Source: an optimization exercise on an open RTL-to-GDS flow (aim: a short achievable clock period and few clock cycles). Production flows keep margins and buffers that such runs may drop.
The RTL was checked by simulation tests, not by an equivalence proof against the original design.
The series may have gaps, and a smaller design here may also do less where the tests do not look.
Power figures rest on the tool's default switching activity, not on a simulated workload.

==> design.v <==
module alu #(
    parameter int XLen = 32
) (
    input  logic [XLen-1:0] a_i,
    input  logic [XLen-1:0] b_i,
    input  logic [5:0]      op_i,
    output logic [XLen-1:0] result_o
);
  logic [XLen-1:0] sum, diff;
  logic lt;
  assign sum  = a_i + b_i;
  assign diff = a_i - b_i;
  assign lt   = (a_i[XLen-1] ^ b_i[XLen-1]) ? a_i[XLen-1] : diff[XLen-1];
  assign result_o = ({XLen{op_i[0]}} & sum)
                  | ({XLen{op_i[1]}} & diff)
                  | ({XLen{op_i[2]}} & (a_i & b_i))
                  | ({XLen{op_i[3]}} & (a_i | b_i))
                  | ({XLen{op_i[4]}} & (a_i ^ b_i))
                  | ({{(XLen-1){1'b0}}, op_i[5] & lt});
endmodule
module regfile #(
    parameter int XLen = 32,
    parameter int NReg = 32,
    localparam int NRegWidth = $clog2(NReg)
) (
    input  logic                 clk_i,
    input  logic                 rst_ni,
    input  logic [NRegWidth-1:0] a1_i,
    input  logic [NRegWidth-1:0] a2_i,
    input  logic [NRegWidth-1:0] a3_i,    
    input  logic [XLen-1:0]      wd3_i,
    output logic [XLen-1:0]      rd1_o,
    output logic [XLen-1:0]      rd2_o
);
  logic [NReg-1:1]         valid_q;
  logic [NReg*XLen-1:XLen] rf_q;
  for (genvar i = 1; i < NReg; i++) begin : g_reg
    always_ff @(posedge clk_i or negedge rst_ni) begin
      if (!rst_ni) valid_q[i] <= 1'b0;
      else if (a3_i == i) valid_q[i] <= 1'b1;
    end
    always_ff @(posedge clk_i) begin
      if (a3_i == i) rf_q[i*XLen+:XLen] <= wd3_i;
    end
  end
  logic [XLen-1:0] r1, r2;
  always_comb begin
    r1 = '0;
    r2 = '0;
    for (int i = 1; i < NReg; i++) begin
      if (a1_i == i && valid_q[i]) r1 = r1 | rf_q[i*XLen+:XLen];
      if (a2_i == i && valid_q[i]) r2 = r2 | rf_q[i*XLen+:XLen];
    end
  end
  assign rd1_o = (a3_i != '0 && a3_i == a1_i) ? wd3_i : r1;
  assign rd2_o = (a3_i != '0 && a3_i == a2_i) ? wd3_i : r2;
endmodule
module riscv_sc #(
    parameter int XLen = 32,
    parameter int ILen = 32,
    parameter int AddrWidth = 16
) (
    input logic clk_i,
    input logic rst_ni,
    output logic [AddrWidth-1:0] pmem_addr_o,
    input logic [ILen-1:0] pmem_rdata_i,
    output logic [AddrWidth-1:0] dmem_addr_o,
    input logic [XLen-1:0] dmem_rdata_i,
    output logic dmem_we_o,
    output logic [XLen-1:0] dmem_wdata_o
);
  localparam logic [6:0] OpLoad = 7'b0000011;
  localparam logic [6:0] OpStore = 7'b0100011;
  localparam logic [6:0] OpReg = 7'b0110011;
  localparam logic [6:0] OpImm = 7'b0010011;
  localparam logic [6:0] OpBranch = 7'b1100011;
  localparam logic [6:0] OpLui = 7'b0110111;
  localparam logic [6:0] OpJal = 7'b1101111;
  logic [31:0] pc_q;
  logic        d_valid_q;
  logic [31:0] d_ir_q;
  logic [31:0] d_pc_q;
  logic [31:0] e_a_q, e_b_q, e_r2_q;
  logic        e_fa_m_q, e_fa_w_q, e_fb_m_q, e_fb_w_q, e_fr_m_q, e_fr_w_q;
  logic [5:0]  e_op_q;
  logic [4:0]  e_rd_q;       
  logic        e_load_q, e_store_q, e_beq_q;
  logic [31:0] e_target_q;
  logic [31:0] m_res_q, m_wdata_q;
  logic [4:0]  m_rd_q;
  logic        m_load_q, m_store_q;
  logic [31:0] w_res_q;
  logic [4:0]  w_rd_q;
  logic [31:0] ir;
  logic [6:0]  op;
  logic [4:0]  rs1, rs2, rd;
  logic [2:0]  funct3;
  logic is_load, is_store, is_reg, is_imm, is_beq, is_lui, is_jal;
  logic beq_same, uses_rs1, uses_rs2, writes_rd;
  logic [31:0] imm_i, imm_s, imm_b, imm_j, imm_u;
  logic [31:0] rd1, rd2;
  logic [31:0] d_target, d_link;
  logic [5:0]  d_aluop;
  logic redirect_d, stall, flush_e;
  assign ir     = d_ir_q;
  assign op     = ir[6:0];
  assign rs1    = ir[19:15];
  assign rs2    = ir[24:20];
  assign rd     = ir[11:7];
  assign funct3 = ir[14:12];
  assign is_load  = op == OpLoad;
  assign is_store = op == OpStore;
  assign is_reg   = op == OpReg;
  assign is_imm   = op == OpImm;
  assign is_beq   = op == OpBranch;
  assign is_lui   = op == OpLui;
  assign is_jal   = op == OpJal;
  assign beq_same  = is_beq && rs1 == rs2;
  assign uses_rs1  = is_load | is_store | is_reg | is_imm | (is_beq & ~beq_same);
  assign uses_rs2  = is_store | is_reg | (is_beq & ~beq_same);
  assign writes_rd = (is_load | is_reg | is_imm | is_lui | is_jal) && rd != 5'd0;
  assign imm_i = {{20{ir[31]}}, ir[31:20]};
  assign imm_s = {{20{ir[31]}}, ir[31:25], ir[11:7]};
  assign imm_b = {{19{ir[31]}}, ir[31], ir[7], ir[30:25], ir[11:8], 1'b0};
  assign imm_j = {{11{ir[31]}}, ir[31], ir[19:12], ir[20], ir[30:21], 1'b0};
  assign imm_u = {ir[31:12], 12'b0};
  assign d_target = d_pc_q + (is_jal ? imm_j : imm_b);
  assign d_link   = d_pc_q + 32'd4;
  always_comb begin
    d_aluop = 6'b000001;
    if (is_reg | is_imm) begin
      unique case (funct3)
        3'b000:  d_aluop = (is_reg && ir[30]) ? 6'b000010 : 6'b000001;
        3'b111:  d_aluop = 6'b000100;
        3'b110:  d_aluop = 6'b001000;
        3'b100:  d_aluop = 6'b010000;
        3'b010:  d_aluop = 6'b100000;
        default: d_aluop = 6'b000001;
      endcase
    end
  end
  regfile #(
      .XLen(XLen),
      .NReg(32)
  ) regfile_i (
      .clk_i (clk_i),
      .rst_ni(rst_ni),
      .a1_i  (rs1),
      .a2_i  (rs2),
      .a3_i  (w_rd_q),
      .wd3_i (w_res_q),
      .rd1_o (rd1),
      .rd2_o (rd2)
  );
  assign stall = d_valid_q && e_load_q && e_rd_q != 5'd0 &&
                 ((uses_rs1 && rs1 == e_rd_q) || (uses_rs2 && rs2 == e_rd_q));
  assign redirect_d = d_valid_q && (is_jal || beq_same) && !flush_e;
  logic fa_m, fa_w, fr_m, fr_w;
  assign fa_m = rs1 != 5'd0 && rs1 == e_rd_q;
  assign fa_w = rs1 != 5'd0 && rs1 == m_rd_q && !fa_m;
  assign fr_m = rs2 != 5'd0 && rs2 == e_rd_q;
  assign fr_w = rs2 != 5'd0 && rs2 == m_rd_q && !fr_m;
  logic [31:0] a, b, r2, res;
  logic eq;
  assign a  = e_fa_m_q ? m_res_q : e_fa_w_q ? w_res_q : e_a_q;
  assign b  = e_fb_m_q ? m_res_q : e_fb_w_q ? w_res_q : e_b_q;
  assign r2 = e_fr_m_q ? m_res_q : e_fr_w_q ? w_res_q : e_r2_q;
  alu #(
      .XLen(XLen)
  ) alu_i (
      .a_i(a),
      .b_i(b),
      .op_i(e_op_q),
      .result_o(res)
  );
  assign eq = a == r2;
  assign flush_e = e_beq_q && eq;
  always_ff @(posedge clk_i or negedge rst_ni) begin
    if (!rst_ni) begin
      pc_q      <= '0;
      d_valid_q <= 1'b0;
      e_rd_q    <= '0;
      e_load_q  <= 1'b0;
      e_store_q <= 1'b0;
      e_beq_q   <= 1'b0;
      m_rd_q    <= '0;
      m_load_q  <= 1'b0;
      m_store_q <= 1'b0;
      w_rd_q    <= '0;
    end else begin
      if (flush_e) pc_q <= e_target_q;
      else if (stall) pc_q <= pc_q;
      else if (redirect_d) pc_q <= d_target;
      else pc_q <= pc_q + 32'd4;
      if (flush_e || redirect_d) d_valid_q <= 1'b0;
      else if (!stall) d_valid_q <= 1'b1;
      if (flush_e || stall || !d_valid_q) begin
        e_rd_q    <= '0;
        e_load_q  <= 1'b0;
        e_store_q <= 1'b0;
        e_beq_q   <= 1'b0;
      end else begin
        e_rd_q    <= writes_rd ? rd : 5'd0;
        e_load_q  <= is_load;
        e_store_q <= is_store;
        e_beq_q   <= is_beq && !beq_same;
      end
      m_rd_q    <= e_rd_q;
      m_load_q  <= e_load_q;
      m_store_q <= e_store_q;
      w_rd_q <= m_rd_q;
    end
  end
  always_ff @(posedge clk_i) begin
    if (!stall) begin
      d_ir_q <= pmem_rdata_i;
      d_pc_q <= pc_q;
    end
    e_a_q      <= (is_lui) ? 32'd0 : (is_jal) ? d_link : rd1;
    e_b_q      <= (is_reg) ? rd2 : (is_store) ? imm_s : (is_lui) ? imm_u : (is_jal) ? 32'd0 : imm_i;
    e_r2_q     <= rd2;
    e_fa_m_q   <= fa_m && uses_rs1;
    e_fa_w_q   <= fa_w && uses_rs1;
    e_fb_m_q   <= fr_m && is_reg;
    e_fb_w_q   <= fr_w && is_reg;
    e_fr_m_q   <= fr_m;
    e_fr_w_q   <= fr_w;
    e_op_q     <= (is_reg | is_imm) ? d_aluop : 6'b000001;
    e_target_q <= d_pc_q + imm_b;
    m_res_q   <= res;
    m_wdata_q <= r2;
    w_res_q <= m_load_q ? dmem_rdata_i : m_res_q;
  end
  assign pmem_addr_o  = pc_q[AddrWidth-1:0];
  assign dmem_addr_o  = m_res_q[AddrWidth-1:0];
  assign dmem_we_o    = m_store_q;
  assign dmem_wdata_o = m_wdata_q;
endmodule
==> run.sh <==
#!/bin/bash
# synth_recipe.tcl (not shown) runs the flow's synth.tcl, then flattens the netlist and writes it again
# the make line also repeats each setting of config.mk as NAME=value (left out here)
make -C /OpenROAD-flow-scripts/flow DESIGN_CONFIG=/design/flow/config.mk WORK_HOME=/design/flow/orfs CLKGATE_MAP_FILE= SYNTH_SCRIPT=/design/flow/synth_recipe.tcl finish
==> config.mk <==
export PLATFORM = sky130hd
export DESIGN_NAME = riscv_sc
export DESIGN_NICKNAME = riscv_sc
export VERILOG_FILES = /design/flow/design.v
export SDC_FILE = /design/flow/constraint.sdc
export NUM_CORES = 4
export LEC_CHECK = 0
export CAP_MARGIN = 20
export CORE_MARGIN = 2
export CORE_UTILIZATION = 30
export SETUP_SLACK_MARGIN = 0.5
export SLEW_MARGIN = 20
==> constraint.sdc <==
create_clock -name core_clock -period 11.0 [get_ports {clk_i}]
set_input_delay 2.2000 -clock core_clock [delete_from_list [all_inputs] [get_ports {clk_i}]]
set_output_delay 2.2000 -clock core_clock [all_outputs]
set_load 0.01 [all_outputs]
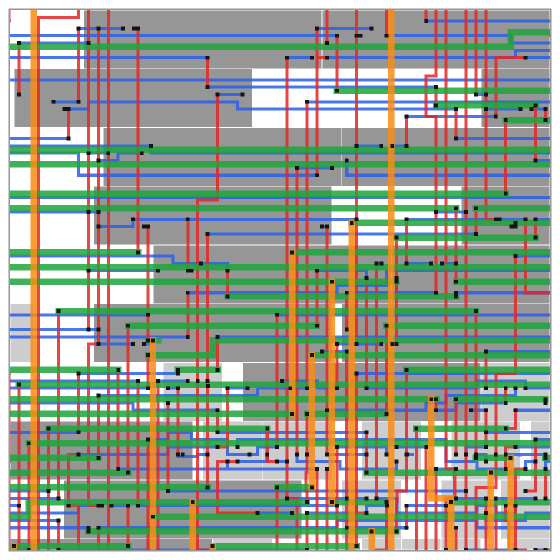
*Zoomed window, run 1*
Window x 222 to 247, y 315 to 340 µm. Cells in grey, sequential cells in the stronger grey; small squares are vias.
layer	colour
M1	blue
M3	green
M4	orange
M2	red
netlist names of flops here include	regfile_i.rf_q (13)
sequential cells in the window	13
cells with their middle in the window	22
most frequent	edfxtp_1 (13), a22oi_1 (4)

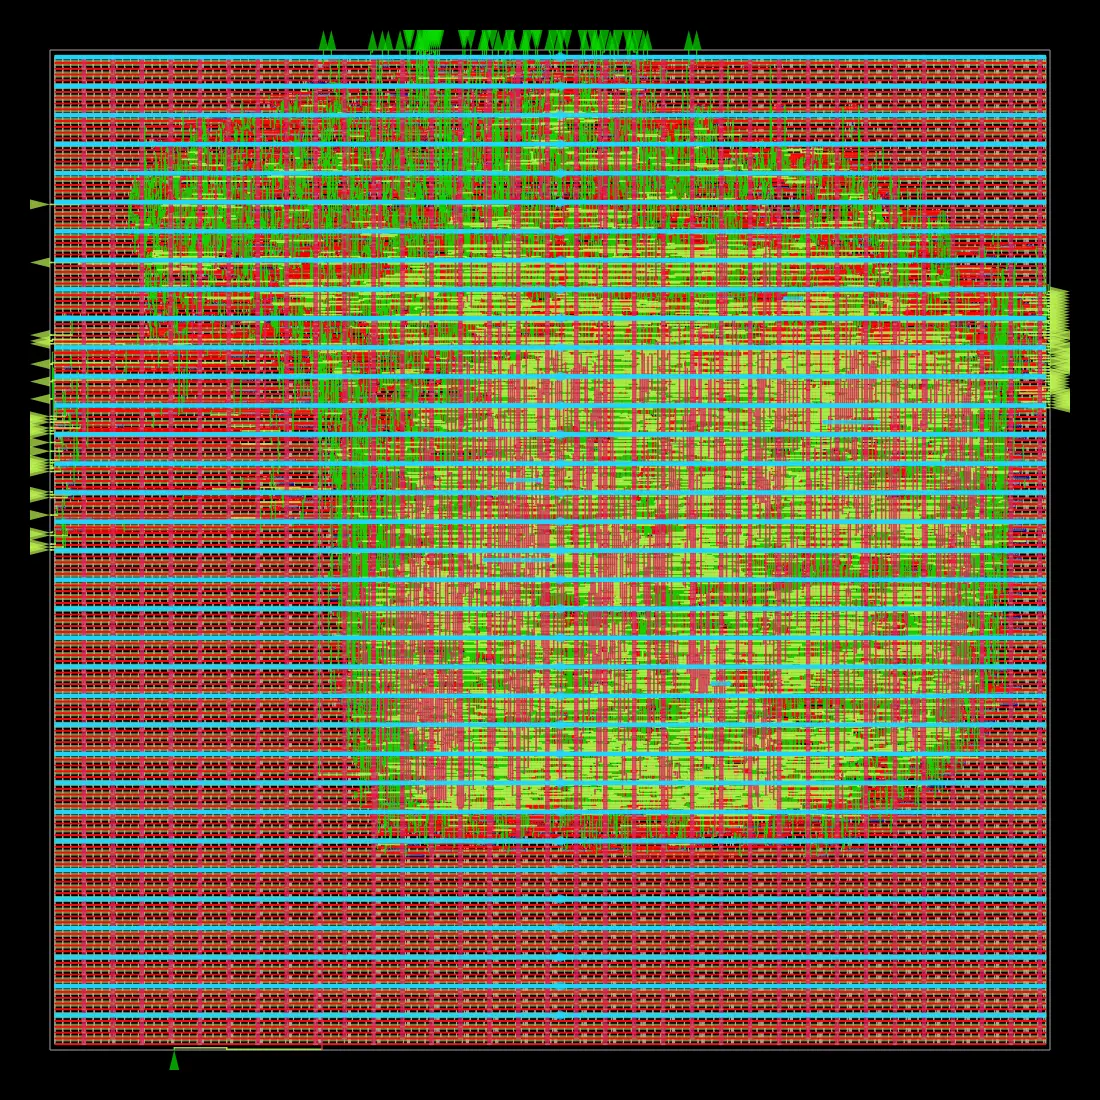
*Final layout, run 1*
Core Rows: 170
design area: 0.07397 mm²
Die Ht: 468.4 µm

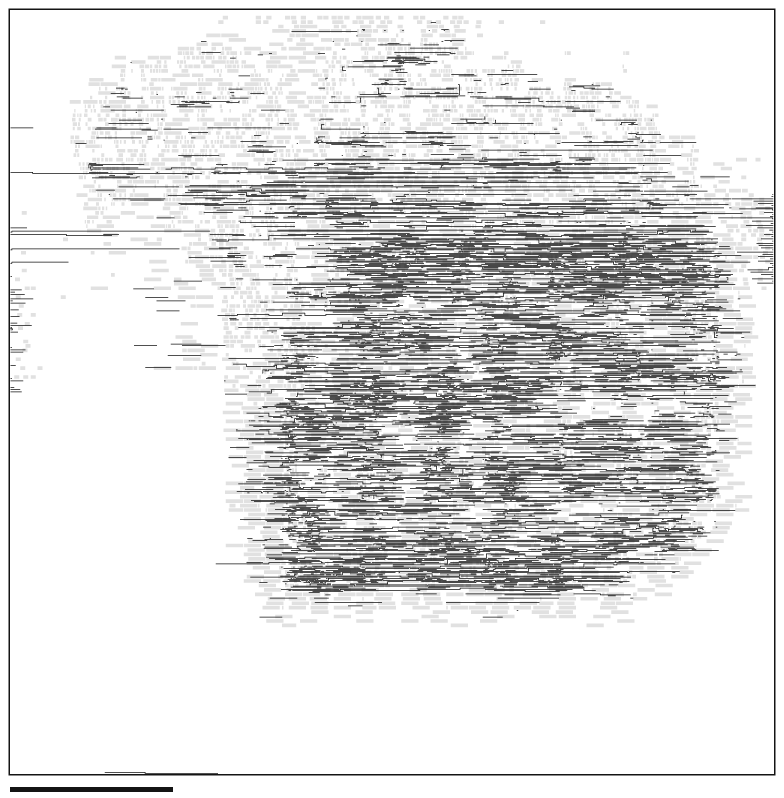
*Met3 routing, run 1*
Bar = 100 µm. Cells faint in the background.
wire length on this layer	54.6 mm
longest straight run	208 µm

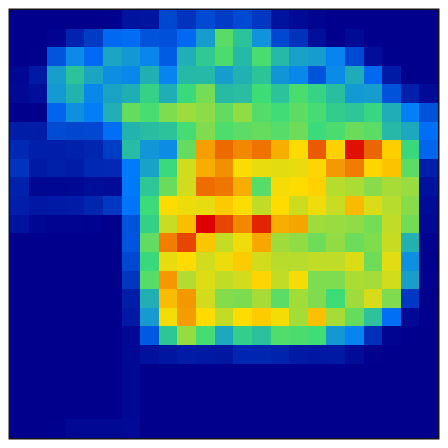
*Wire density map, run 1*
The die is cut into 23 by 23 equal tiles; dark blue is low, red is high, scaled to the fullest tile. Values are wire area over tile area, all layers added.
fullest tile	0.89
tiles over half the peak	31%
mean over tiles	0.26
densest ninth of the die	centre
emptiest ninth of the die	south-west
nearly empty tiles	36%

==> run summary, run 1 <==
==================================================================================================
Portion of the layout cell area used by clock cells                                         6.340%
Leading post-synthesis cells by instance count                                        edfxtp_1 (1056), a22oi_1 (380), clkbuf_1 (275)
Power consumption                                                                         12.86 mW
Count of different cell masters after synthesis                                                 98
# Max-Cap Violations                                                                             0
Number of flip-flops in the largest register                                                   992
Largest Register                                                                      regfile_i.rf_q
Post CTS Setup Buffer Count                                                                      0
Met3 Usage GRT                                                                              12.62%
Capture instance of the worst register-to-register path                                m_res_q[31]
Fraction of power consumed by combinational cells                                            12.7%
Final net count                                                                               5462
Synthesis-stage register bit count                                                            1376
Worst max-slew margin expressed relative to the limit                                       17.32%
Count of buffers from port buffering                                                           130
Resized cells post-CTS                                                                           0
Actual transition at the worst max-transition pin                                         1.240 ns
Cells after Synth                                                                             5259
Htree depth                                                                                      4
Final count of negative-setup-slack endpoints                                                    0
Vias                                                                                         54890
Share of cells above drive strength 1                                                       10.89%
Startpoint of the worst-slack reg-to-reg timing path                                      e_fa_w_q
Status                                                            no timing/DRC/antenna violations
Via count of the first global-routing pass                                                   51160
Adder-Cell Fraction of Synth Area                                                           2.862%
Sink Count                                                                                    1376
Number of DRC violations after detailed-routing iteration 0                                  13550
Worst hold path stage count                                                                      0
Yosys warnings                                                                                   2
Peak VDD IR                                                                               177.3 µV
Leakage power                                                                             25.28 nW
Detail Route met2 WL                                                                      117.6 mm
Area-dominant cell class after layout                                                 sequential cells
N_diodes                                                                                         9
Final routed DRC violation total                                                                 0
Met1 Usage GRT                                                                              33.67%
Number of cells on the worst reg-to-reg path                                                    18
Area share of the largest cell type after synthesis                                         49.00%
Clock transition time at the flip-flop clock pins of the worst setup and hold paths        0.06 ns
Met1 WL                                                                                   106.5 mm
M2 GR Usage                                                                                 36.07%
Register cell area after layout                                                        0.03856 mm²
==================================================================================================
Testbench counts for the RTL of run 1, summed over its fixed seeds: cycles 93,771.
### Path with the least slack, run 1

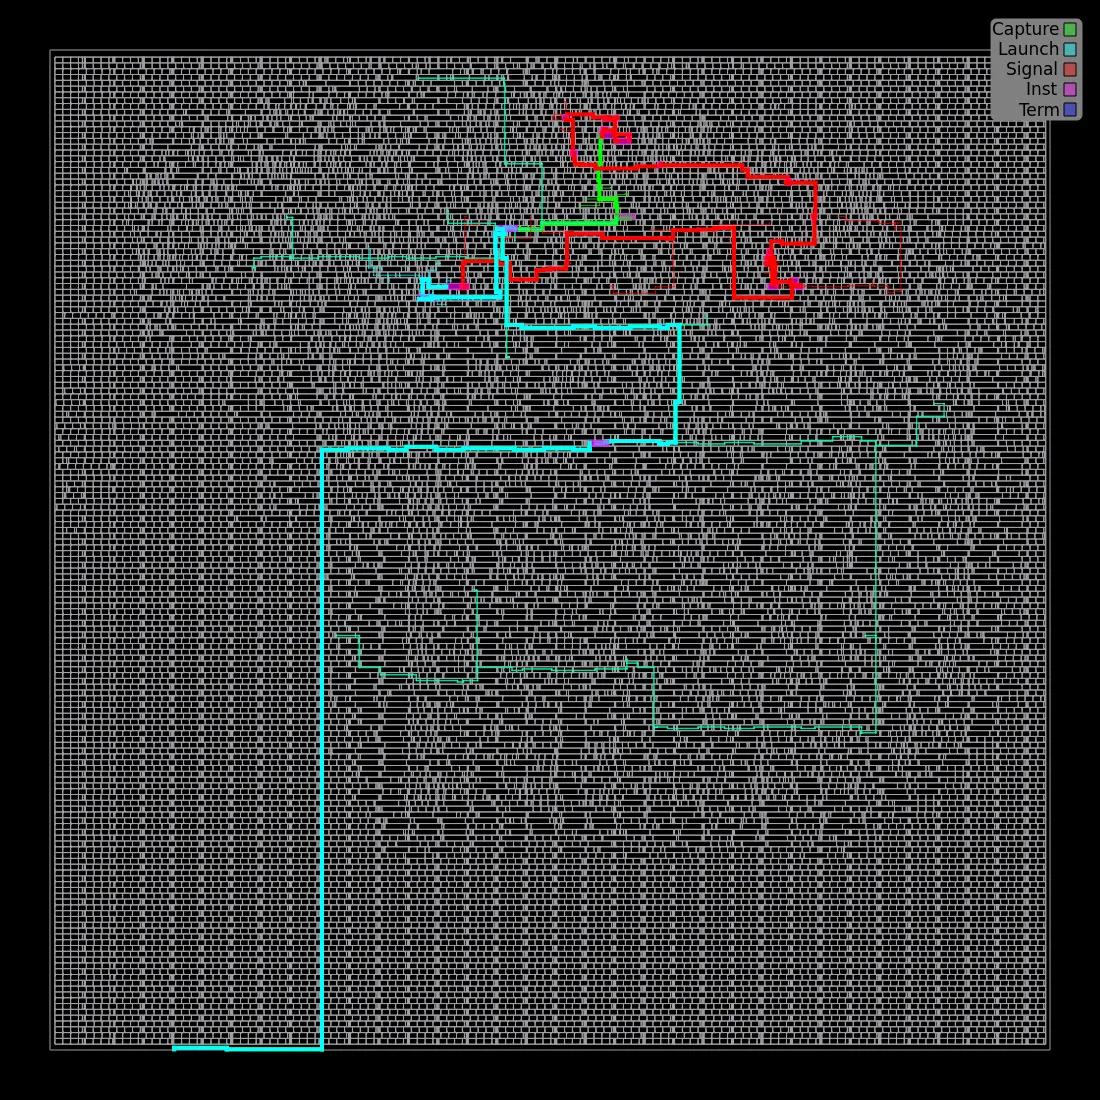

==> run 1 -> run 2 <==
--- a/design.v
+++ b/design.v
@@ -78,5 +78,11 @@
   localparam logic [6:0] OpJal = 7'b1101111;
   logic [31:0] pc_q;
+  localparam int NBtb = 8;
+  logic [NBtb-1:0]   btb_valid_q;
+  logic [31:2]       btb_tag_q[NBtb];
+  logic [31:0]       btb_target_q[NBtb];
+  logic [$clog2(NBtb)-1:0] btb_ptr_q;
   logic        d_valid_q;
+  logic        d_pred_q;     
   logic [31:0] d_ir_q;
   logic [31:0] d_pc_q;
@@ -92,4 +98,16 @@
   logic [31:0] w_res_q;
   logic [4:0]  w_rd_q;
+  logic        btb_hit;
+  logic [31:0] btb_target;
+  always_comb begin
+    btb_hit = 1'b0;
+    btb_target = '0;
+    for (int i = 0; i < NBtb; i++) begin
+      if (btb_valid_q[i] && btb_tag_q[i] == pc_q[31:2]) begin
+        btb_hit = 1'b1;
+        btb_target = btb_target_q[i];
+      end
+    end
+  end
   logic [31:0] ir;
   logic [6:0]  op;
@@ -102,5 +120,5 @@
   logic [31:0] d_target, d_link;
   logic [5:0]  d_aluop;
-  logic redirect_d, stall, flush_e;
+  logic stall, flush_e;
   assign ir     = d_ir_q;
   assign op     = ir[6:0];
@@ -155,5 +173,8 @@
   assign stall = d_valid_q && e_load_q && e_rd_q != 5'd0 &&
                  ((uses_rs1 && rs1 == e_rd_q) || (uses_rs2 && rs2 == e_rd_q));
-  assign redirect_d = d_valid_q && (is_jal || beq_same) && !flush_e;
+  logic taken_d, mispred_d, redirect_d;
+  assign taken_d    = is_jal || beq_same;
+  assign redirect_d = d_valid_q && !flush_e && (taken_d != d_pred_q);
+  assign mispred_d  = d_pred_q;    
   logic fa_m, fa_w, fr_m, fr_w;
   assign fa_m = rs1 != 5'd0 && rs1 == e_rd_q;
@@ -179,4 +200,6 @@
     if (!rst_ni) begin
       pc_q      <= '0;
+      btb_valid_q <= '0;
+      btb_ptr_q <= '0;
       d_valid_q <= 1'b0;
       e_rd_q    <= '0;
@@ -191,6 +214,11 @@
       if (flush_e) pc_q <= e_target_q;
       else if (stall) pc_q <= pc_q;
-      else if (redirect_d) pc_q <= d_target;
+      else if (redirect_d) pc_q <= mispred_d ? d_link : d_target;
+      else if (btb_hit) pc_q <= btb_target;
       else pc_q <= pc_q + 32'd4;
+      if (redirect_d && !mispred_d) begin
+        btb_valid_q[btb_ptr_q] <= 1'b1;
+        btb_ptr_q <= btb_ptr_q + 1'b1;
+      end
       if (flush_e || redirect_d) d_valid_q <= 1'b0;
       else if (!stall) d_valid_q <= 1'b1;
@@ -216,4 +244,9 @@
       d_ir_q <= pmem_rdata_i;
       d_pc_q <= pc_q;
+      d_pred_q <= btb_hit;
+    end
+    if (redirect_d && !mispred_d) begin
+      btb_tag_q[btb_ptr_q] <= d_pc_q[31:2];
+      btb_target_q[btb_ptr_q] <= d_target;
     end
     e_a_q      <= (is_lui) ? 32'd0 : (is_jal) ? d_link : rd1;
--- a/config.mk
+++ b/config.mk
@@ -6,7 +6,8 @@
 export NUM_CORES = 4
 export LEC_CHECK = 0
+export ABC_CLOCK_PERIOD_IN_PS = 2500
 export CAP_MARGIN = 20
 export CORE_MARGIN = 2
 export CORE_UTILIZATION = 30
-export SETUP_SLACK_MARGIN = 0.5
+export SETUP_SLACK_MARGIN = 5
 export SLEW_MARGIN = 20
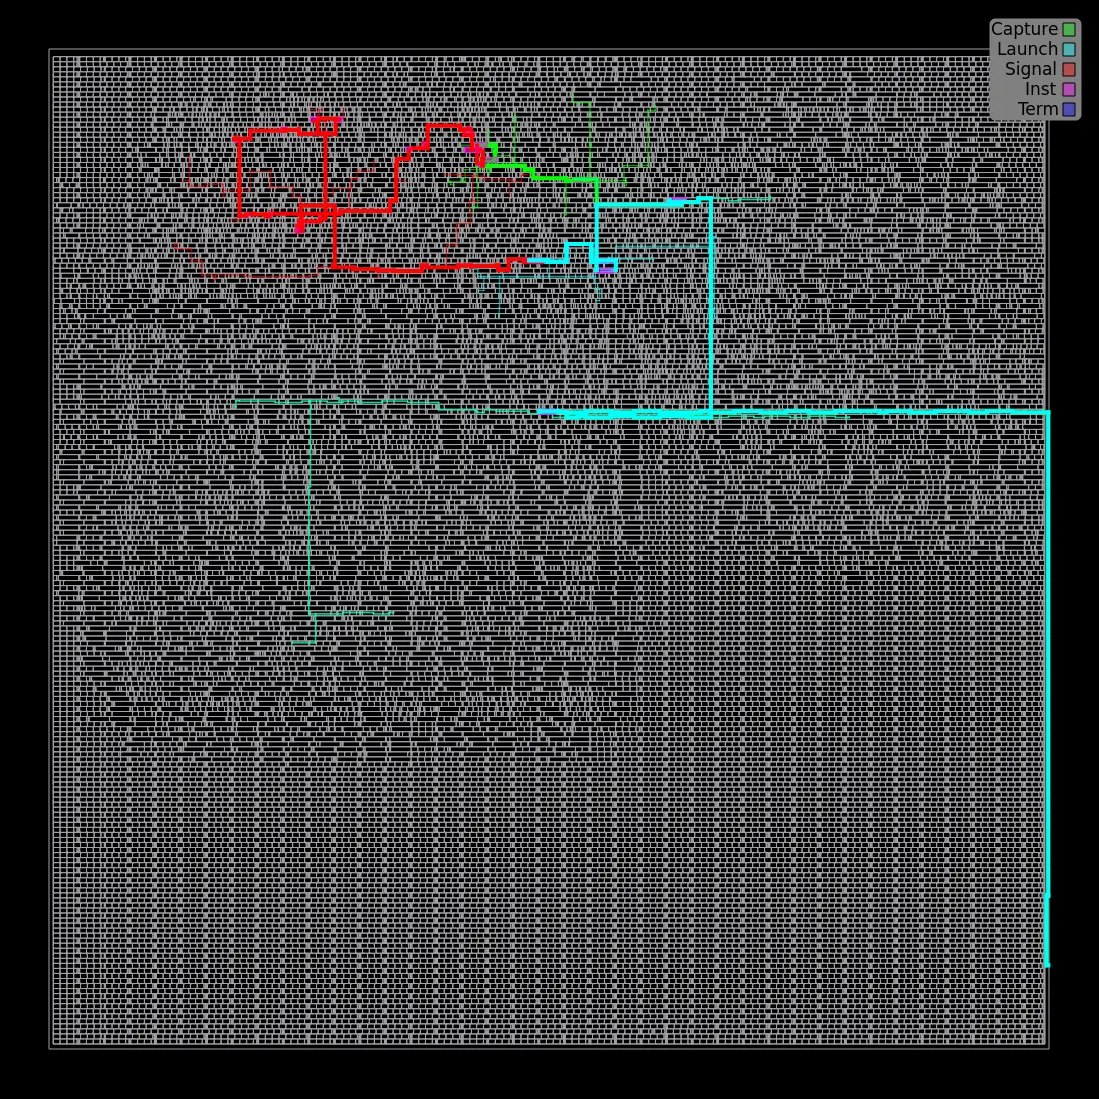
*Path with the least slack, run 2*
utilization of the core after routing: 34.60%
Sum Neg Setup Slack: 0 ns
final setup margin: 5.327 ns
final non-filler cell total: 10770

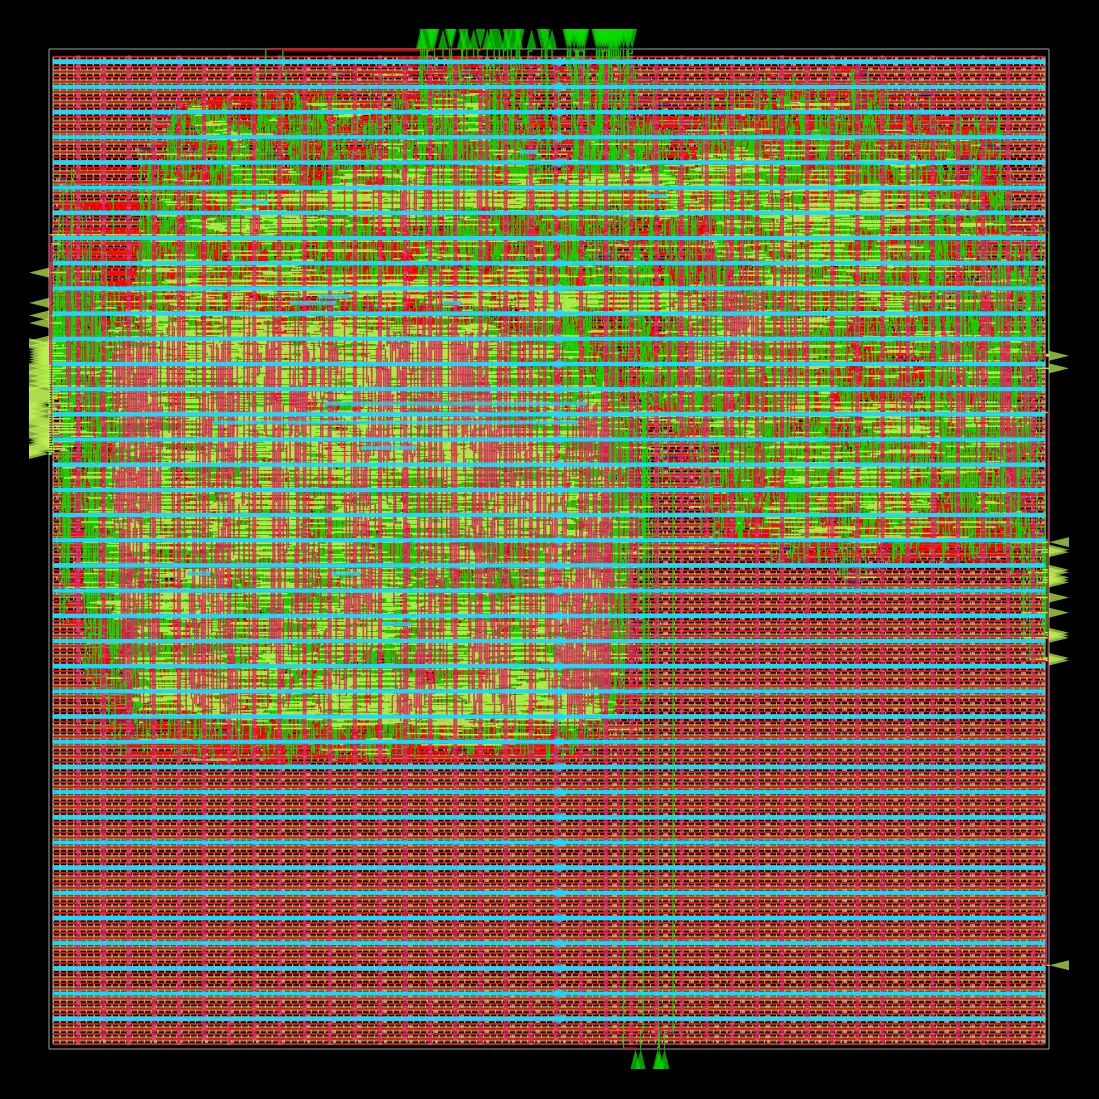
*Final layout, run 2*
horizontal extent of the die: 540.0 µm
area of the die: 0.2916 mm²
Die Ht: 540.0 µm
design area: 0.09877 mm²
Core Rows: 196

==> run summary, run 2 <==
==================================================================================================
Switching power of the nets                                                               5.646 mW
Startpoint of the tightest hold check path                                               e_store_q
Met1 Usage GRT                                                                              32.89%   -0.78 points
Yosys warnings                                                                                   2   unchanged
Met1 WL                                                                                   138.8 mm   +30%
Count of buffers from port buffering                                                           130   unchanged
Portion of the layout cell area used by clock cells                                         6.611%   +0.27 points
Number of DRC violations after detailed-routing iteration 0                                  16050   +18%
Via count of the first global-routing pass                                                   64630   +26%
Clock latency on the worst-skew pair                                                       0.92 ns
Detail Route met2 WL                                                                      156.6 mm   +33%
Capture instance of the worst register-to-register path                                m_res_q[31]
Actual transition at the worst max-transition pin                                         1.381 ns   +0.1406 ns
Count of different cell masters after synthesis                                                102   +4.1%
N_diodes                                                                                        35   +26
Cells after Synth                                                                             6779   +29%
Resized cells post-CTS                                                                           0   unchanged
Area-dominant cell class after layout                                                 sequential cells
Number of cells on the worst reg-to-reg path                                                    17   -1
Fraction of power consumed by combinational cells                                            17.2%   +4.5 points
M2 GR Usage                                                                                 35.65%   -0.42 points
Registers with the highest flip-flop counts                                           regfile_i.rf_q (992), btb_target_q (256), btb_tag_q (240)
Leading cell type in the layout, fill and taps excluded                                   edfxtp_1
Power consumption                                                                         19.04 mW   +48%
Area share of the largest cell type after synthesis                                         54.11%   +5.1 points
# Max-Cap Violations                                                                             0   unchanged
Synthesis-stage register bit count                                                            1884   +37%
Htree depth                                                                                      4   unchanged
Leading post-synthesis cells by instance count                                        edfxtp_1 (1553), a22oi_1 (400), nand2_1 (375)
Met3 Usage GRT                                                                              10.20%   -2.4 points
Clock transition time at the flip-flop clock pins of the worst setup and hold paths        0.06 ns   about the same
Status                                                            no timing/DRC/antenna violations
Final net count                                                                               7032   +29%
Largest Register                                                                      regfile_i.rf_q
Register cell area after layout                                                        0.05376 mm²   +39%
Antenna violations before repair                                                                32
Final count of negative-setup-slack endpoints                                                    0   unchanged
Final routed DRC violation total                                                                 0   unchanged
Number of flip-flops in the largest register                                                   992   unchanged
Adder-Cell Fraction of Synth Area                                                           2.207%   -0.65 points
Signal buffers                                                                                 362
Vias                                                                                         69560   +27%
Startpoint of the worst-slack reg-to-reg timing path                                      e_fa_w_q
Share of cells above drive strength 1                                                       11.36%   +0.47 points
Peak VDD IR                                                                               143.5 µV   -19%
Worst slack, placed                                                                       5.420 ns
Worst max-slew margin expressed relative to the limit                                       7.281%   -10 points
==================================================================================================
Testbench counts for the RTL of run 2, summed over its fixed seeds: cycles 86,380.
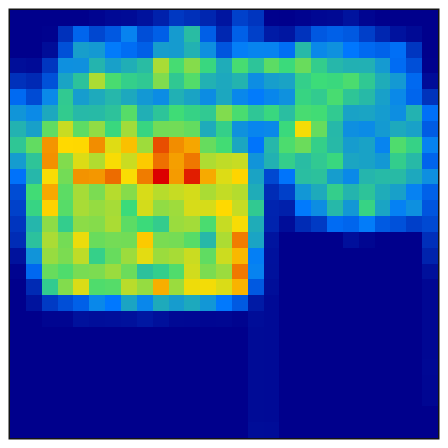
*Wire density map, run 2*
The die is cut into 27 by 27 equal tiles; dark blue is low, red is high, scaled to the fullest tile. Values are wire area over tile area, all layers added.
fullest tile	0.99
tiles over half the peak	21%
nearly empty tiles	37%
emptiest ninth of the die	south-east
mean over tiles	0.25

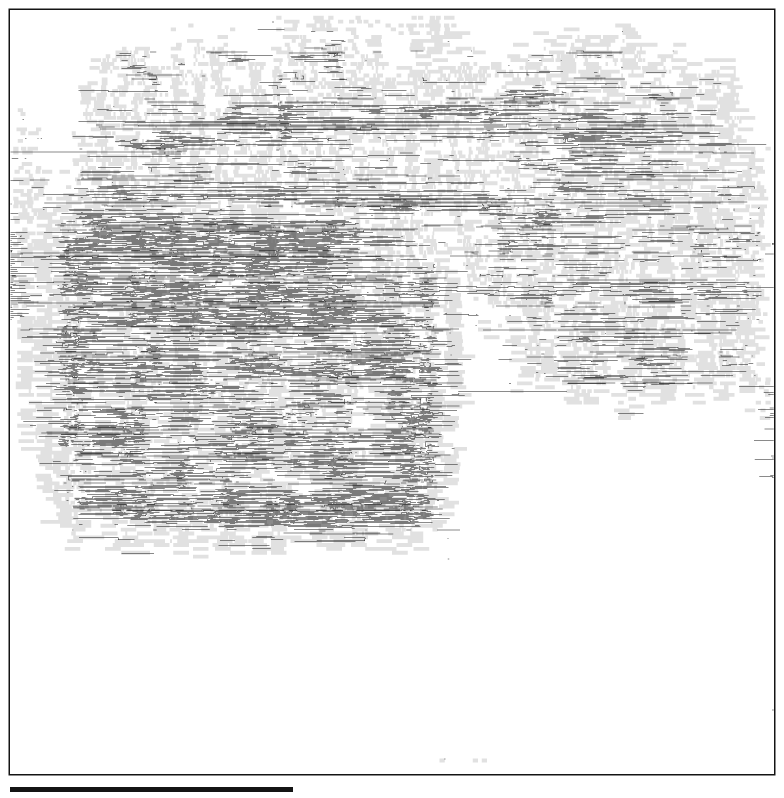
*Met3 routing, run 2*
Bar = 200 µm. Cells faint in the background.
wire length on this layer	63.5 mm
share of all routed wire	16%

### Zoomed window, run 2

Window x 257 to 282, y 365 to 390 µm. Cells in grey, sequential cells in the stronger grey; small squares are vias.
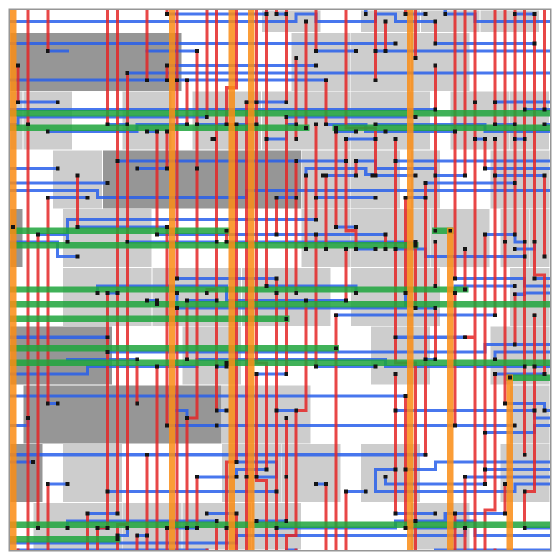

==> run 2 -> run 3 <==
--- a/design.v
+++ b/design.v
@@ -9,7 +9,7 @@
   logic [XLen-1:0] sum, diff;
   logic lt;
-  assign sum  = a_i + b_i;
-  assign diff = a_i - b_i;
-  assign lt   = (a_i[XLen-1] ^ b_i[XLen-1]) ? a_i[XLen-1] : diff[XLen-1];
+  pfx_add #(.W(XLen)) add_i (.a_i(a_i), .b_i(b_i),  .cin_i(1'b0), .s_o(sum));
+  pfx_add #(.W(XLen)) sub_i (.a_i(a_i), .b_i(~b_i), .cin_i(1'b1), .s_o(diff));
+  assign lt = (a_i[XLen-1] ^ b_i[XLen-1]) ? a_i[XLen-1] : diff[XLen-1];
   assign result_o = ({XLen{op_i[0]}} & sum)
                   | ({XLen{op_i[1]}} & diff)
@@ -18,4 +18,33 @@
                   | ({XLen{op_i[4]}} & (a_i ^ b_i))
                   | ({{(XLen-1){1'b0}}, op_i[5] & lt});
+endmodule
+module pfx_add #(
+    parameter int W = 32,
+    localparam int L = $clog2(W)
+) (
+    input  logic [W-1:0] a_i,
+    input  logic [W-1:0] b_i,
+    input  logic         cin_i,
+    output logic [W-1:0] s_o
+);
+  logic [(L+1)*W-1:0] g, p;
+  logic [W-1:0] p0;
+  assign p0 = a_i ^ b_i;
+  assign g[0] = (a_i[0] & b_i[0]) | (p0[0] & cin_i);
+  assign p[0] = 1'b0;
+  assign g[W-1:1] = a_i[W-1:1] & b_i[W-1:1];
+  assign p[W-1:1] = p0[W-1:1];
+  for (genvar l = 0; l < L; l++) begin : g_lvl
+    for (genvar i = 0; i < W; i++) begin : g_bit
+      if (i >= (1 << l)) begin : g_op
+        assign g[(l+1)*W+i] = g[l*W+i] | (p[l*W+i] & g[l*W+i-(1<<l)]);
+        assign p[(l+1)*W+i] = p[l*W+i] & p[l*W+i-(1<<l)];
+      end else begin : g_pass
+        assign g[(l+1)*W+i] = g[l*W+i];
+        assign p[(l+1)*W+i] = p[l*W+i];
+      end
+    end
+  end
+  assign s_o = p0 ^ {g[L*W+:W-1], cin_i};
 endmodule
 module regfile #(
@@ -80,6 +109,6 @@
   localparam int NBtb = 8;
   logic [NBtb-1:0]   btb_valid_q;
-  logic [31:2]       btb_tag_q[NBtb];
-  logic [31:0]       btb_target_q[NBtb];
+  logic [15:2]       btb_tag_q[NBtb];
+  logic [15:2]       btb_target_q[NBtb];
   logic [$clog2(NBtb)-1:0] btb_ptr_q;
   logic        d_valid_q;
@@ -99,10 +128,10 @@
   logic [4:0]  w_rd_q;
   logic        btb_hit;
-  logic [31:0] btb_target;
+  logic [15:2] btb_target;
   always_comb begin
     btb_hit = 1'b0;
     btb_target = '0;
     for (int i = 0; i < NBtb; i++) begin
-      if (btb_valid_q[i] && btb_tag_q[i] == pc_q[31:2]) begin
+      if (btb_valid_q[i] && btb_tag_q[i] == pc_q[15:2]) begin
         btb_hit = 1'b1;
         btb_target = btb_target_q[i];
@@ -177,4 +206,9 @@
   assign redirect_d = d_valid_q && !flush_e && (taken_d != d_pred_q);
   assign mispred_d  = d_pred_q;    
+  logic        fill_q;
+  logic [31:0] fill_pc_q, fill_target_q;
+  logic        btb_fill;
+  assign btb_fill = fill_q && fill_target_q[31:16] == fill_pc_q[31:16] &&
+                    fill_target_q[1:0] == 2'b00;
   logic fa_m, fa_w, fr_m, fr_w;
   assign fa_m = rs1 != 5'd0 && rs1 == e_rd_q;
@@ -202,4 +236,5 @@
       btb_valid_q <= '0;
       btb_ptr_q <= '0;
+      fill_q    <= 1'b0;
       d_valid_q <= 1'b0;
       e_rd_q    <= '0;
@@ -215,7 +250,8 @@
       else if (stall) pc_q <= pc_q;
       else if (redirect_d) pc_q <= mispred_d ? d_link : d_target;
-      else if (btb_hit) pc_q <= btb_target;
+      else if (btb_hit) pc_q <= {pc_q[31:16], btb_target, 2'b00};
       else pc_q <= pc_q + 32'd4;
-      if (redirect_d && !mispred_d) begin
+      fill_q <= redirect_d && !mispred_d;
+      if (btb_fill) begin
         btb_valid_q[btb_ptr_q] <= 1'b1;
         btb_ptr_q <= btb_ptr_q + 1'b1;
@@ -246,7 +282,9 @@
       d_pred_q <= btb_hit;
     end
-    if (redirect_d && !mispred_d) begin
-      btb_tag_q[btb_ptr_q] <= d_pc_q[31:2];
-      btb_target_q[btb_ptr_q] <= d_target;
+    fill_pc_q <= d_pc_q;
+    fill_target_q <= d_target;
+    if (btb_fill) begin
+      btb_tag_q[btb_ptr_q] <= fill_pc_q[15:2];
+      btb_target_q[btb_ptr_q] <= fill_target_q[15:2];
     end
     e_a_q      <= (is_lui) ? 32'd0 : (is_jal) ? d_link : rd1;
==> flow/run.sh (new file) <==
#!/bin/bash
set -euo pipefail
bash standard.sh SETUP_SLACK_MARGIN=7.5 finish > standard.log 2>&1
==> standard.sh (new file) <==
#!/bin/bash
# synth_recipe.tcl (not shown) runs the flow's synth.tcl, then flattens the netlist and writes it again
# the make line also repeats each setting of config.mk as NAME=value (left out here)
make -C /OpenROAD-flow-scripts/flow DESIGN_CONFIG=/design/flow/config.mk WORK_HOME=/design/flow/orfs CLKGATE_MAP_FILE= SYNTH_SCRIPT=/design/flow/synth_recipe.tcl "${@:-finish}"
--- a/config.mk
+++ b/config.mk
@@ -6,5 +6,5 @@
 export NUM_CORES = 4
 export LEC_CHECK = 0
-export ABC_CLOCK_PERIOD_IN_PS = 2500
+export ABC_CLOCK_PERIOD_IN_PS = 2000
 export CAP_MARGIN = 20
 export CORE_MARGIN = 2
removed: run.sh
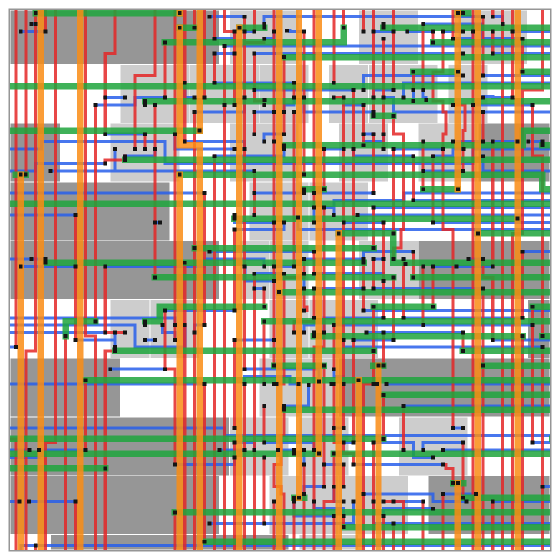
*Zoomed window, run 3*
Window x 241 to 266, y 342 to 367 µm. Cells in grey, sequential cells in the stronger grey; small squares are vias.
layer	colour
M1	blue
M3	green
M2	red
M4	orange
most frequent	edfxtp_1 (8), a221oi_1 (7), a22oi_1 (6)
netlist names of flops here include	regfile_i.rf_q (8)
cells with their middle in the window	36
sequential cells in the window	8

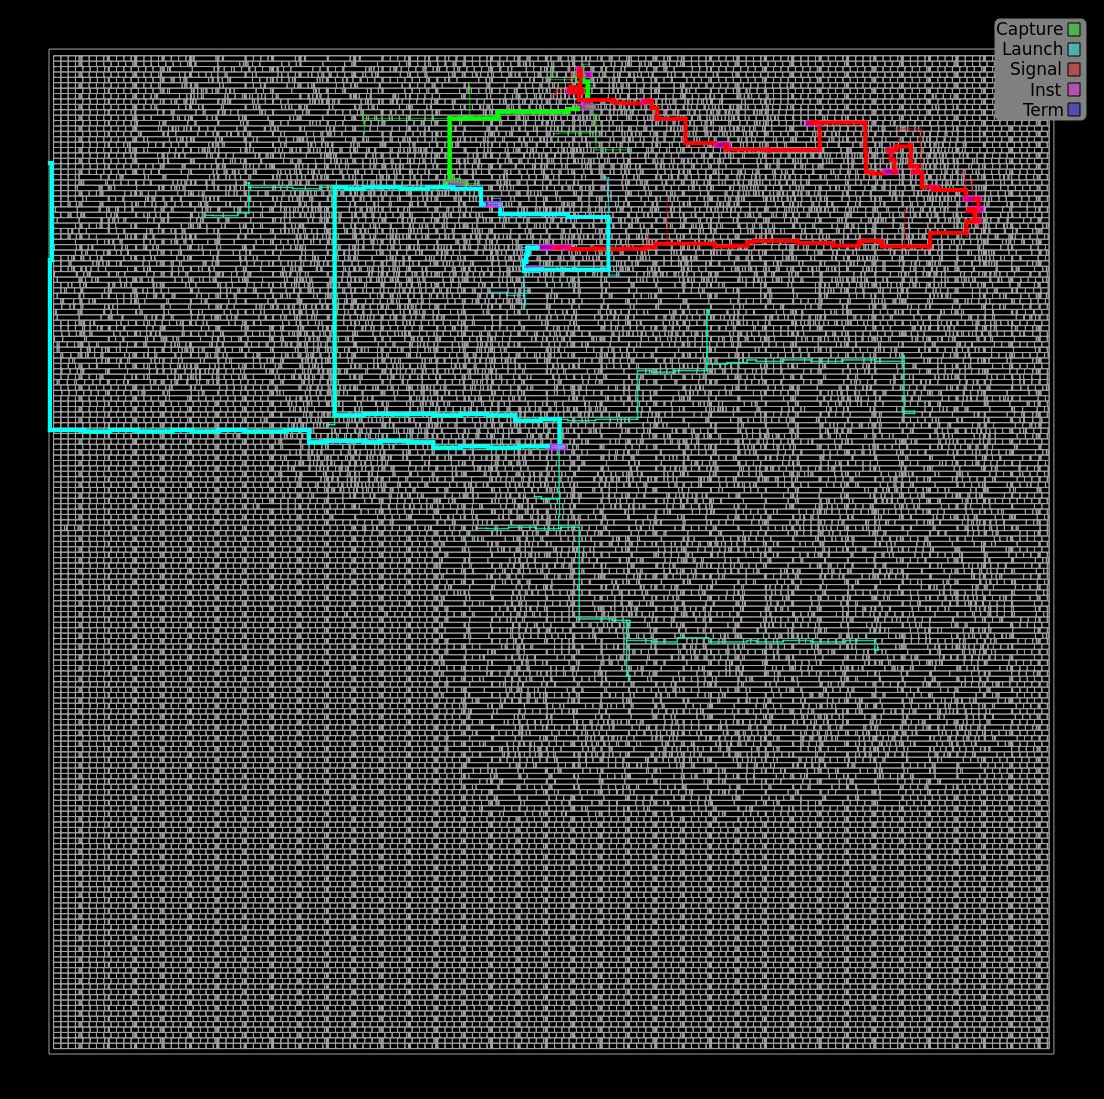
*Path with the least slack, run 3*
utilization of the core after routing: 36.18%
final setup margin: 6.723 ns

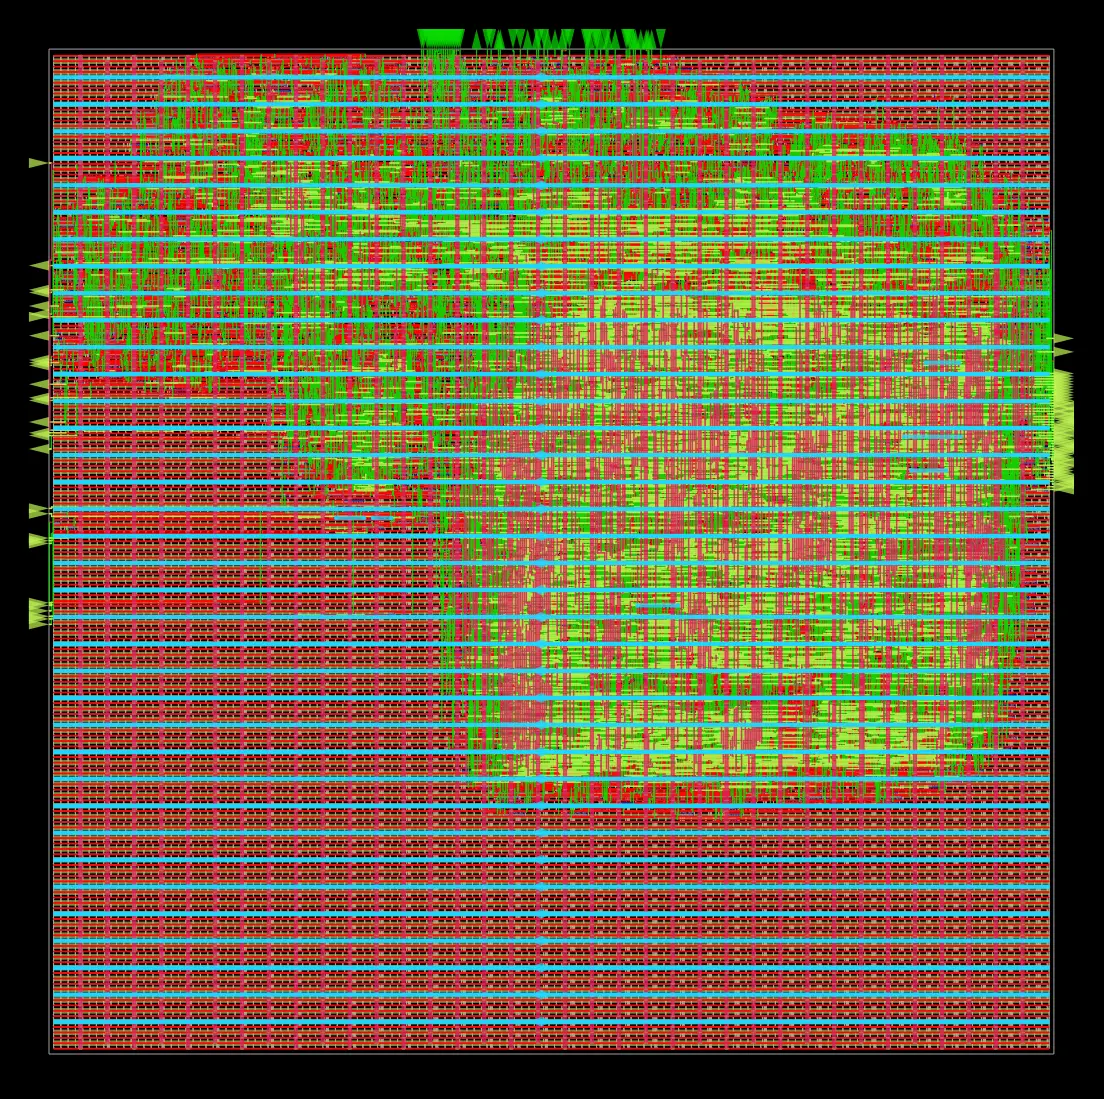
*Final layout, run 3*
Die Ht: 506.6 µm
area of the die: 0.2566 mm²
final non-filler cell total: 9704
Core Rows: 184

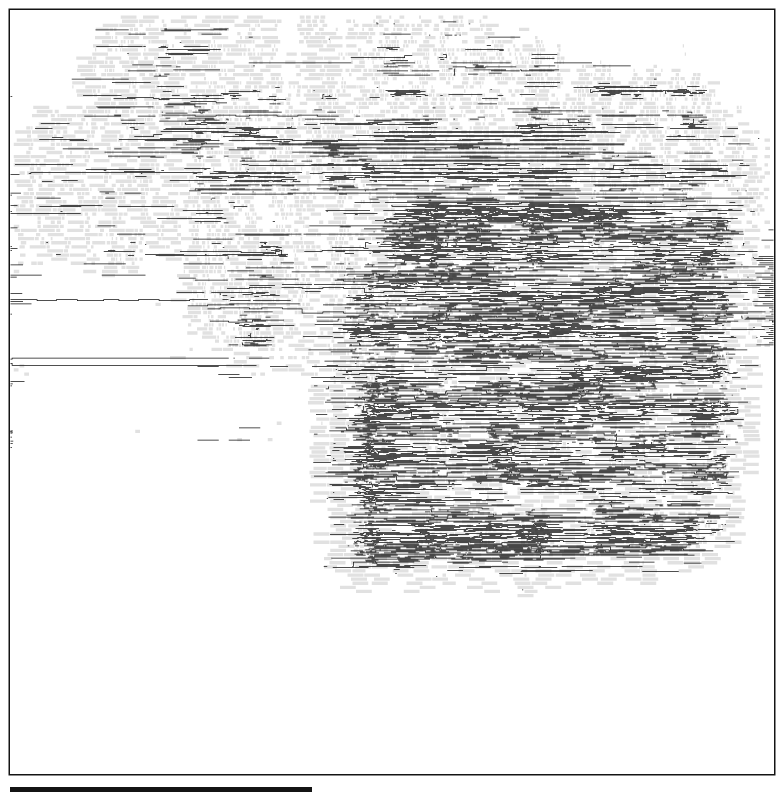
*Met3 routing, run 3*
Bar = 200 µm. Cells faint in the background.
nets with wire on the layer	1185
main direction	horizontal
longest straight run	229 µm

==> run summary, run 3 <==
==================================================================================================
Largest Pwr Group                                                                     sequential cells
Peak VDD IR                                                                               164.5 µV   +15%
Met3 Usage GRT                                                                              10.74%   +0.54 points
Cells after Synth                                                                             6023   -11%
Register cell area after layout                                                        0.04701 mm²   -13%
Switching power of the nets                                                               4.785 mW   -15%
Post CTS Setup Buffer Count                                                                     91
Final critical-path required period                                                       4.277 ns
Share of cells above drive strength 1                                                       19.66%   +8.3 points
Sum Neg Setup Slack                                                                           0 ns   unchanged
Actual transition at the worst max-transition pin                                         1.191 ns   -0.1900 ns
Worst hold-check path type                                                            register to register
Max Clock Freq                                                                          0.2338 GHz
Data arrival at the endpoint of the critical path                                          5.01 ns
Final routed DRC violation total                                                                 0   unchanged
Power consumption                                                                         16.44 mW   -14%
Clock latency on the worst-skew pair                                                       0.85 ns   -0.07 ns
Via count of the first global-routing pass                                                   58380   -9.7%
Leading cell type in the layout, fill and taps excluded                                   edfxtp_1
GPL Wtd Cong                                                                                0.9546
N_diodes                                                                                        17   -51%
Number of DRC violations after detailed-routing iteration 0                                  13840   -14%
Largest Register                                                                      regfile_i.rf_q
Htree depth                                                                                      4   unchanged
M2 GR Usage                                                                                 35.65%   about the same
Synthesis-stage register bit count                                                            1674   -11%
Startpoint of the worst-slack reg-to-reg timing path                                      e_fa_w_q
Worst max-slew margin expressed relative to the limit                                       20.04%   +13 points
Resized cells post-CTS                                                                         698   +698
# Max-Cap Violations                                                                             0   unchanged
Number of flip-flops in the largest register                                                   992   unchanged
Signal buffers                                                                                 480   +33%
Vias                                                                                         62690   -9.9%
Final count of negative-setup-slack endpoints                                                    0   unchanged
Worst slack, placed                                                                       6.107 ns   +0.6866 ns
Count of different cell masters after synthesis                                                 85   -17%
Area-dominant cell class after layout                                                 sequential cells
Registers with the highest flip-flop counts                                           regfile_i.rf_q (992), btb_tag_q (112), btb_target_q (112)
Number of cells on the worst reg-to-reg path                                                    15   -2
Seq cells                                                                                     1674
Clock transition time at the flip-flop clock pins of the worst setup and hold paths        0.06 ns   about the same
CTS tree                                                                                      done
Final net count                                                                               6414   -8.8%
Horizontal extent of the die                                                              506.6 µm   -6.2%
Hold Violations, Final                                                                           0
Area share of the largest cell type after synthesis                                         50.77%   -3.3 points
Met1 Usage GRT                                                                              32.97%   +0.086 points
Yosys warnings                                                                                   2   unchanged
Adder-Cell Fraction of Synth Area                                                           2.510%   +0.30 points
Antenna violations before repair                                                                23   -28%
Detail Route met2 WL                                                                      137.9 mm   -12%
Leading post-synthesis cells by instance count                                        edfxtp_1 (1281), a22oi_1 (377), clkbuf_1 (357)
Met1 WL                                                                                   123.1 mm   -11%
Startpoint of the tightest hold check path                                               e_store_q
Status                                                            no timing/DRC/antenna violations
Capture instance of the worst register-to-register path                                m_res_q[28]
Count of buffers from port buffering                                                           130   unchanged
==================================================================================================
Testbench counts for the RTL of run 3, summed over its fixed seeds: cycles 86,380.
### Wire density map, run 3

The die is cut into 25 by 25 equal tiles; dark blue is low, red is high, scaled to the fullest tile. Values are wire area over tile area, all layers added.
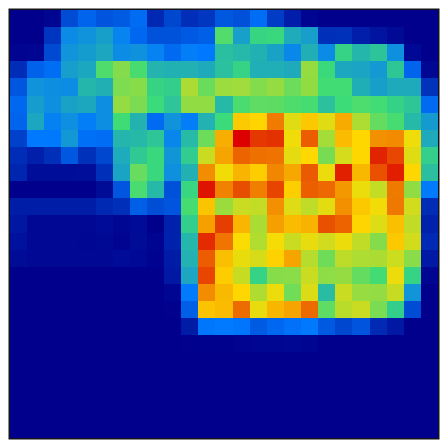

==> run 3 -> run 4 <==
--- a/design.v
+++ b/design.v
@@ -112,4 +112,6 @@
   logic [15:2]       btb_target_q[NBtb];
   logic [$clog2(NBtb)-1:0] btb_ptr_q;
+  logic        fill_q;
+  logic [31:0] fill_pc_q, fill_target_q;
   logic        d_valid_q;
   logic        d_pred_q;     
@@ -117,5 +119,4 @@
   logic [31:0] d_pc_q;
   logic [31:0] e_a_q, e_b_q, e_r2_q;
-  logic        e_fa_m_q, e_fa_w_q, e_fb_m_q, e_fb_w_q, e_fr_m_q, e_fr_w_q;
   logic [5:0]  e_op_q;
   logic [4:0]  e_rd_q;       
@@ -139,4 +140,7 @@
     end
   end
+  logic btb_fill;
+  assign btb_fill = fill_q && fill_target_q[31:16] == fill_pc_q[31:16] &&
+                    fill_target_q[1:0] == 2'b00;
   logic [31:0] ir;
   logic [6:0]  op;
@@ -147,5 +151,5 @@
   logic [31:0] imm_i, imm_s, imm_b, imm_j, imm_u;
   logic [31:0] rd1, rd2;
-  logic [31:0] d_target, d_link;
+  logic [31:0] d_target_b, d_target_j, d_target, d_link;
   logic [5:0]  d_aluop;
   logic stall, flush_e;
@@ -172,6 +176,8 @@
   assign imm_j = {{11{ir[31]}}, ir[31], ir[19:12], ir[20], ir[30:21], 1'b0};
   assign imm_u = {ir[31:12], 12'b0};
-  assign d_target = d_pc_q + (is_jal ? imm_j : imm_b);
-  assign d_link   = d_pc_q + 32'd4;
+  assign d_target_b = d_pc_q + imm_b;
+  assign d_target_j = d_pc_q + imm_j;
+  assign d_target   = is_jal ? d_target_j : d_target_b;
+  assign d_link     = d_pc_q + 32'd4;
   always_comb begin
     d_aluop = 6'b000001;
@@ -206,44 +212,41 @@
   assign redirect_d = d_valid_q && !flush_e && (taken_d != d_pred_q);
   assign mispred_d  = d_pred_q;    
-  logic        fill_q;
-  logic [31:0] fill_pc_q, fill_target_q;
-  logic        btb_fill;
-  assign btb_fill = fill_q && fill_target_q[31:16] == fill_pc_q[31:16] &&
-                    fill_target_q[1:0] == 2'b00;
-  logic fa_m, fa_w, fr_m, fr_w;
-  assign fa_m = rs1 != 5'd0 && rs1 == e_rd_q;
-  assign fa_w = rs1 != 5'd0 && rs1 == m_rd_q && !fa_m;
-  assign fr_m = rs2 != 5'd0 && rs2 == e_rd_q;
-  assign fr_w = rs2 != 5'd0 && rs2 == m_rd_q && !fr_m;
-  logic [31:0] a, b, r2, res;
+  logic [31:0] m_value, a_d, r2_d, b_d;
+  logic fa_e, fa_m, fr_e, fr_m;
+  assign m_value = m_load_q ? dmem_rdata_i : m_res_q;
+  assign fa_e = uses_rs1 && rs1 == e_rd_q && rs1 != 5'd0;
+  assign fa_m = uses_rs1 && rs1 == m_rd_q && rs1 != 5'd0;
+  assign fr_e = uses_rs2 && rs2 == e_rd_q && rs2 != 5'd0;
+  assign fr_m = uses_rs2 && rs2 == m_rd_q && rs2 != 5'd0;
+  assign a_d  = fa_m ? m_value : is_lui ? 32'd0 : is_jal ? d_link : rd1;
+  assign r2_d = fr_m ? m_value : rd2;
+  assign b_d  = is_reg ? r2_d : is_store ? imm_s : is_lui ? imm_u : is_jal ? 32'd0 : imm_i;
+  logic [31:0] res;
   logic eq;
-  assign a  = e_fa_m_q ? m_res_q : e_fa_w_q ? w_res_q : e_a_q;
-  assign b  = e_fb_m_q ? m_res_q : e_fb_w_q ? w_res_q : e_b_q;
-  assign r2 = e_fr_m_q ? m_res_q : e_fr_w_q ? w_res_q : e_r2_q;
   alu #(
       .XLen(XLen)
   ) alu_i (
-      .a_i(a),
-      .b_i(b),
+      .a_i(e_a_q),
+      .b_i(e_b_q),
       .op_i(e_op_q),
       .result_o(res)
   );
-  assign eq = a == r2;
+  assign eq = e_a_q == e_r2_q;
   assign flush_e = e_beq_q && eq;
   always_ff @(posedge clk_i or negedge rst_ni) begin
     if (!rst_ni) begin
-      pc_q      <= '0;
+      pc_q        <= '0;
       btb_valid_q <= '0;
-      btb_ptr_q <= '0;
-      fill_q    <= 1'b0;
-      d_valid_q <= 1'b0;
-      e_rd_q    <= '0;
-      e_load_q  <= 1'b0;
-      e_store_q <= 1'b0;
-      e_beq_q   <= 1'b0;
-      m_rd_q    <= '0;
-      m_load_q  <= 1'b0;
-      m_store_q <= 1'b0;
-      w_rd_q    <= '0;
+      btb_ptr_q   <= '0;
+      fill_q      <= 1'b0;
+      d_valid_q   <= 1'b0;
+      e_rd_q      <= '0;
+      e_load_q    <= 1'b0;
+      e_store_q   <= 1'b0;
+      e_beq_q     <= 1'b0;
+      m_rd_q      <= '0;
+      m_load_q    <= 1'b0;
+      m_store_q   <= 1'b0;
+      w_rd_q      <= '0;
     end else begin
       if (flush_e) pc_q <= e_target_q;
@@ -277,29 +280,23 @@
   end
   always_ff @(posedge clk_i) begin
-    if (!stall) begin
-      d_ir_q <= pmem_rdata_i;
-      d_pc_q <= pc_q;
-      d_pred_q <= btb_hit;
-    end
-    fill_pc_q <= d_pc_q;
+    fill_pc_q     <= d_pc_q;
     fill_target_q <= d_target;
     if (btb_fill) begin
-      btb_tag_q[btb_ptr_q] <= fill_pc_q[15:2];
+      btb_tag_q[btb_ptr_q]    <= fill_pc_q[15:2];
       btb_target_q[btb_ptr_q] <= fill_target_q[15:2];
     end
-    e_a_q      <= (is_lui) ? 32'd0 : (is_jal) ? d_link : rd1;
-    e_b_q      <= (is_reg) ? rd2 : (is_store) ? imm_s : (is_lui) ? imm_u : (is_jal) ? 32'd0 : imm_i;
-    e_r2_q     <= rd2;
-    e_fa_m_q   <= fa_m && uses_rs1;
-    e_fa_w_q   <= fa_w && uses_rs1;
-    e_fb_m_q   <= fr_m && is_reg;
-    e_fb_w_q   <= fr_w && is_reg;
-    e_fr_m_q   <= fr_m;
-    e_fr_w_q   <= fr_w;
+    if (!stall) begin
+      d_ir_q   <= pmem_rdata_i;
+      d_pc_q   <= pc_q;
+      d_pred_q <= btb_hit;
+    end
+    e_a_q      <= fa_e ? res : a_d;
+    e_b_q      <= (fr_e && is_reg) ? res : b_d;
+    e_r2_q     <= fr_e ? res : r2_d;
     e_op_q     <= (is_reg | is_imm) ? d_aluop : 6'b000001;
-    e_target_q <= d_pc_q + imm_b;
+    e_target_q <= d_target_b;
     m_res_q   <= res;
-    m_wdata_q <= r2;
-    w_res_q <= m_load_q ? dmem_rdata_i : m_res_q;
+    m_wdata_q <= e_r2_q;
+    w_res_q <= m_value;
   end
   assign pmem_addr_o  = pc_q[AddrWidth-1:0];
--- a/config.mk
+++ b/config.mk
@@ -6,8 +6,8 @@
 export NUM_CORES = 4
 export LEC_CHECK = 0
-export ABC_CLOCK_PERIOD_IN_PS = 2000
 export CAP_MARGIN = 20
 export CORE_MARGIN = 2
-export CORE_UTILIZATION = 30
+export CORE_UTILIZATION = 40
+export PLACE_DENSITY = 0.5
 export SETUP_SLACK_MARGIN = 5
 export SLEW_MARGIN = 20
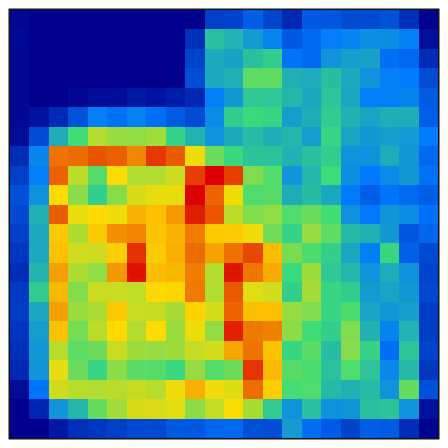
*Wire density map, run 4*
The die is cut into 22 by 22 equal tiles; dark blue is low, red is high, scaled to the fullest tile. Values are wire area over tile area, all layers added.
densest ninth of the die	centre
fullest tile	0.86
emptiest ninth of the die	north-west
nearly empty tiles	9.7%
mean over tiles	0.36

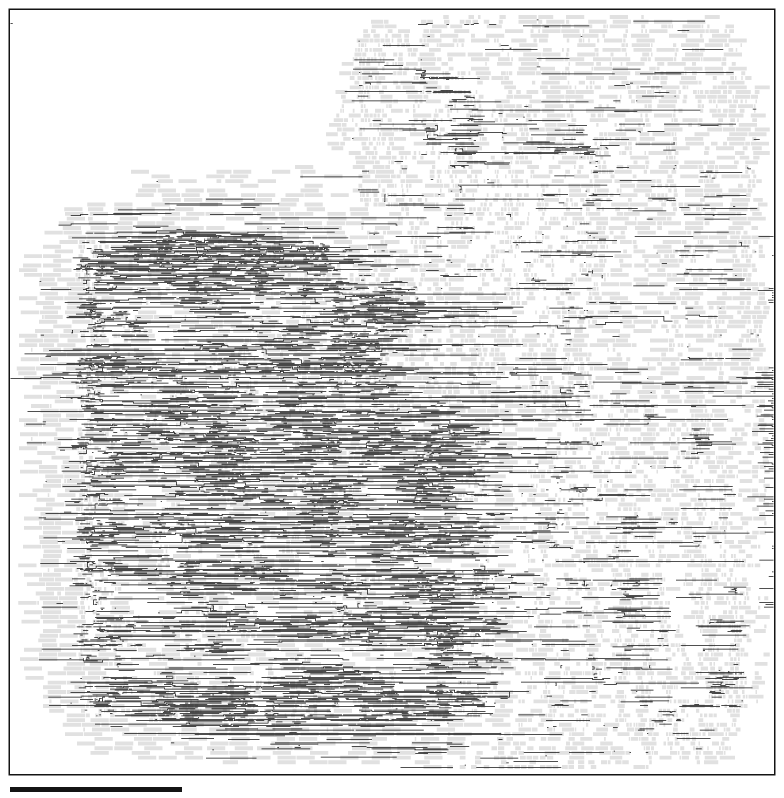
*Met3 routing, run 4*
Bar = 100 µm. Cells faint in the background.
nets with wire on the layer	1337
main direction	horizontal
longest straight run	232 µm
wire length on this layer	57.0 mm
share of all routed wire	15%

==> run summary, run 4 <==
==================================================================================================
N_diodes                                                                                        15   -2
Largest Pwr Group                                                                     sequential cells
Worst slack, placed                                                                       6.337 ns   +0.2302 ns
Capture instance of the worst register-to-register path                                  e_a_q[16]
Number of DRC violations after detailed-routing iteration 0                                  13760   -0.57%
Adder-Cell Fraction of Synth Area                                                           2.463%   -0.047 points
Number of cells on the worst reg-to-reg path                                                    10   -5
Final net count                                                                               6960   +8.5%
Clock latency on the worst-skew pair                                                       0.87 ns   +0.02 ns
Final count of negative-setup-slack endpoints                                                    0   unchanged
Peak VDD IR                                                                               139.8 µV   -15%
Power consumption                                                                         17.48 mW   +6.3%
Clock transition time at the flip-flop clock pins of the worst setup and hold paths        0.06 ns   about the same
Final routed DRC violation total                                                                 0   unchanged
Synthesis-stage register bit count                                                            1668   -0.36%
Cells after Synth                                                                             6428   +6.7%
Max Clock Freq                                                                          0.2671 GHz   +14%
Met1 WL                                                                                   141.4 mm   +15%
Htree depth                                                                                      4   unchanged
Post CTS Setup Buffer Count                                                                    117   +29%
Worst hold-check path type                                                            register to register
Status                                                            no timing/DRC/antenna violations
Startpoint of the tightest hold check path                                              e_r2_q[22]
Leading post-synthesis cells by instance count                                        edfxtp_1 (1281), a22oi_1 (875), nand2_1 (480)
GPL Wtd Cong                                                                                0.9562   +0.17%
Leading cell type in the layout, fill and taps excluded                                   edfxtp_1
Registers with the highest flip-flop counts                                           regfile_i.rf_q (992), btb_tag_q (112), btb_target_q (112)
Signal buffers                                                                                 597   +24%
Register cell area after layout                                                        0.04688 mm²   -0.28%
Area-dominant cell class after layout                                                 sequential cells
CTS tree                                                                                      done
==================================================================================================
Testbench counts for the RTL of run 4, summed over its fixed seeds: cycles 86,380.
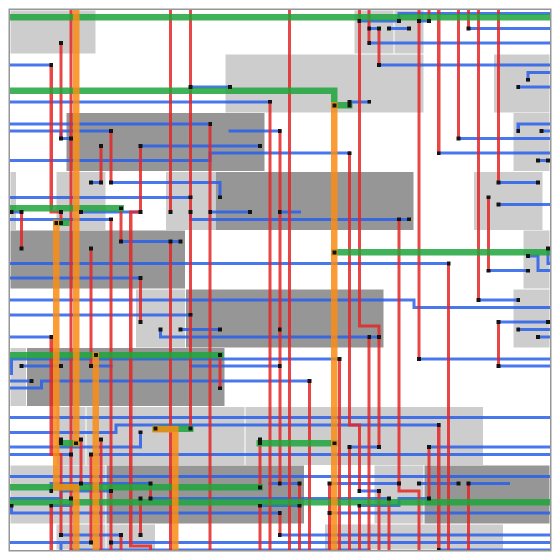
*Zoomed window, run 4*
Window x 209 to 234, y 298 to 323 µm. Cells in grey, sequential cells in the stronger grey; small squares are vias.
layer	colour
M4	orange
M2	red
M1	blue
M3	green
cells with their middle in the window	23
sequential cells in the window	7
netlist names of flops here include	regfile_i.valid_q (7)
most frequent	dfrtp_1 (7), or2_2 (4)

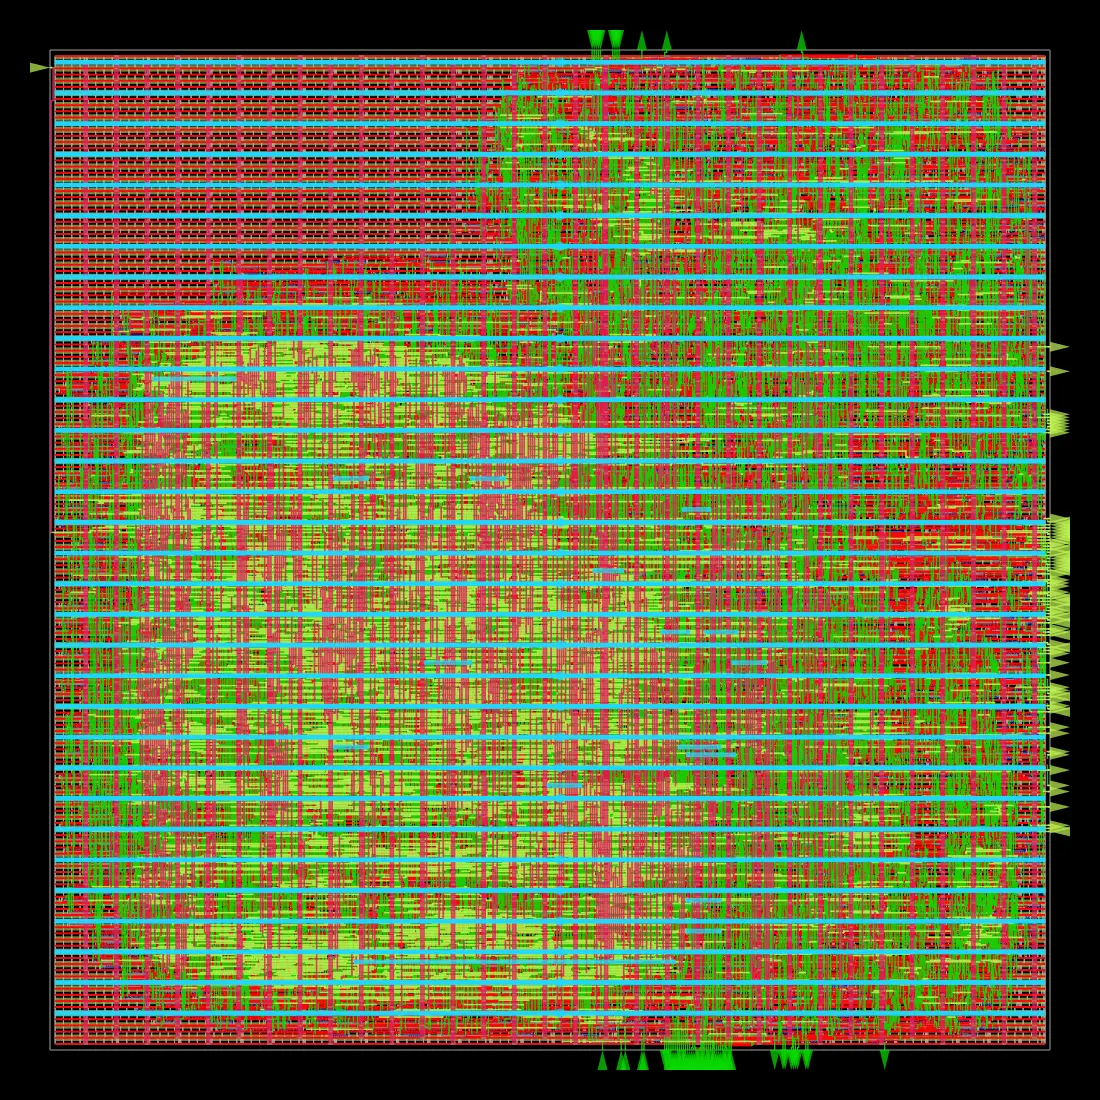
*Final layout, run 4*
final non-filler cell total: 9445
number of I/O pins: 131
Die Ht: 443.4 µm

### Path with the least slack, run 4

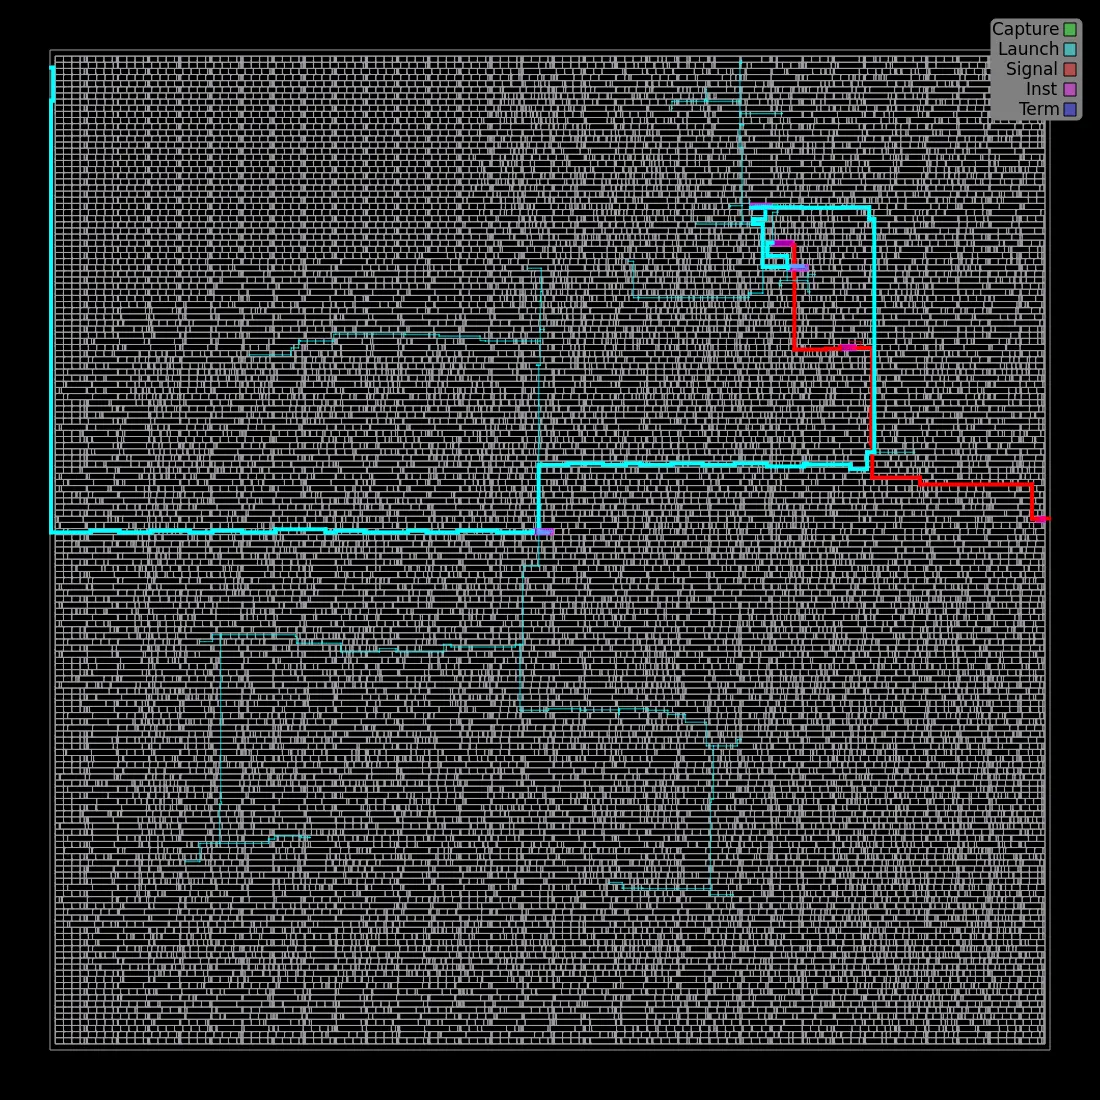

==> run 4 -> run 5 <==
--- a/design.v
+++ b/design.v
@@ -7,17 +7,20 @@
     output logic [XLen-1:0] result_o
 );
-  logic [XLen-1:0] sum, diff;
+  logic [XLen-1:0] p, cs, cd;
   logic lt;
-  pfx_add #(.W(XLen)) add_i (.a_i(a_i), .b_i(b_i),  .cin_i(1'b0), .s_o(sum));
-  pfx_add #(.W(XLen)) sub_i (.a_i(a_i), .b_i(~b_i), .cin_i(1'b1), .s_o(diff));
-  assign lt = (a_i[XLen-1] ^ b_i[XLen-1]) ? a_i[XLen-1] : diff[XLen-1];
-  assign result_o = ({XLen{op_i[0]}} & sum)
-                  | ({XLen{op_i[1]}} & diff)
+  assign p = a_i ^ b_i;
+  pfx_carry #(.W(XLen)) add_i (.a_i(a_i), .b_i(b_i),  .cin_i(1'b0), .c_o(cs));
+  pfx_carry #(.W(XLen)) sub_i (.a_i(a_i), .b_i(~b_i), .cin_i(1'b1), .c_o(cd));
+  assign lt = p[XLen-1] ? a_i[XLen-1] : ~cd[XLen-1];
+  assign result_o = ({XLen{op_i[0]}} & p & ~cs)
+                  | ({XLen{op_i[0]}} & ~p & cs)
+                  | ({XLen{op_i[1]}} & ~p & ~cd)
+                  | ({XLen{op_i[1]}} & p & cd)
                   | ({XLen{op_i[2]}} & (a_i & b_i))
                   | ({XLen{op_i[3]}} & (a_i | b_i))
-                  | ({XLen{op_i[4]}} & (a_i ^ b_i))
+                  | ({XLen{op_i[4]}} & p)
                   | ({{(XLen-1){1'b0}}, op_i[5] & lt});
 endmodule
-module pfx_add #(
+module pfx_carry #(
     parameter int W = 32,
     localparam int L = $clog2(W)
@@ -26,5 +29,5 @@
     input  logic [W-1:0] b_i,
     input  logic         cin_i,
-    output logic [W-1:0] s_o
+    output logic [W-1:0] c_o
 );
   logic [(L+1)*W-1:0] g, p;
@@ -46,5 +49,5 @@
     end
   end
-  assign s_o = p0 ^ {g[L*W+:W-1], cin_i};
+  assign c_o = {g[L*W+:W-1], cin_i};
 endmodule
 module regfile #(
@@ -107,4 +110,5 @@
   localparam logic [6:0] OpJal = 7'b1101111;
   logic [31:0] pc_q;
+  logic [AddrWidth-1:0] pc_out_q;      
   localparam int NBtb = 8;
   logic [NBtb-1:0]   btb_valid_q;
@@ -118,4 +122,7 @@
   logic [31:0] d_ir_q;
   logic [31:0] d_pc_q;
+  logic        d_pred_h_q;
+  logic [31:0] d_ir_h_q;
+  logic [31:0] d_pc_h_q;
   logic [31:0] e_a_q, e_b_q, e_r2_q;
   logic [5:0]  e_op_q;
@@ -208,6 +215,9 @@
   assign stall = d_valid_q && e_load_q && e_rd_q != 5'd0 &&
                  ((uses_rs1 && rs1 == e_rd_q) || (uses_rs2 && rs2 == e_rd_q));
+  logic beq_z, e_zero;
+  assign beq_z = is_beq && !beq_same && e_rd_q != 5'd0 && !e_load_q && !e_op_q[5] &&
+                 ((rs2 == 5'd0 && rs1 == e_rd_q) || (rs1 == 5'd0 && rs2 == e_rd_q));
   logic taken_d, mispred_d, redirect_d;
-  assign taken_d    = is_jal || beq_same;
+  assign taken_d    = is_jal || beq_same || (beq_z && e_zero);
   assign redirect_d = d_valid_q && !flush_e && (taken_d != d_pred_q);
   assign mispred_d  = d_pred_q;    
@@ -233,5 +243,19 @@
   );
   assign eq = e_a_q == e_r2_q;
+  logic [31:0] e_ab_x;
+  assign e_ab_x = e_a_q ^ e_b_q;
+  assign e_zero = (e_op_q[0] && e_ab_x == {e_a_q[30:0] | e_b_q[30:0], 1'b0})
+               || ((e_op_q[1] || e_op_q[4]) && e_ab_x == 32'd0)
+               || (e_op_q[2] && (e_a_q & e_b_q) == 32'd0)
+               || (e_op_q[3] && (e_a_q | e_b_q) == 32'd0);
   assign flush_e = e_beq_q && eq;
+  logic [31:0] pc_d;
+  always_comb begin
+    if (flush_e) pc_d = e_target_q;
+    else if (stall) pc_d = pc_q;
+    else if (redirect_d) pc_d = mispred_d ? d_link : d_target;
+    else if (btb_hit) pc_d = {pc_q[31:16], btb_target, 2'b00};
+    else pc_d = pc_q + 32'd4;
+  end
   always_ff @(posedge clk_i or negedge rst_ni) begin
     if (!rst_ni) begin
@@ -247,13 +271,8 @@
       m_rd_q      <= '0;
       m_load_q    <= 1'b0;
-      m_store_q   <= 1'b0;
       w_rd_q      <= '0;
     end else begin
-      if (flush_e) pc_q <= e_target_q;
-      else if (stall) pc_q <= pc_q;
-      else if (redirect_d) pc_q <= mispred_d ? d_link : d_target;
-      else if (btb_hit) pc_q <= {pc_q[31:16], btb_target, 2'b00};
-      else pc_q <= pc_q + 32'd4;
-      fill_q <= redirect_d && !mispred_d;
+      pc_q <= pc_d;
+      fill_q <= redirect_d && !mispred_d && (is_jal || beq_same);
       if (btb_fill) begin
         btb_valid_q[btb_ptr_q] <= 1'b1;
@@ -271,13 +290,32 @@
         e_load_q  <= is_load;
         e_store_q <= is_store;
-        e_beq_q   <= is_beq && !beq_same;
+        e_beq_q   <= is_beq && !beq_same && !beq_z;
       end
       m_rd_q    <= e_rd_q;
       m_load_q  <= e_load_q;
-      m_store_q <= e_store_q;
       w_rd_q <= m_rd_q;
     end
   end
   always_ff @(posedge clk_i) begin
+    if (!rst_ni) begin
+      d_ir_h_q   <= '0;
+      d_pc_h_q   <= '0;
+      d_pred_h_q <= 1'b0;
+    end else if (!stall) begin
+      d_ir_h_q   <= pmem_rdata_i;
+      d_pc_h_q   <= pc_q;
+      d_pred_h_q <= btb_hit;
+    end
+  end
+  always_ff @(posedge clk_i) begin
+    if (!rst_ni) begin
+      pc_out_q  <= '0;
+      m_store_q <= 1'b0;
+    end else begin
+      pc_out_q  <= pc_d[AddrWidth-1:0];
+      m_store_q <= e_store_q;
+    end
+  end
+  always_ff @(posedge clk_i) begin
     fill_pc_q     <= d_pc_q;
     fill_target_q <= d_target;
@@ -286,9 +324,7 @@
       btb_target_q[btb_ptr_q] <= fill_target_q[15:2];
     end
-    if (!stall) begin
-      d_ir_q   <= pmem_rdata_i;
-      d_pc_q   <= pc_q;
-      d_pred_q <= btb_hit;
-    end
+    d_ir_q   <= stall ? d_ir_h_q : pmem_rdata_i;
+    d_pc_q   <= stall ? d_pc_h_q : pc_q;
+    d_pred_q <= stall ? d_pred_h_q : btb_hit;
     e_a_q      <= fa_e ? res : a_d;
     e_b_q      <= (fr_e && is_reg) ? res : b_d;
@@ -300,5 +336,5 @@
     w_res_q <= m_value;
   end
-  assign pmem_addr_o  = pc_q[AddrWidth-1:0];
+  assign pmem_addr_o  = pc_out_q;
   assign dmem_addr_o  = m_res_q[AddrWidth-1:0];
   assign dmem_we_o    = m_store_q;
==> flow/run.sh (replaced) <==
#!/bin/bash
set -euo pipefail
bash standard.sh SETUP_SLACK_MARGIN=8 finish > standard.log 2>&1
--- a/config.mk
+++ b/config.mk
@@ -8,6 +8,8 @@
 export CAP_MARGIN = 20
 export CORE_MARGIN = 2
-export CORE_UTILIZATION = 40
-export PLACE_DENSITY = 0.5
+export CORE_UTILIZATION = 50
+export CTS_CLUSTER_DIAMETER = 80
+export CTS_CLUSTER_SIZE = 25
+export PLACE_DENSITY = 0.6
 export SETUP_SLACK_MARGIN = 5
 export SLEW_MARGIN = 20
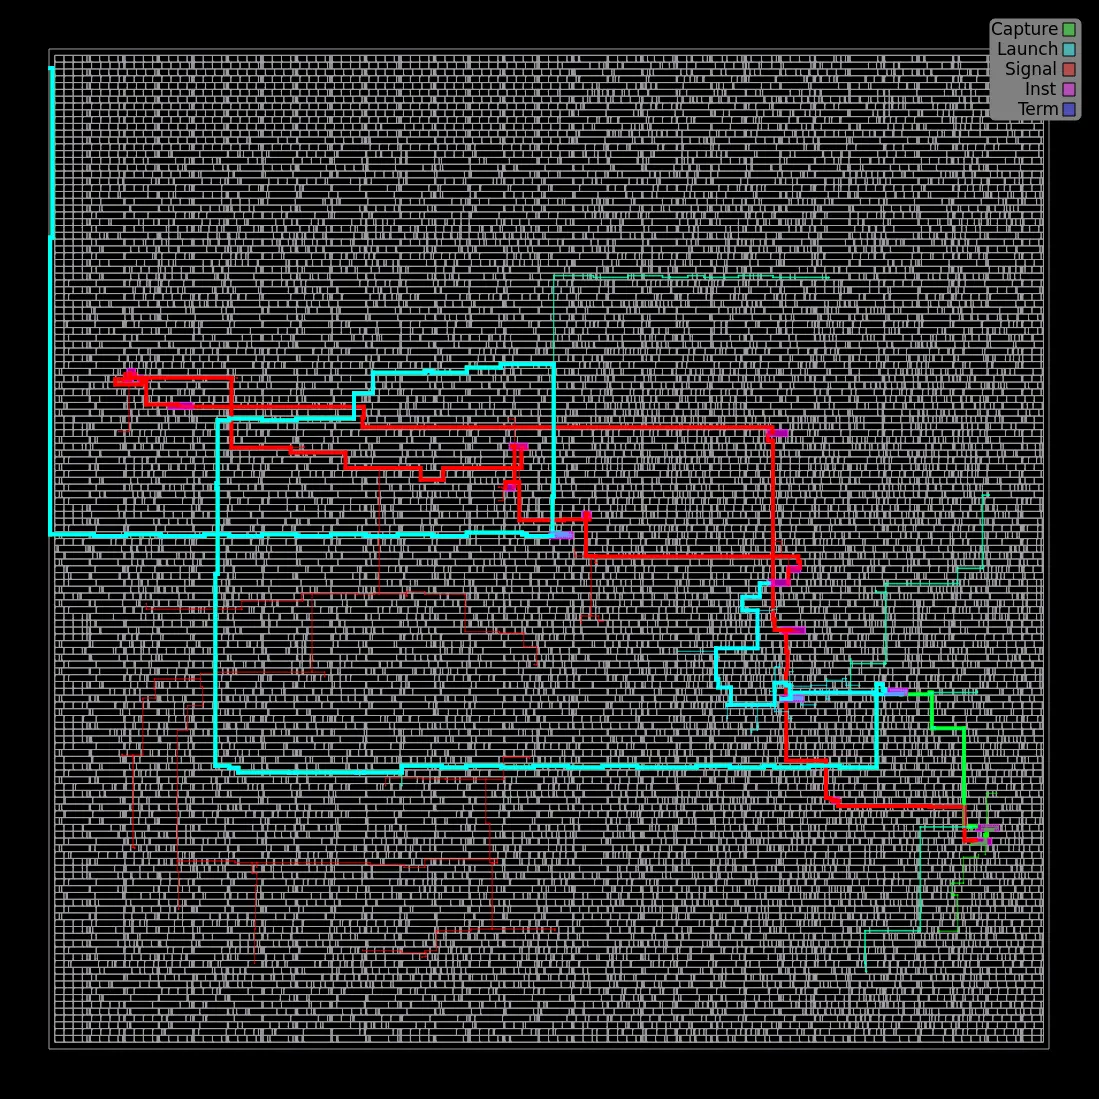
*Path with the least slack, run 5*
final setup margin: 7.426 ns
utilization of the core after routing: 63.84%
final critical-path required period: 3.574 ns
final non-filler cell total: 9072

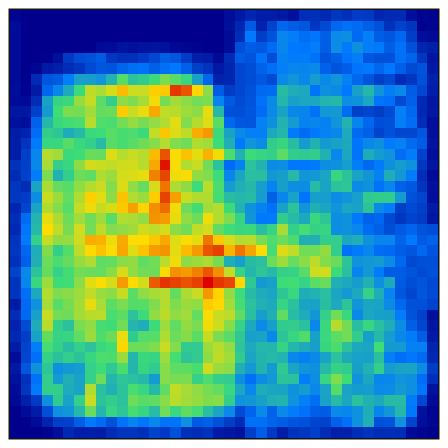
*Wire density map, run 5*
The die is cut into 40 by 40 equal tiles; dark blue is low, red is high, scaled to the fullest tile. Values are wire area over tile area, all layers added.
fullest tile	1.3
emptiest ninth of the die	north-east
mean over tiles	0.48

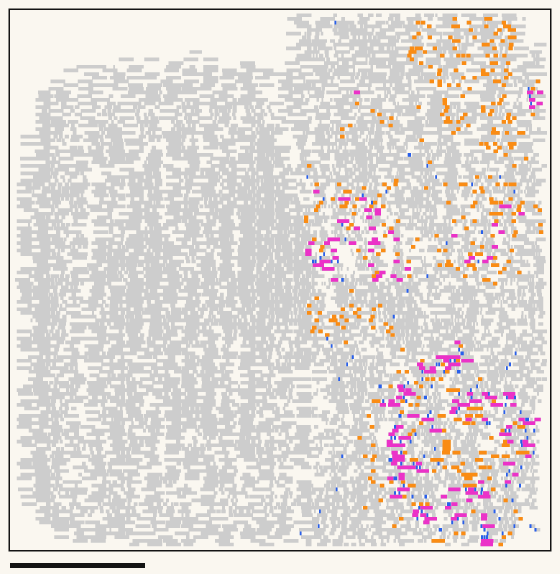
*Logic cells by family, run 5*
Bar = 100 µm.
family	colour	cells	most used
fa/ha/maj cells	magenta	147	ha_1
inv cells	blue	144	inv_1
xor and xnor cells	orange	368	xnor2_1

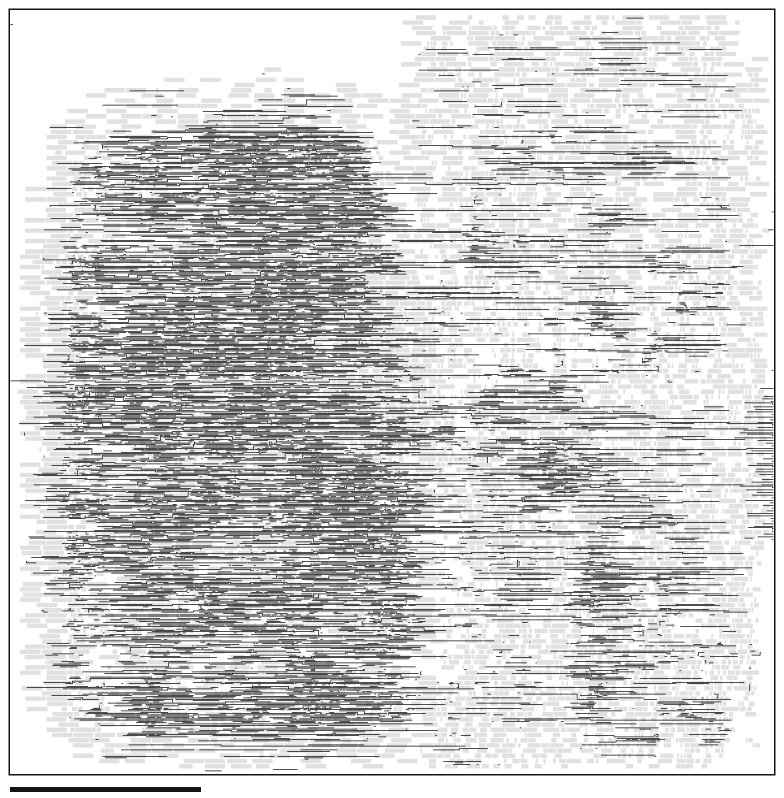
*Met3 routing, run 5*
Bar = 100 µm. Cells faint in the background.
share of all routed wire	18%
longest straight run	194 µm
wire length on this layer	69.2 mm
nets with wire on the layer	1588
main direction	horizontal

==> run summary, run 5 <==
==================================================================================================
Number of I/O pins                                                                             131   unchanged
Startpoint of the tightest hold check path                                              e_r2_q[22]
Peak VDD IR                                                                               159.2 µV   +14%
Synthesis-stage register bit count                                                            1749   +4.9%
Htree depth                                                                                      3   -1
Adder-Cell Fraction of Synth Area                                                           2.369%   -0.094 points
Status                                                            no timing/DRC/antenna violations
Power consumption                                                                         15.94 mW   -8.8%
Signal buffers                                                                                 935   +57%
N_diodes                                                                                        29   +14
Final net count                                                                               7115   +2.2%
Clock latency on the worst-skew pair                                                       0.82 ns   -0.05 ns
Registers with the highest flip-flop counts                                           regfile_i.rf_q (992), btb_tag_q (112), btb_target_q (112)
Max Clock Freq                                                                          0.2798 GHz   +4.8%
Worst hold-check path type                                                            register to register
Post CTS Setup Buffer Count                                                                    445   +280%
Final routed DRC violation total                                                                 0   unchanged
Worst slack, placed                                                                       5.916 ns   -0.4211 ns
Register cell area after layout                                                        0.04802 mm²   +2.4%
Largest Pwr Group                                                                     sequential cells
Clock transition time at the flip-flop clock pins of the worst setup and hold paths        0.12 ns   +0.06 ns
Cells after Synth                                                                             6364   -1.0%
Leading post-synthesis cells by instance count                                        edfxtp_1 (1216), dfxtp_1 (438), nand2_1 (433)
GPL Wtd Cong                                                                                 1.012   +5.8%
Number of DRC violations after detailed-routing iteration 0                                  15910   +16%
Number of cells on the worst reg-to-reg path                                                    11   +1
==================================================================================================
Testbench counts for the RTL of run 5, summed over its fixed seeds: cycles 84,578.

-- afterwards: timing with drivers on the ports --
The results above use ideal ports. As a check the final layouts listed here were re-extracted and re-timed, cells and wires unchanged.
Step 1: set_driving_cell puts a clkbuf_16 on clk_i and a buf_2 on each other input, an assumption about the parent block.
Step 2 adds t to the input delays and takes it off the output delays; t is the mean of the earliest and latest rising clock arrival at the registers after step 1. Input paths then give back, and output paths get back, about the clock's delay inside the block.
a / b / c = no drivers / after step 1 / after step 2; a / b = the first two.
| run | t (ns) | setup slack, ns | worst register clock-pin slew, ns |
|---|---|---|---|
| run 1 | 0.895 | 5.307 / 5.307 / 5.307 | 0.07 / 0.07 |
| run 2 | 0.980 | 5.327 / 5.327 / 5.327 | 0.07 / 0.07 |
| run 3 | 0.903 | 6.723 / 6.723 / 6.723 | 0.07 / 0.07 |
| run 4 | 0.919 | 7.256 / 7.169 / 6.928 | 0.07 / 0.07 |
| run 5 | 0.877 | 7.426 / 7.372 / 6.821 | 0.12 / 0.12 |
After both steps setup and hold are still met in every run listed. The setup slack of run 5, which loses most, moves by -0.054 ns with the drivers and by -0.605 ns with both steps.
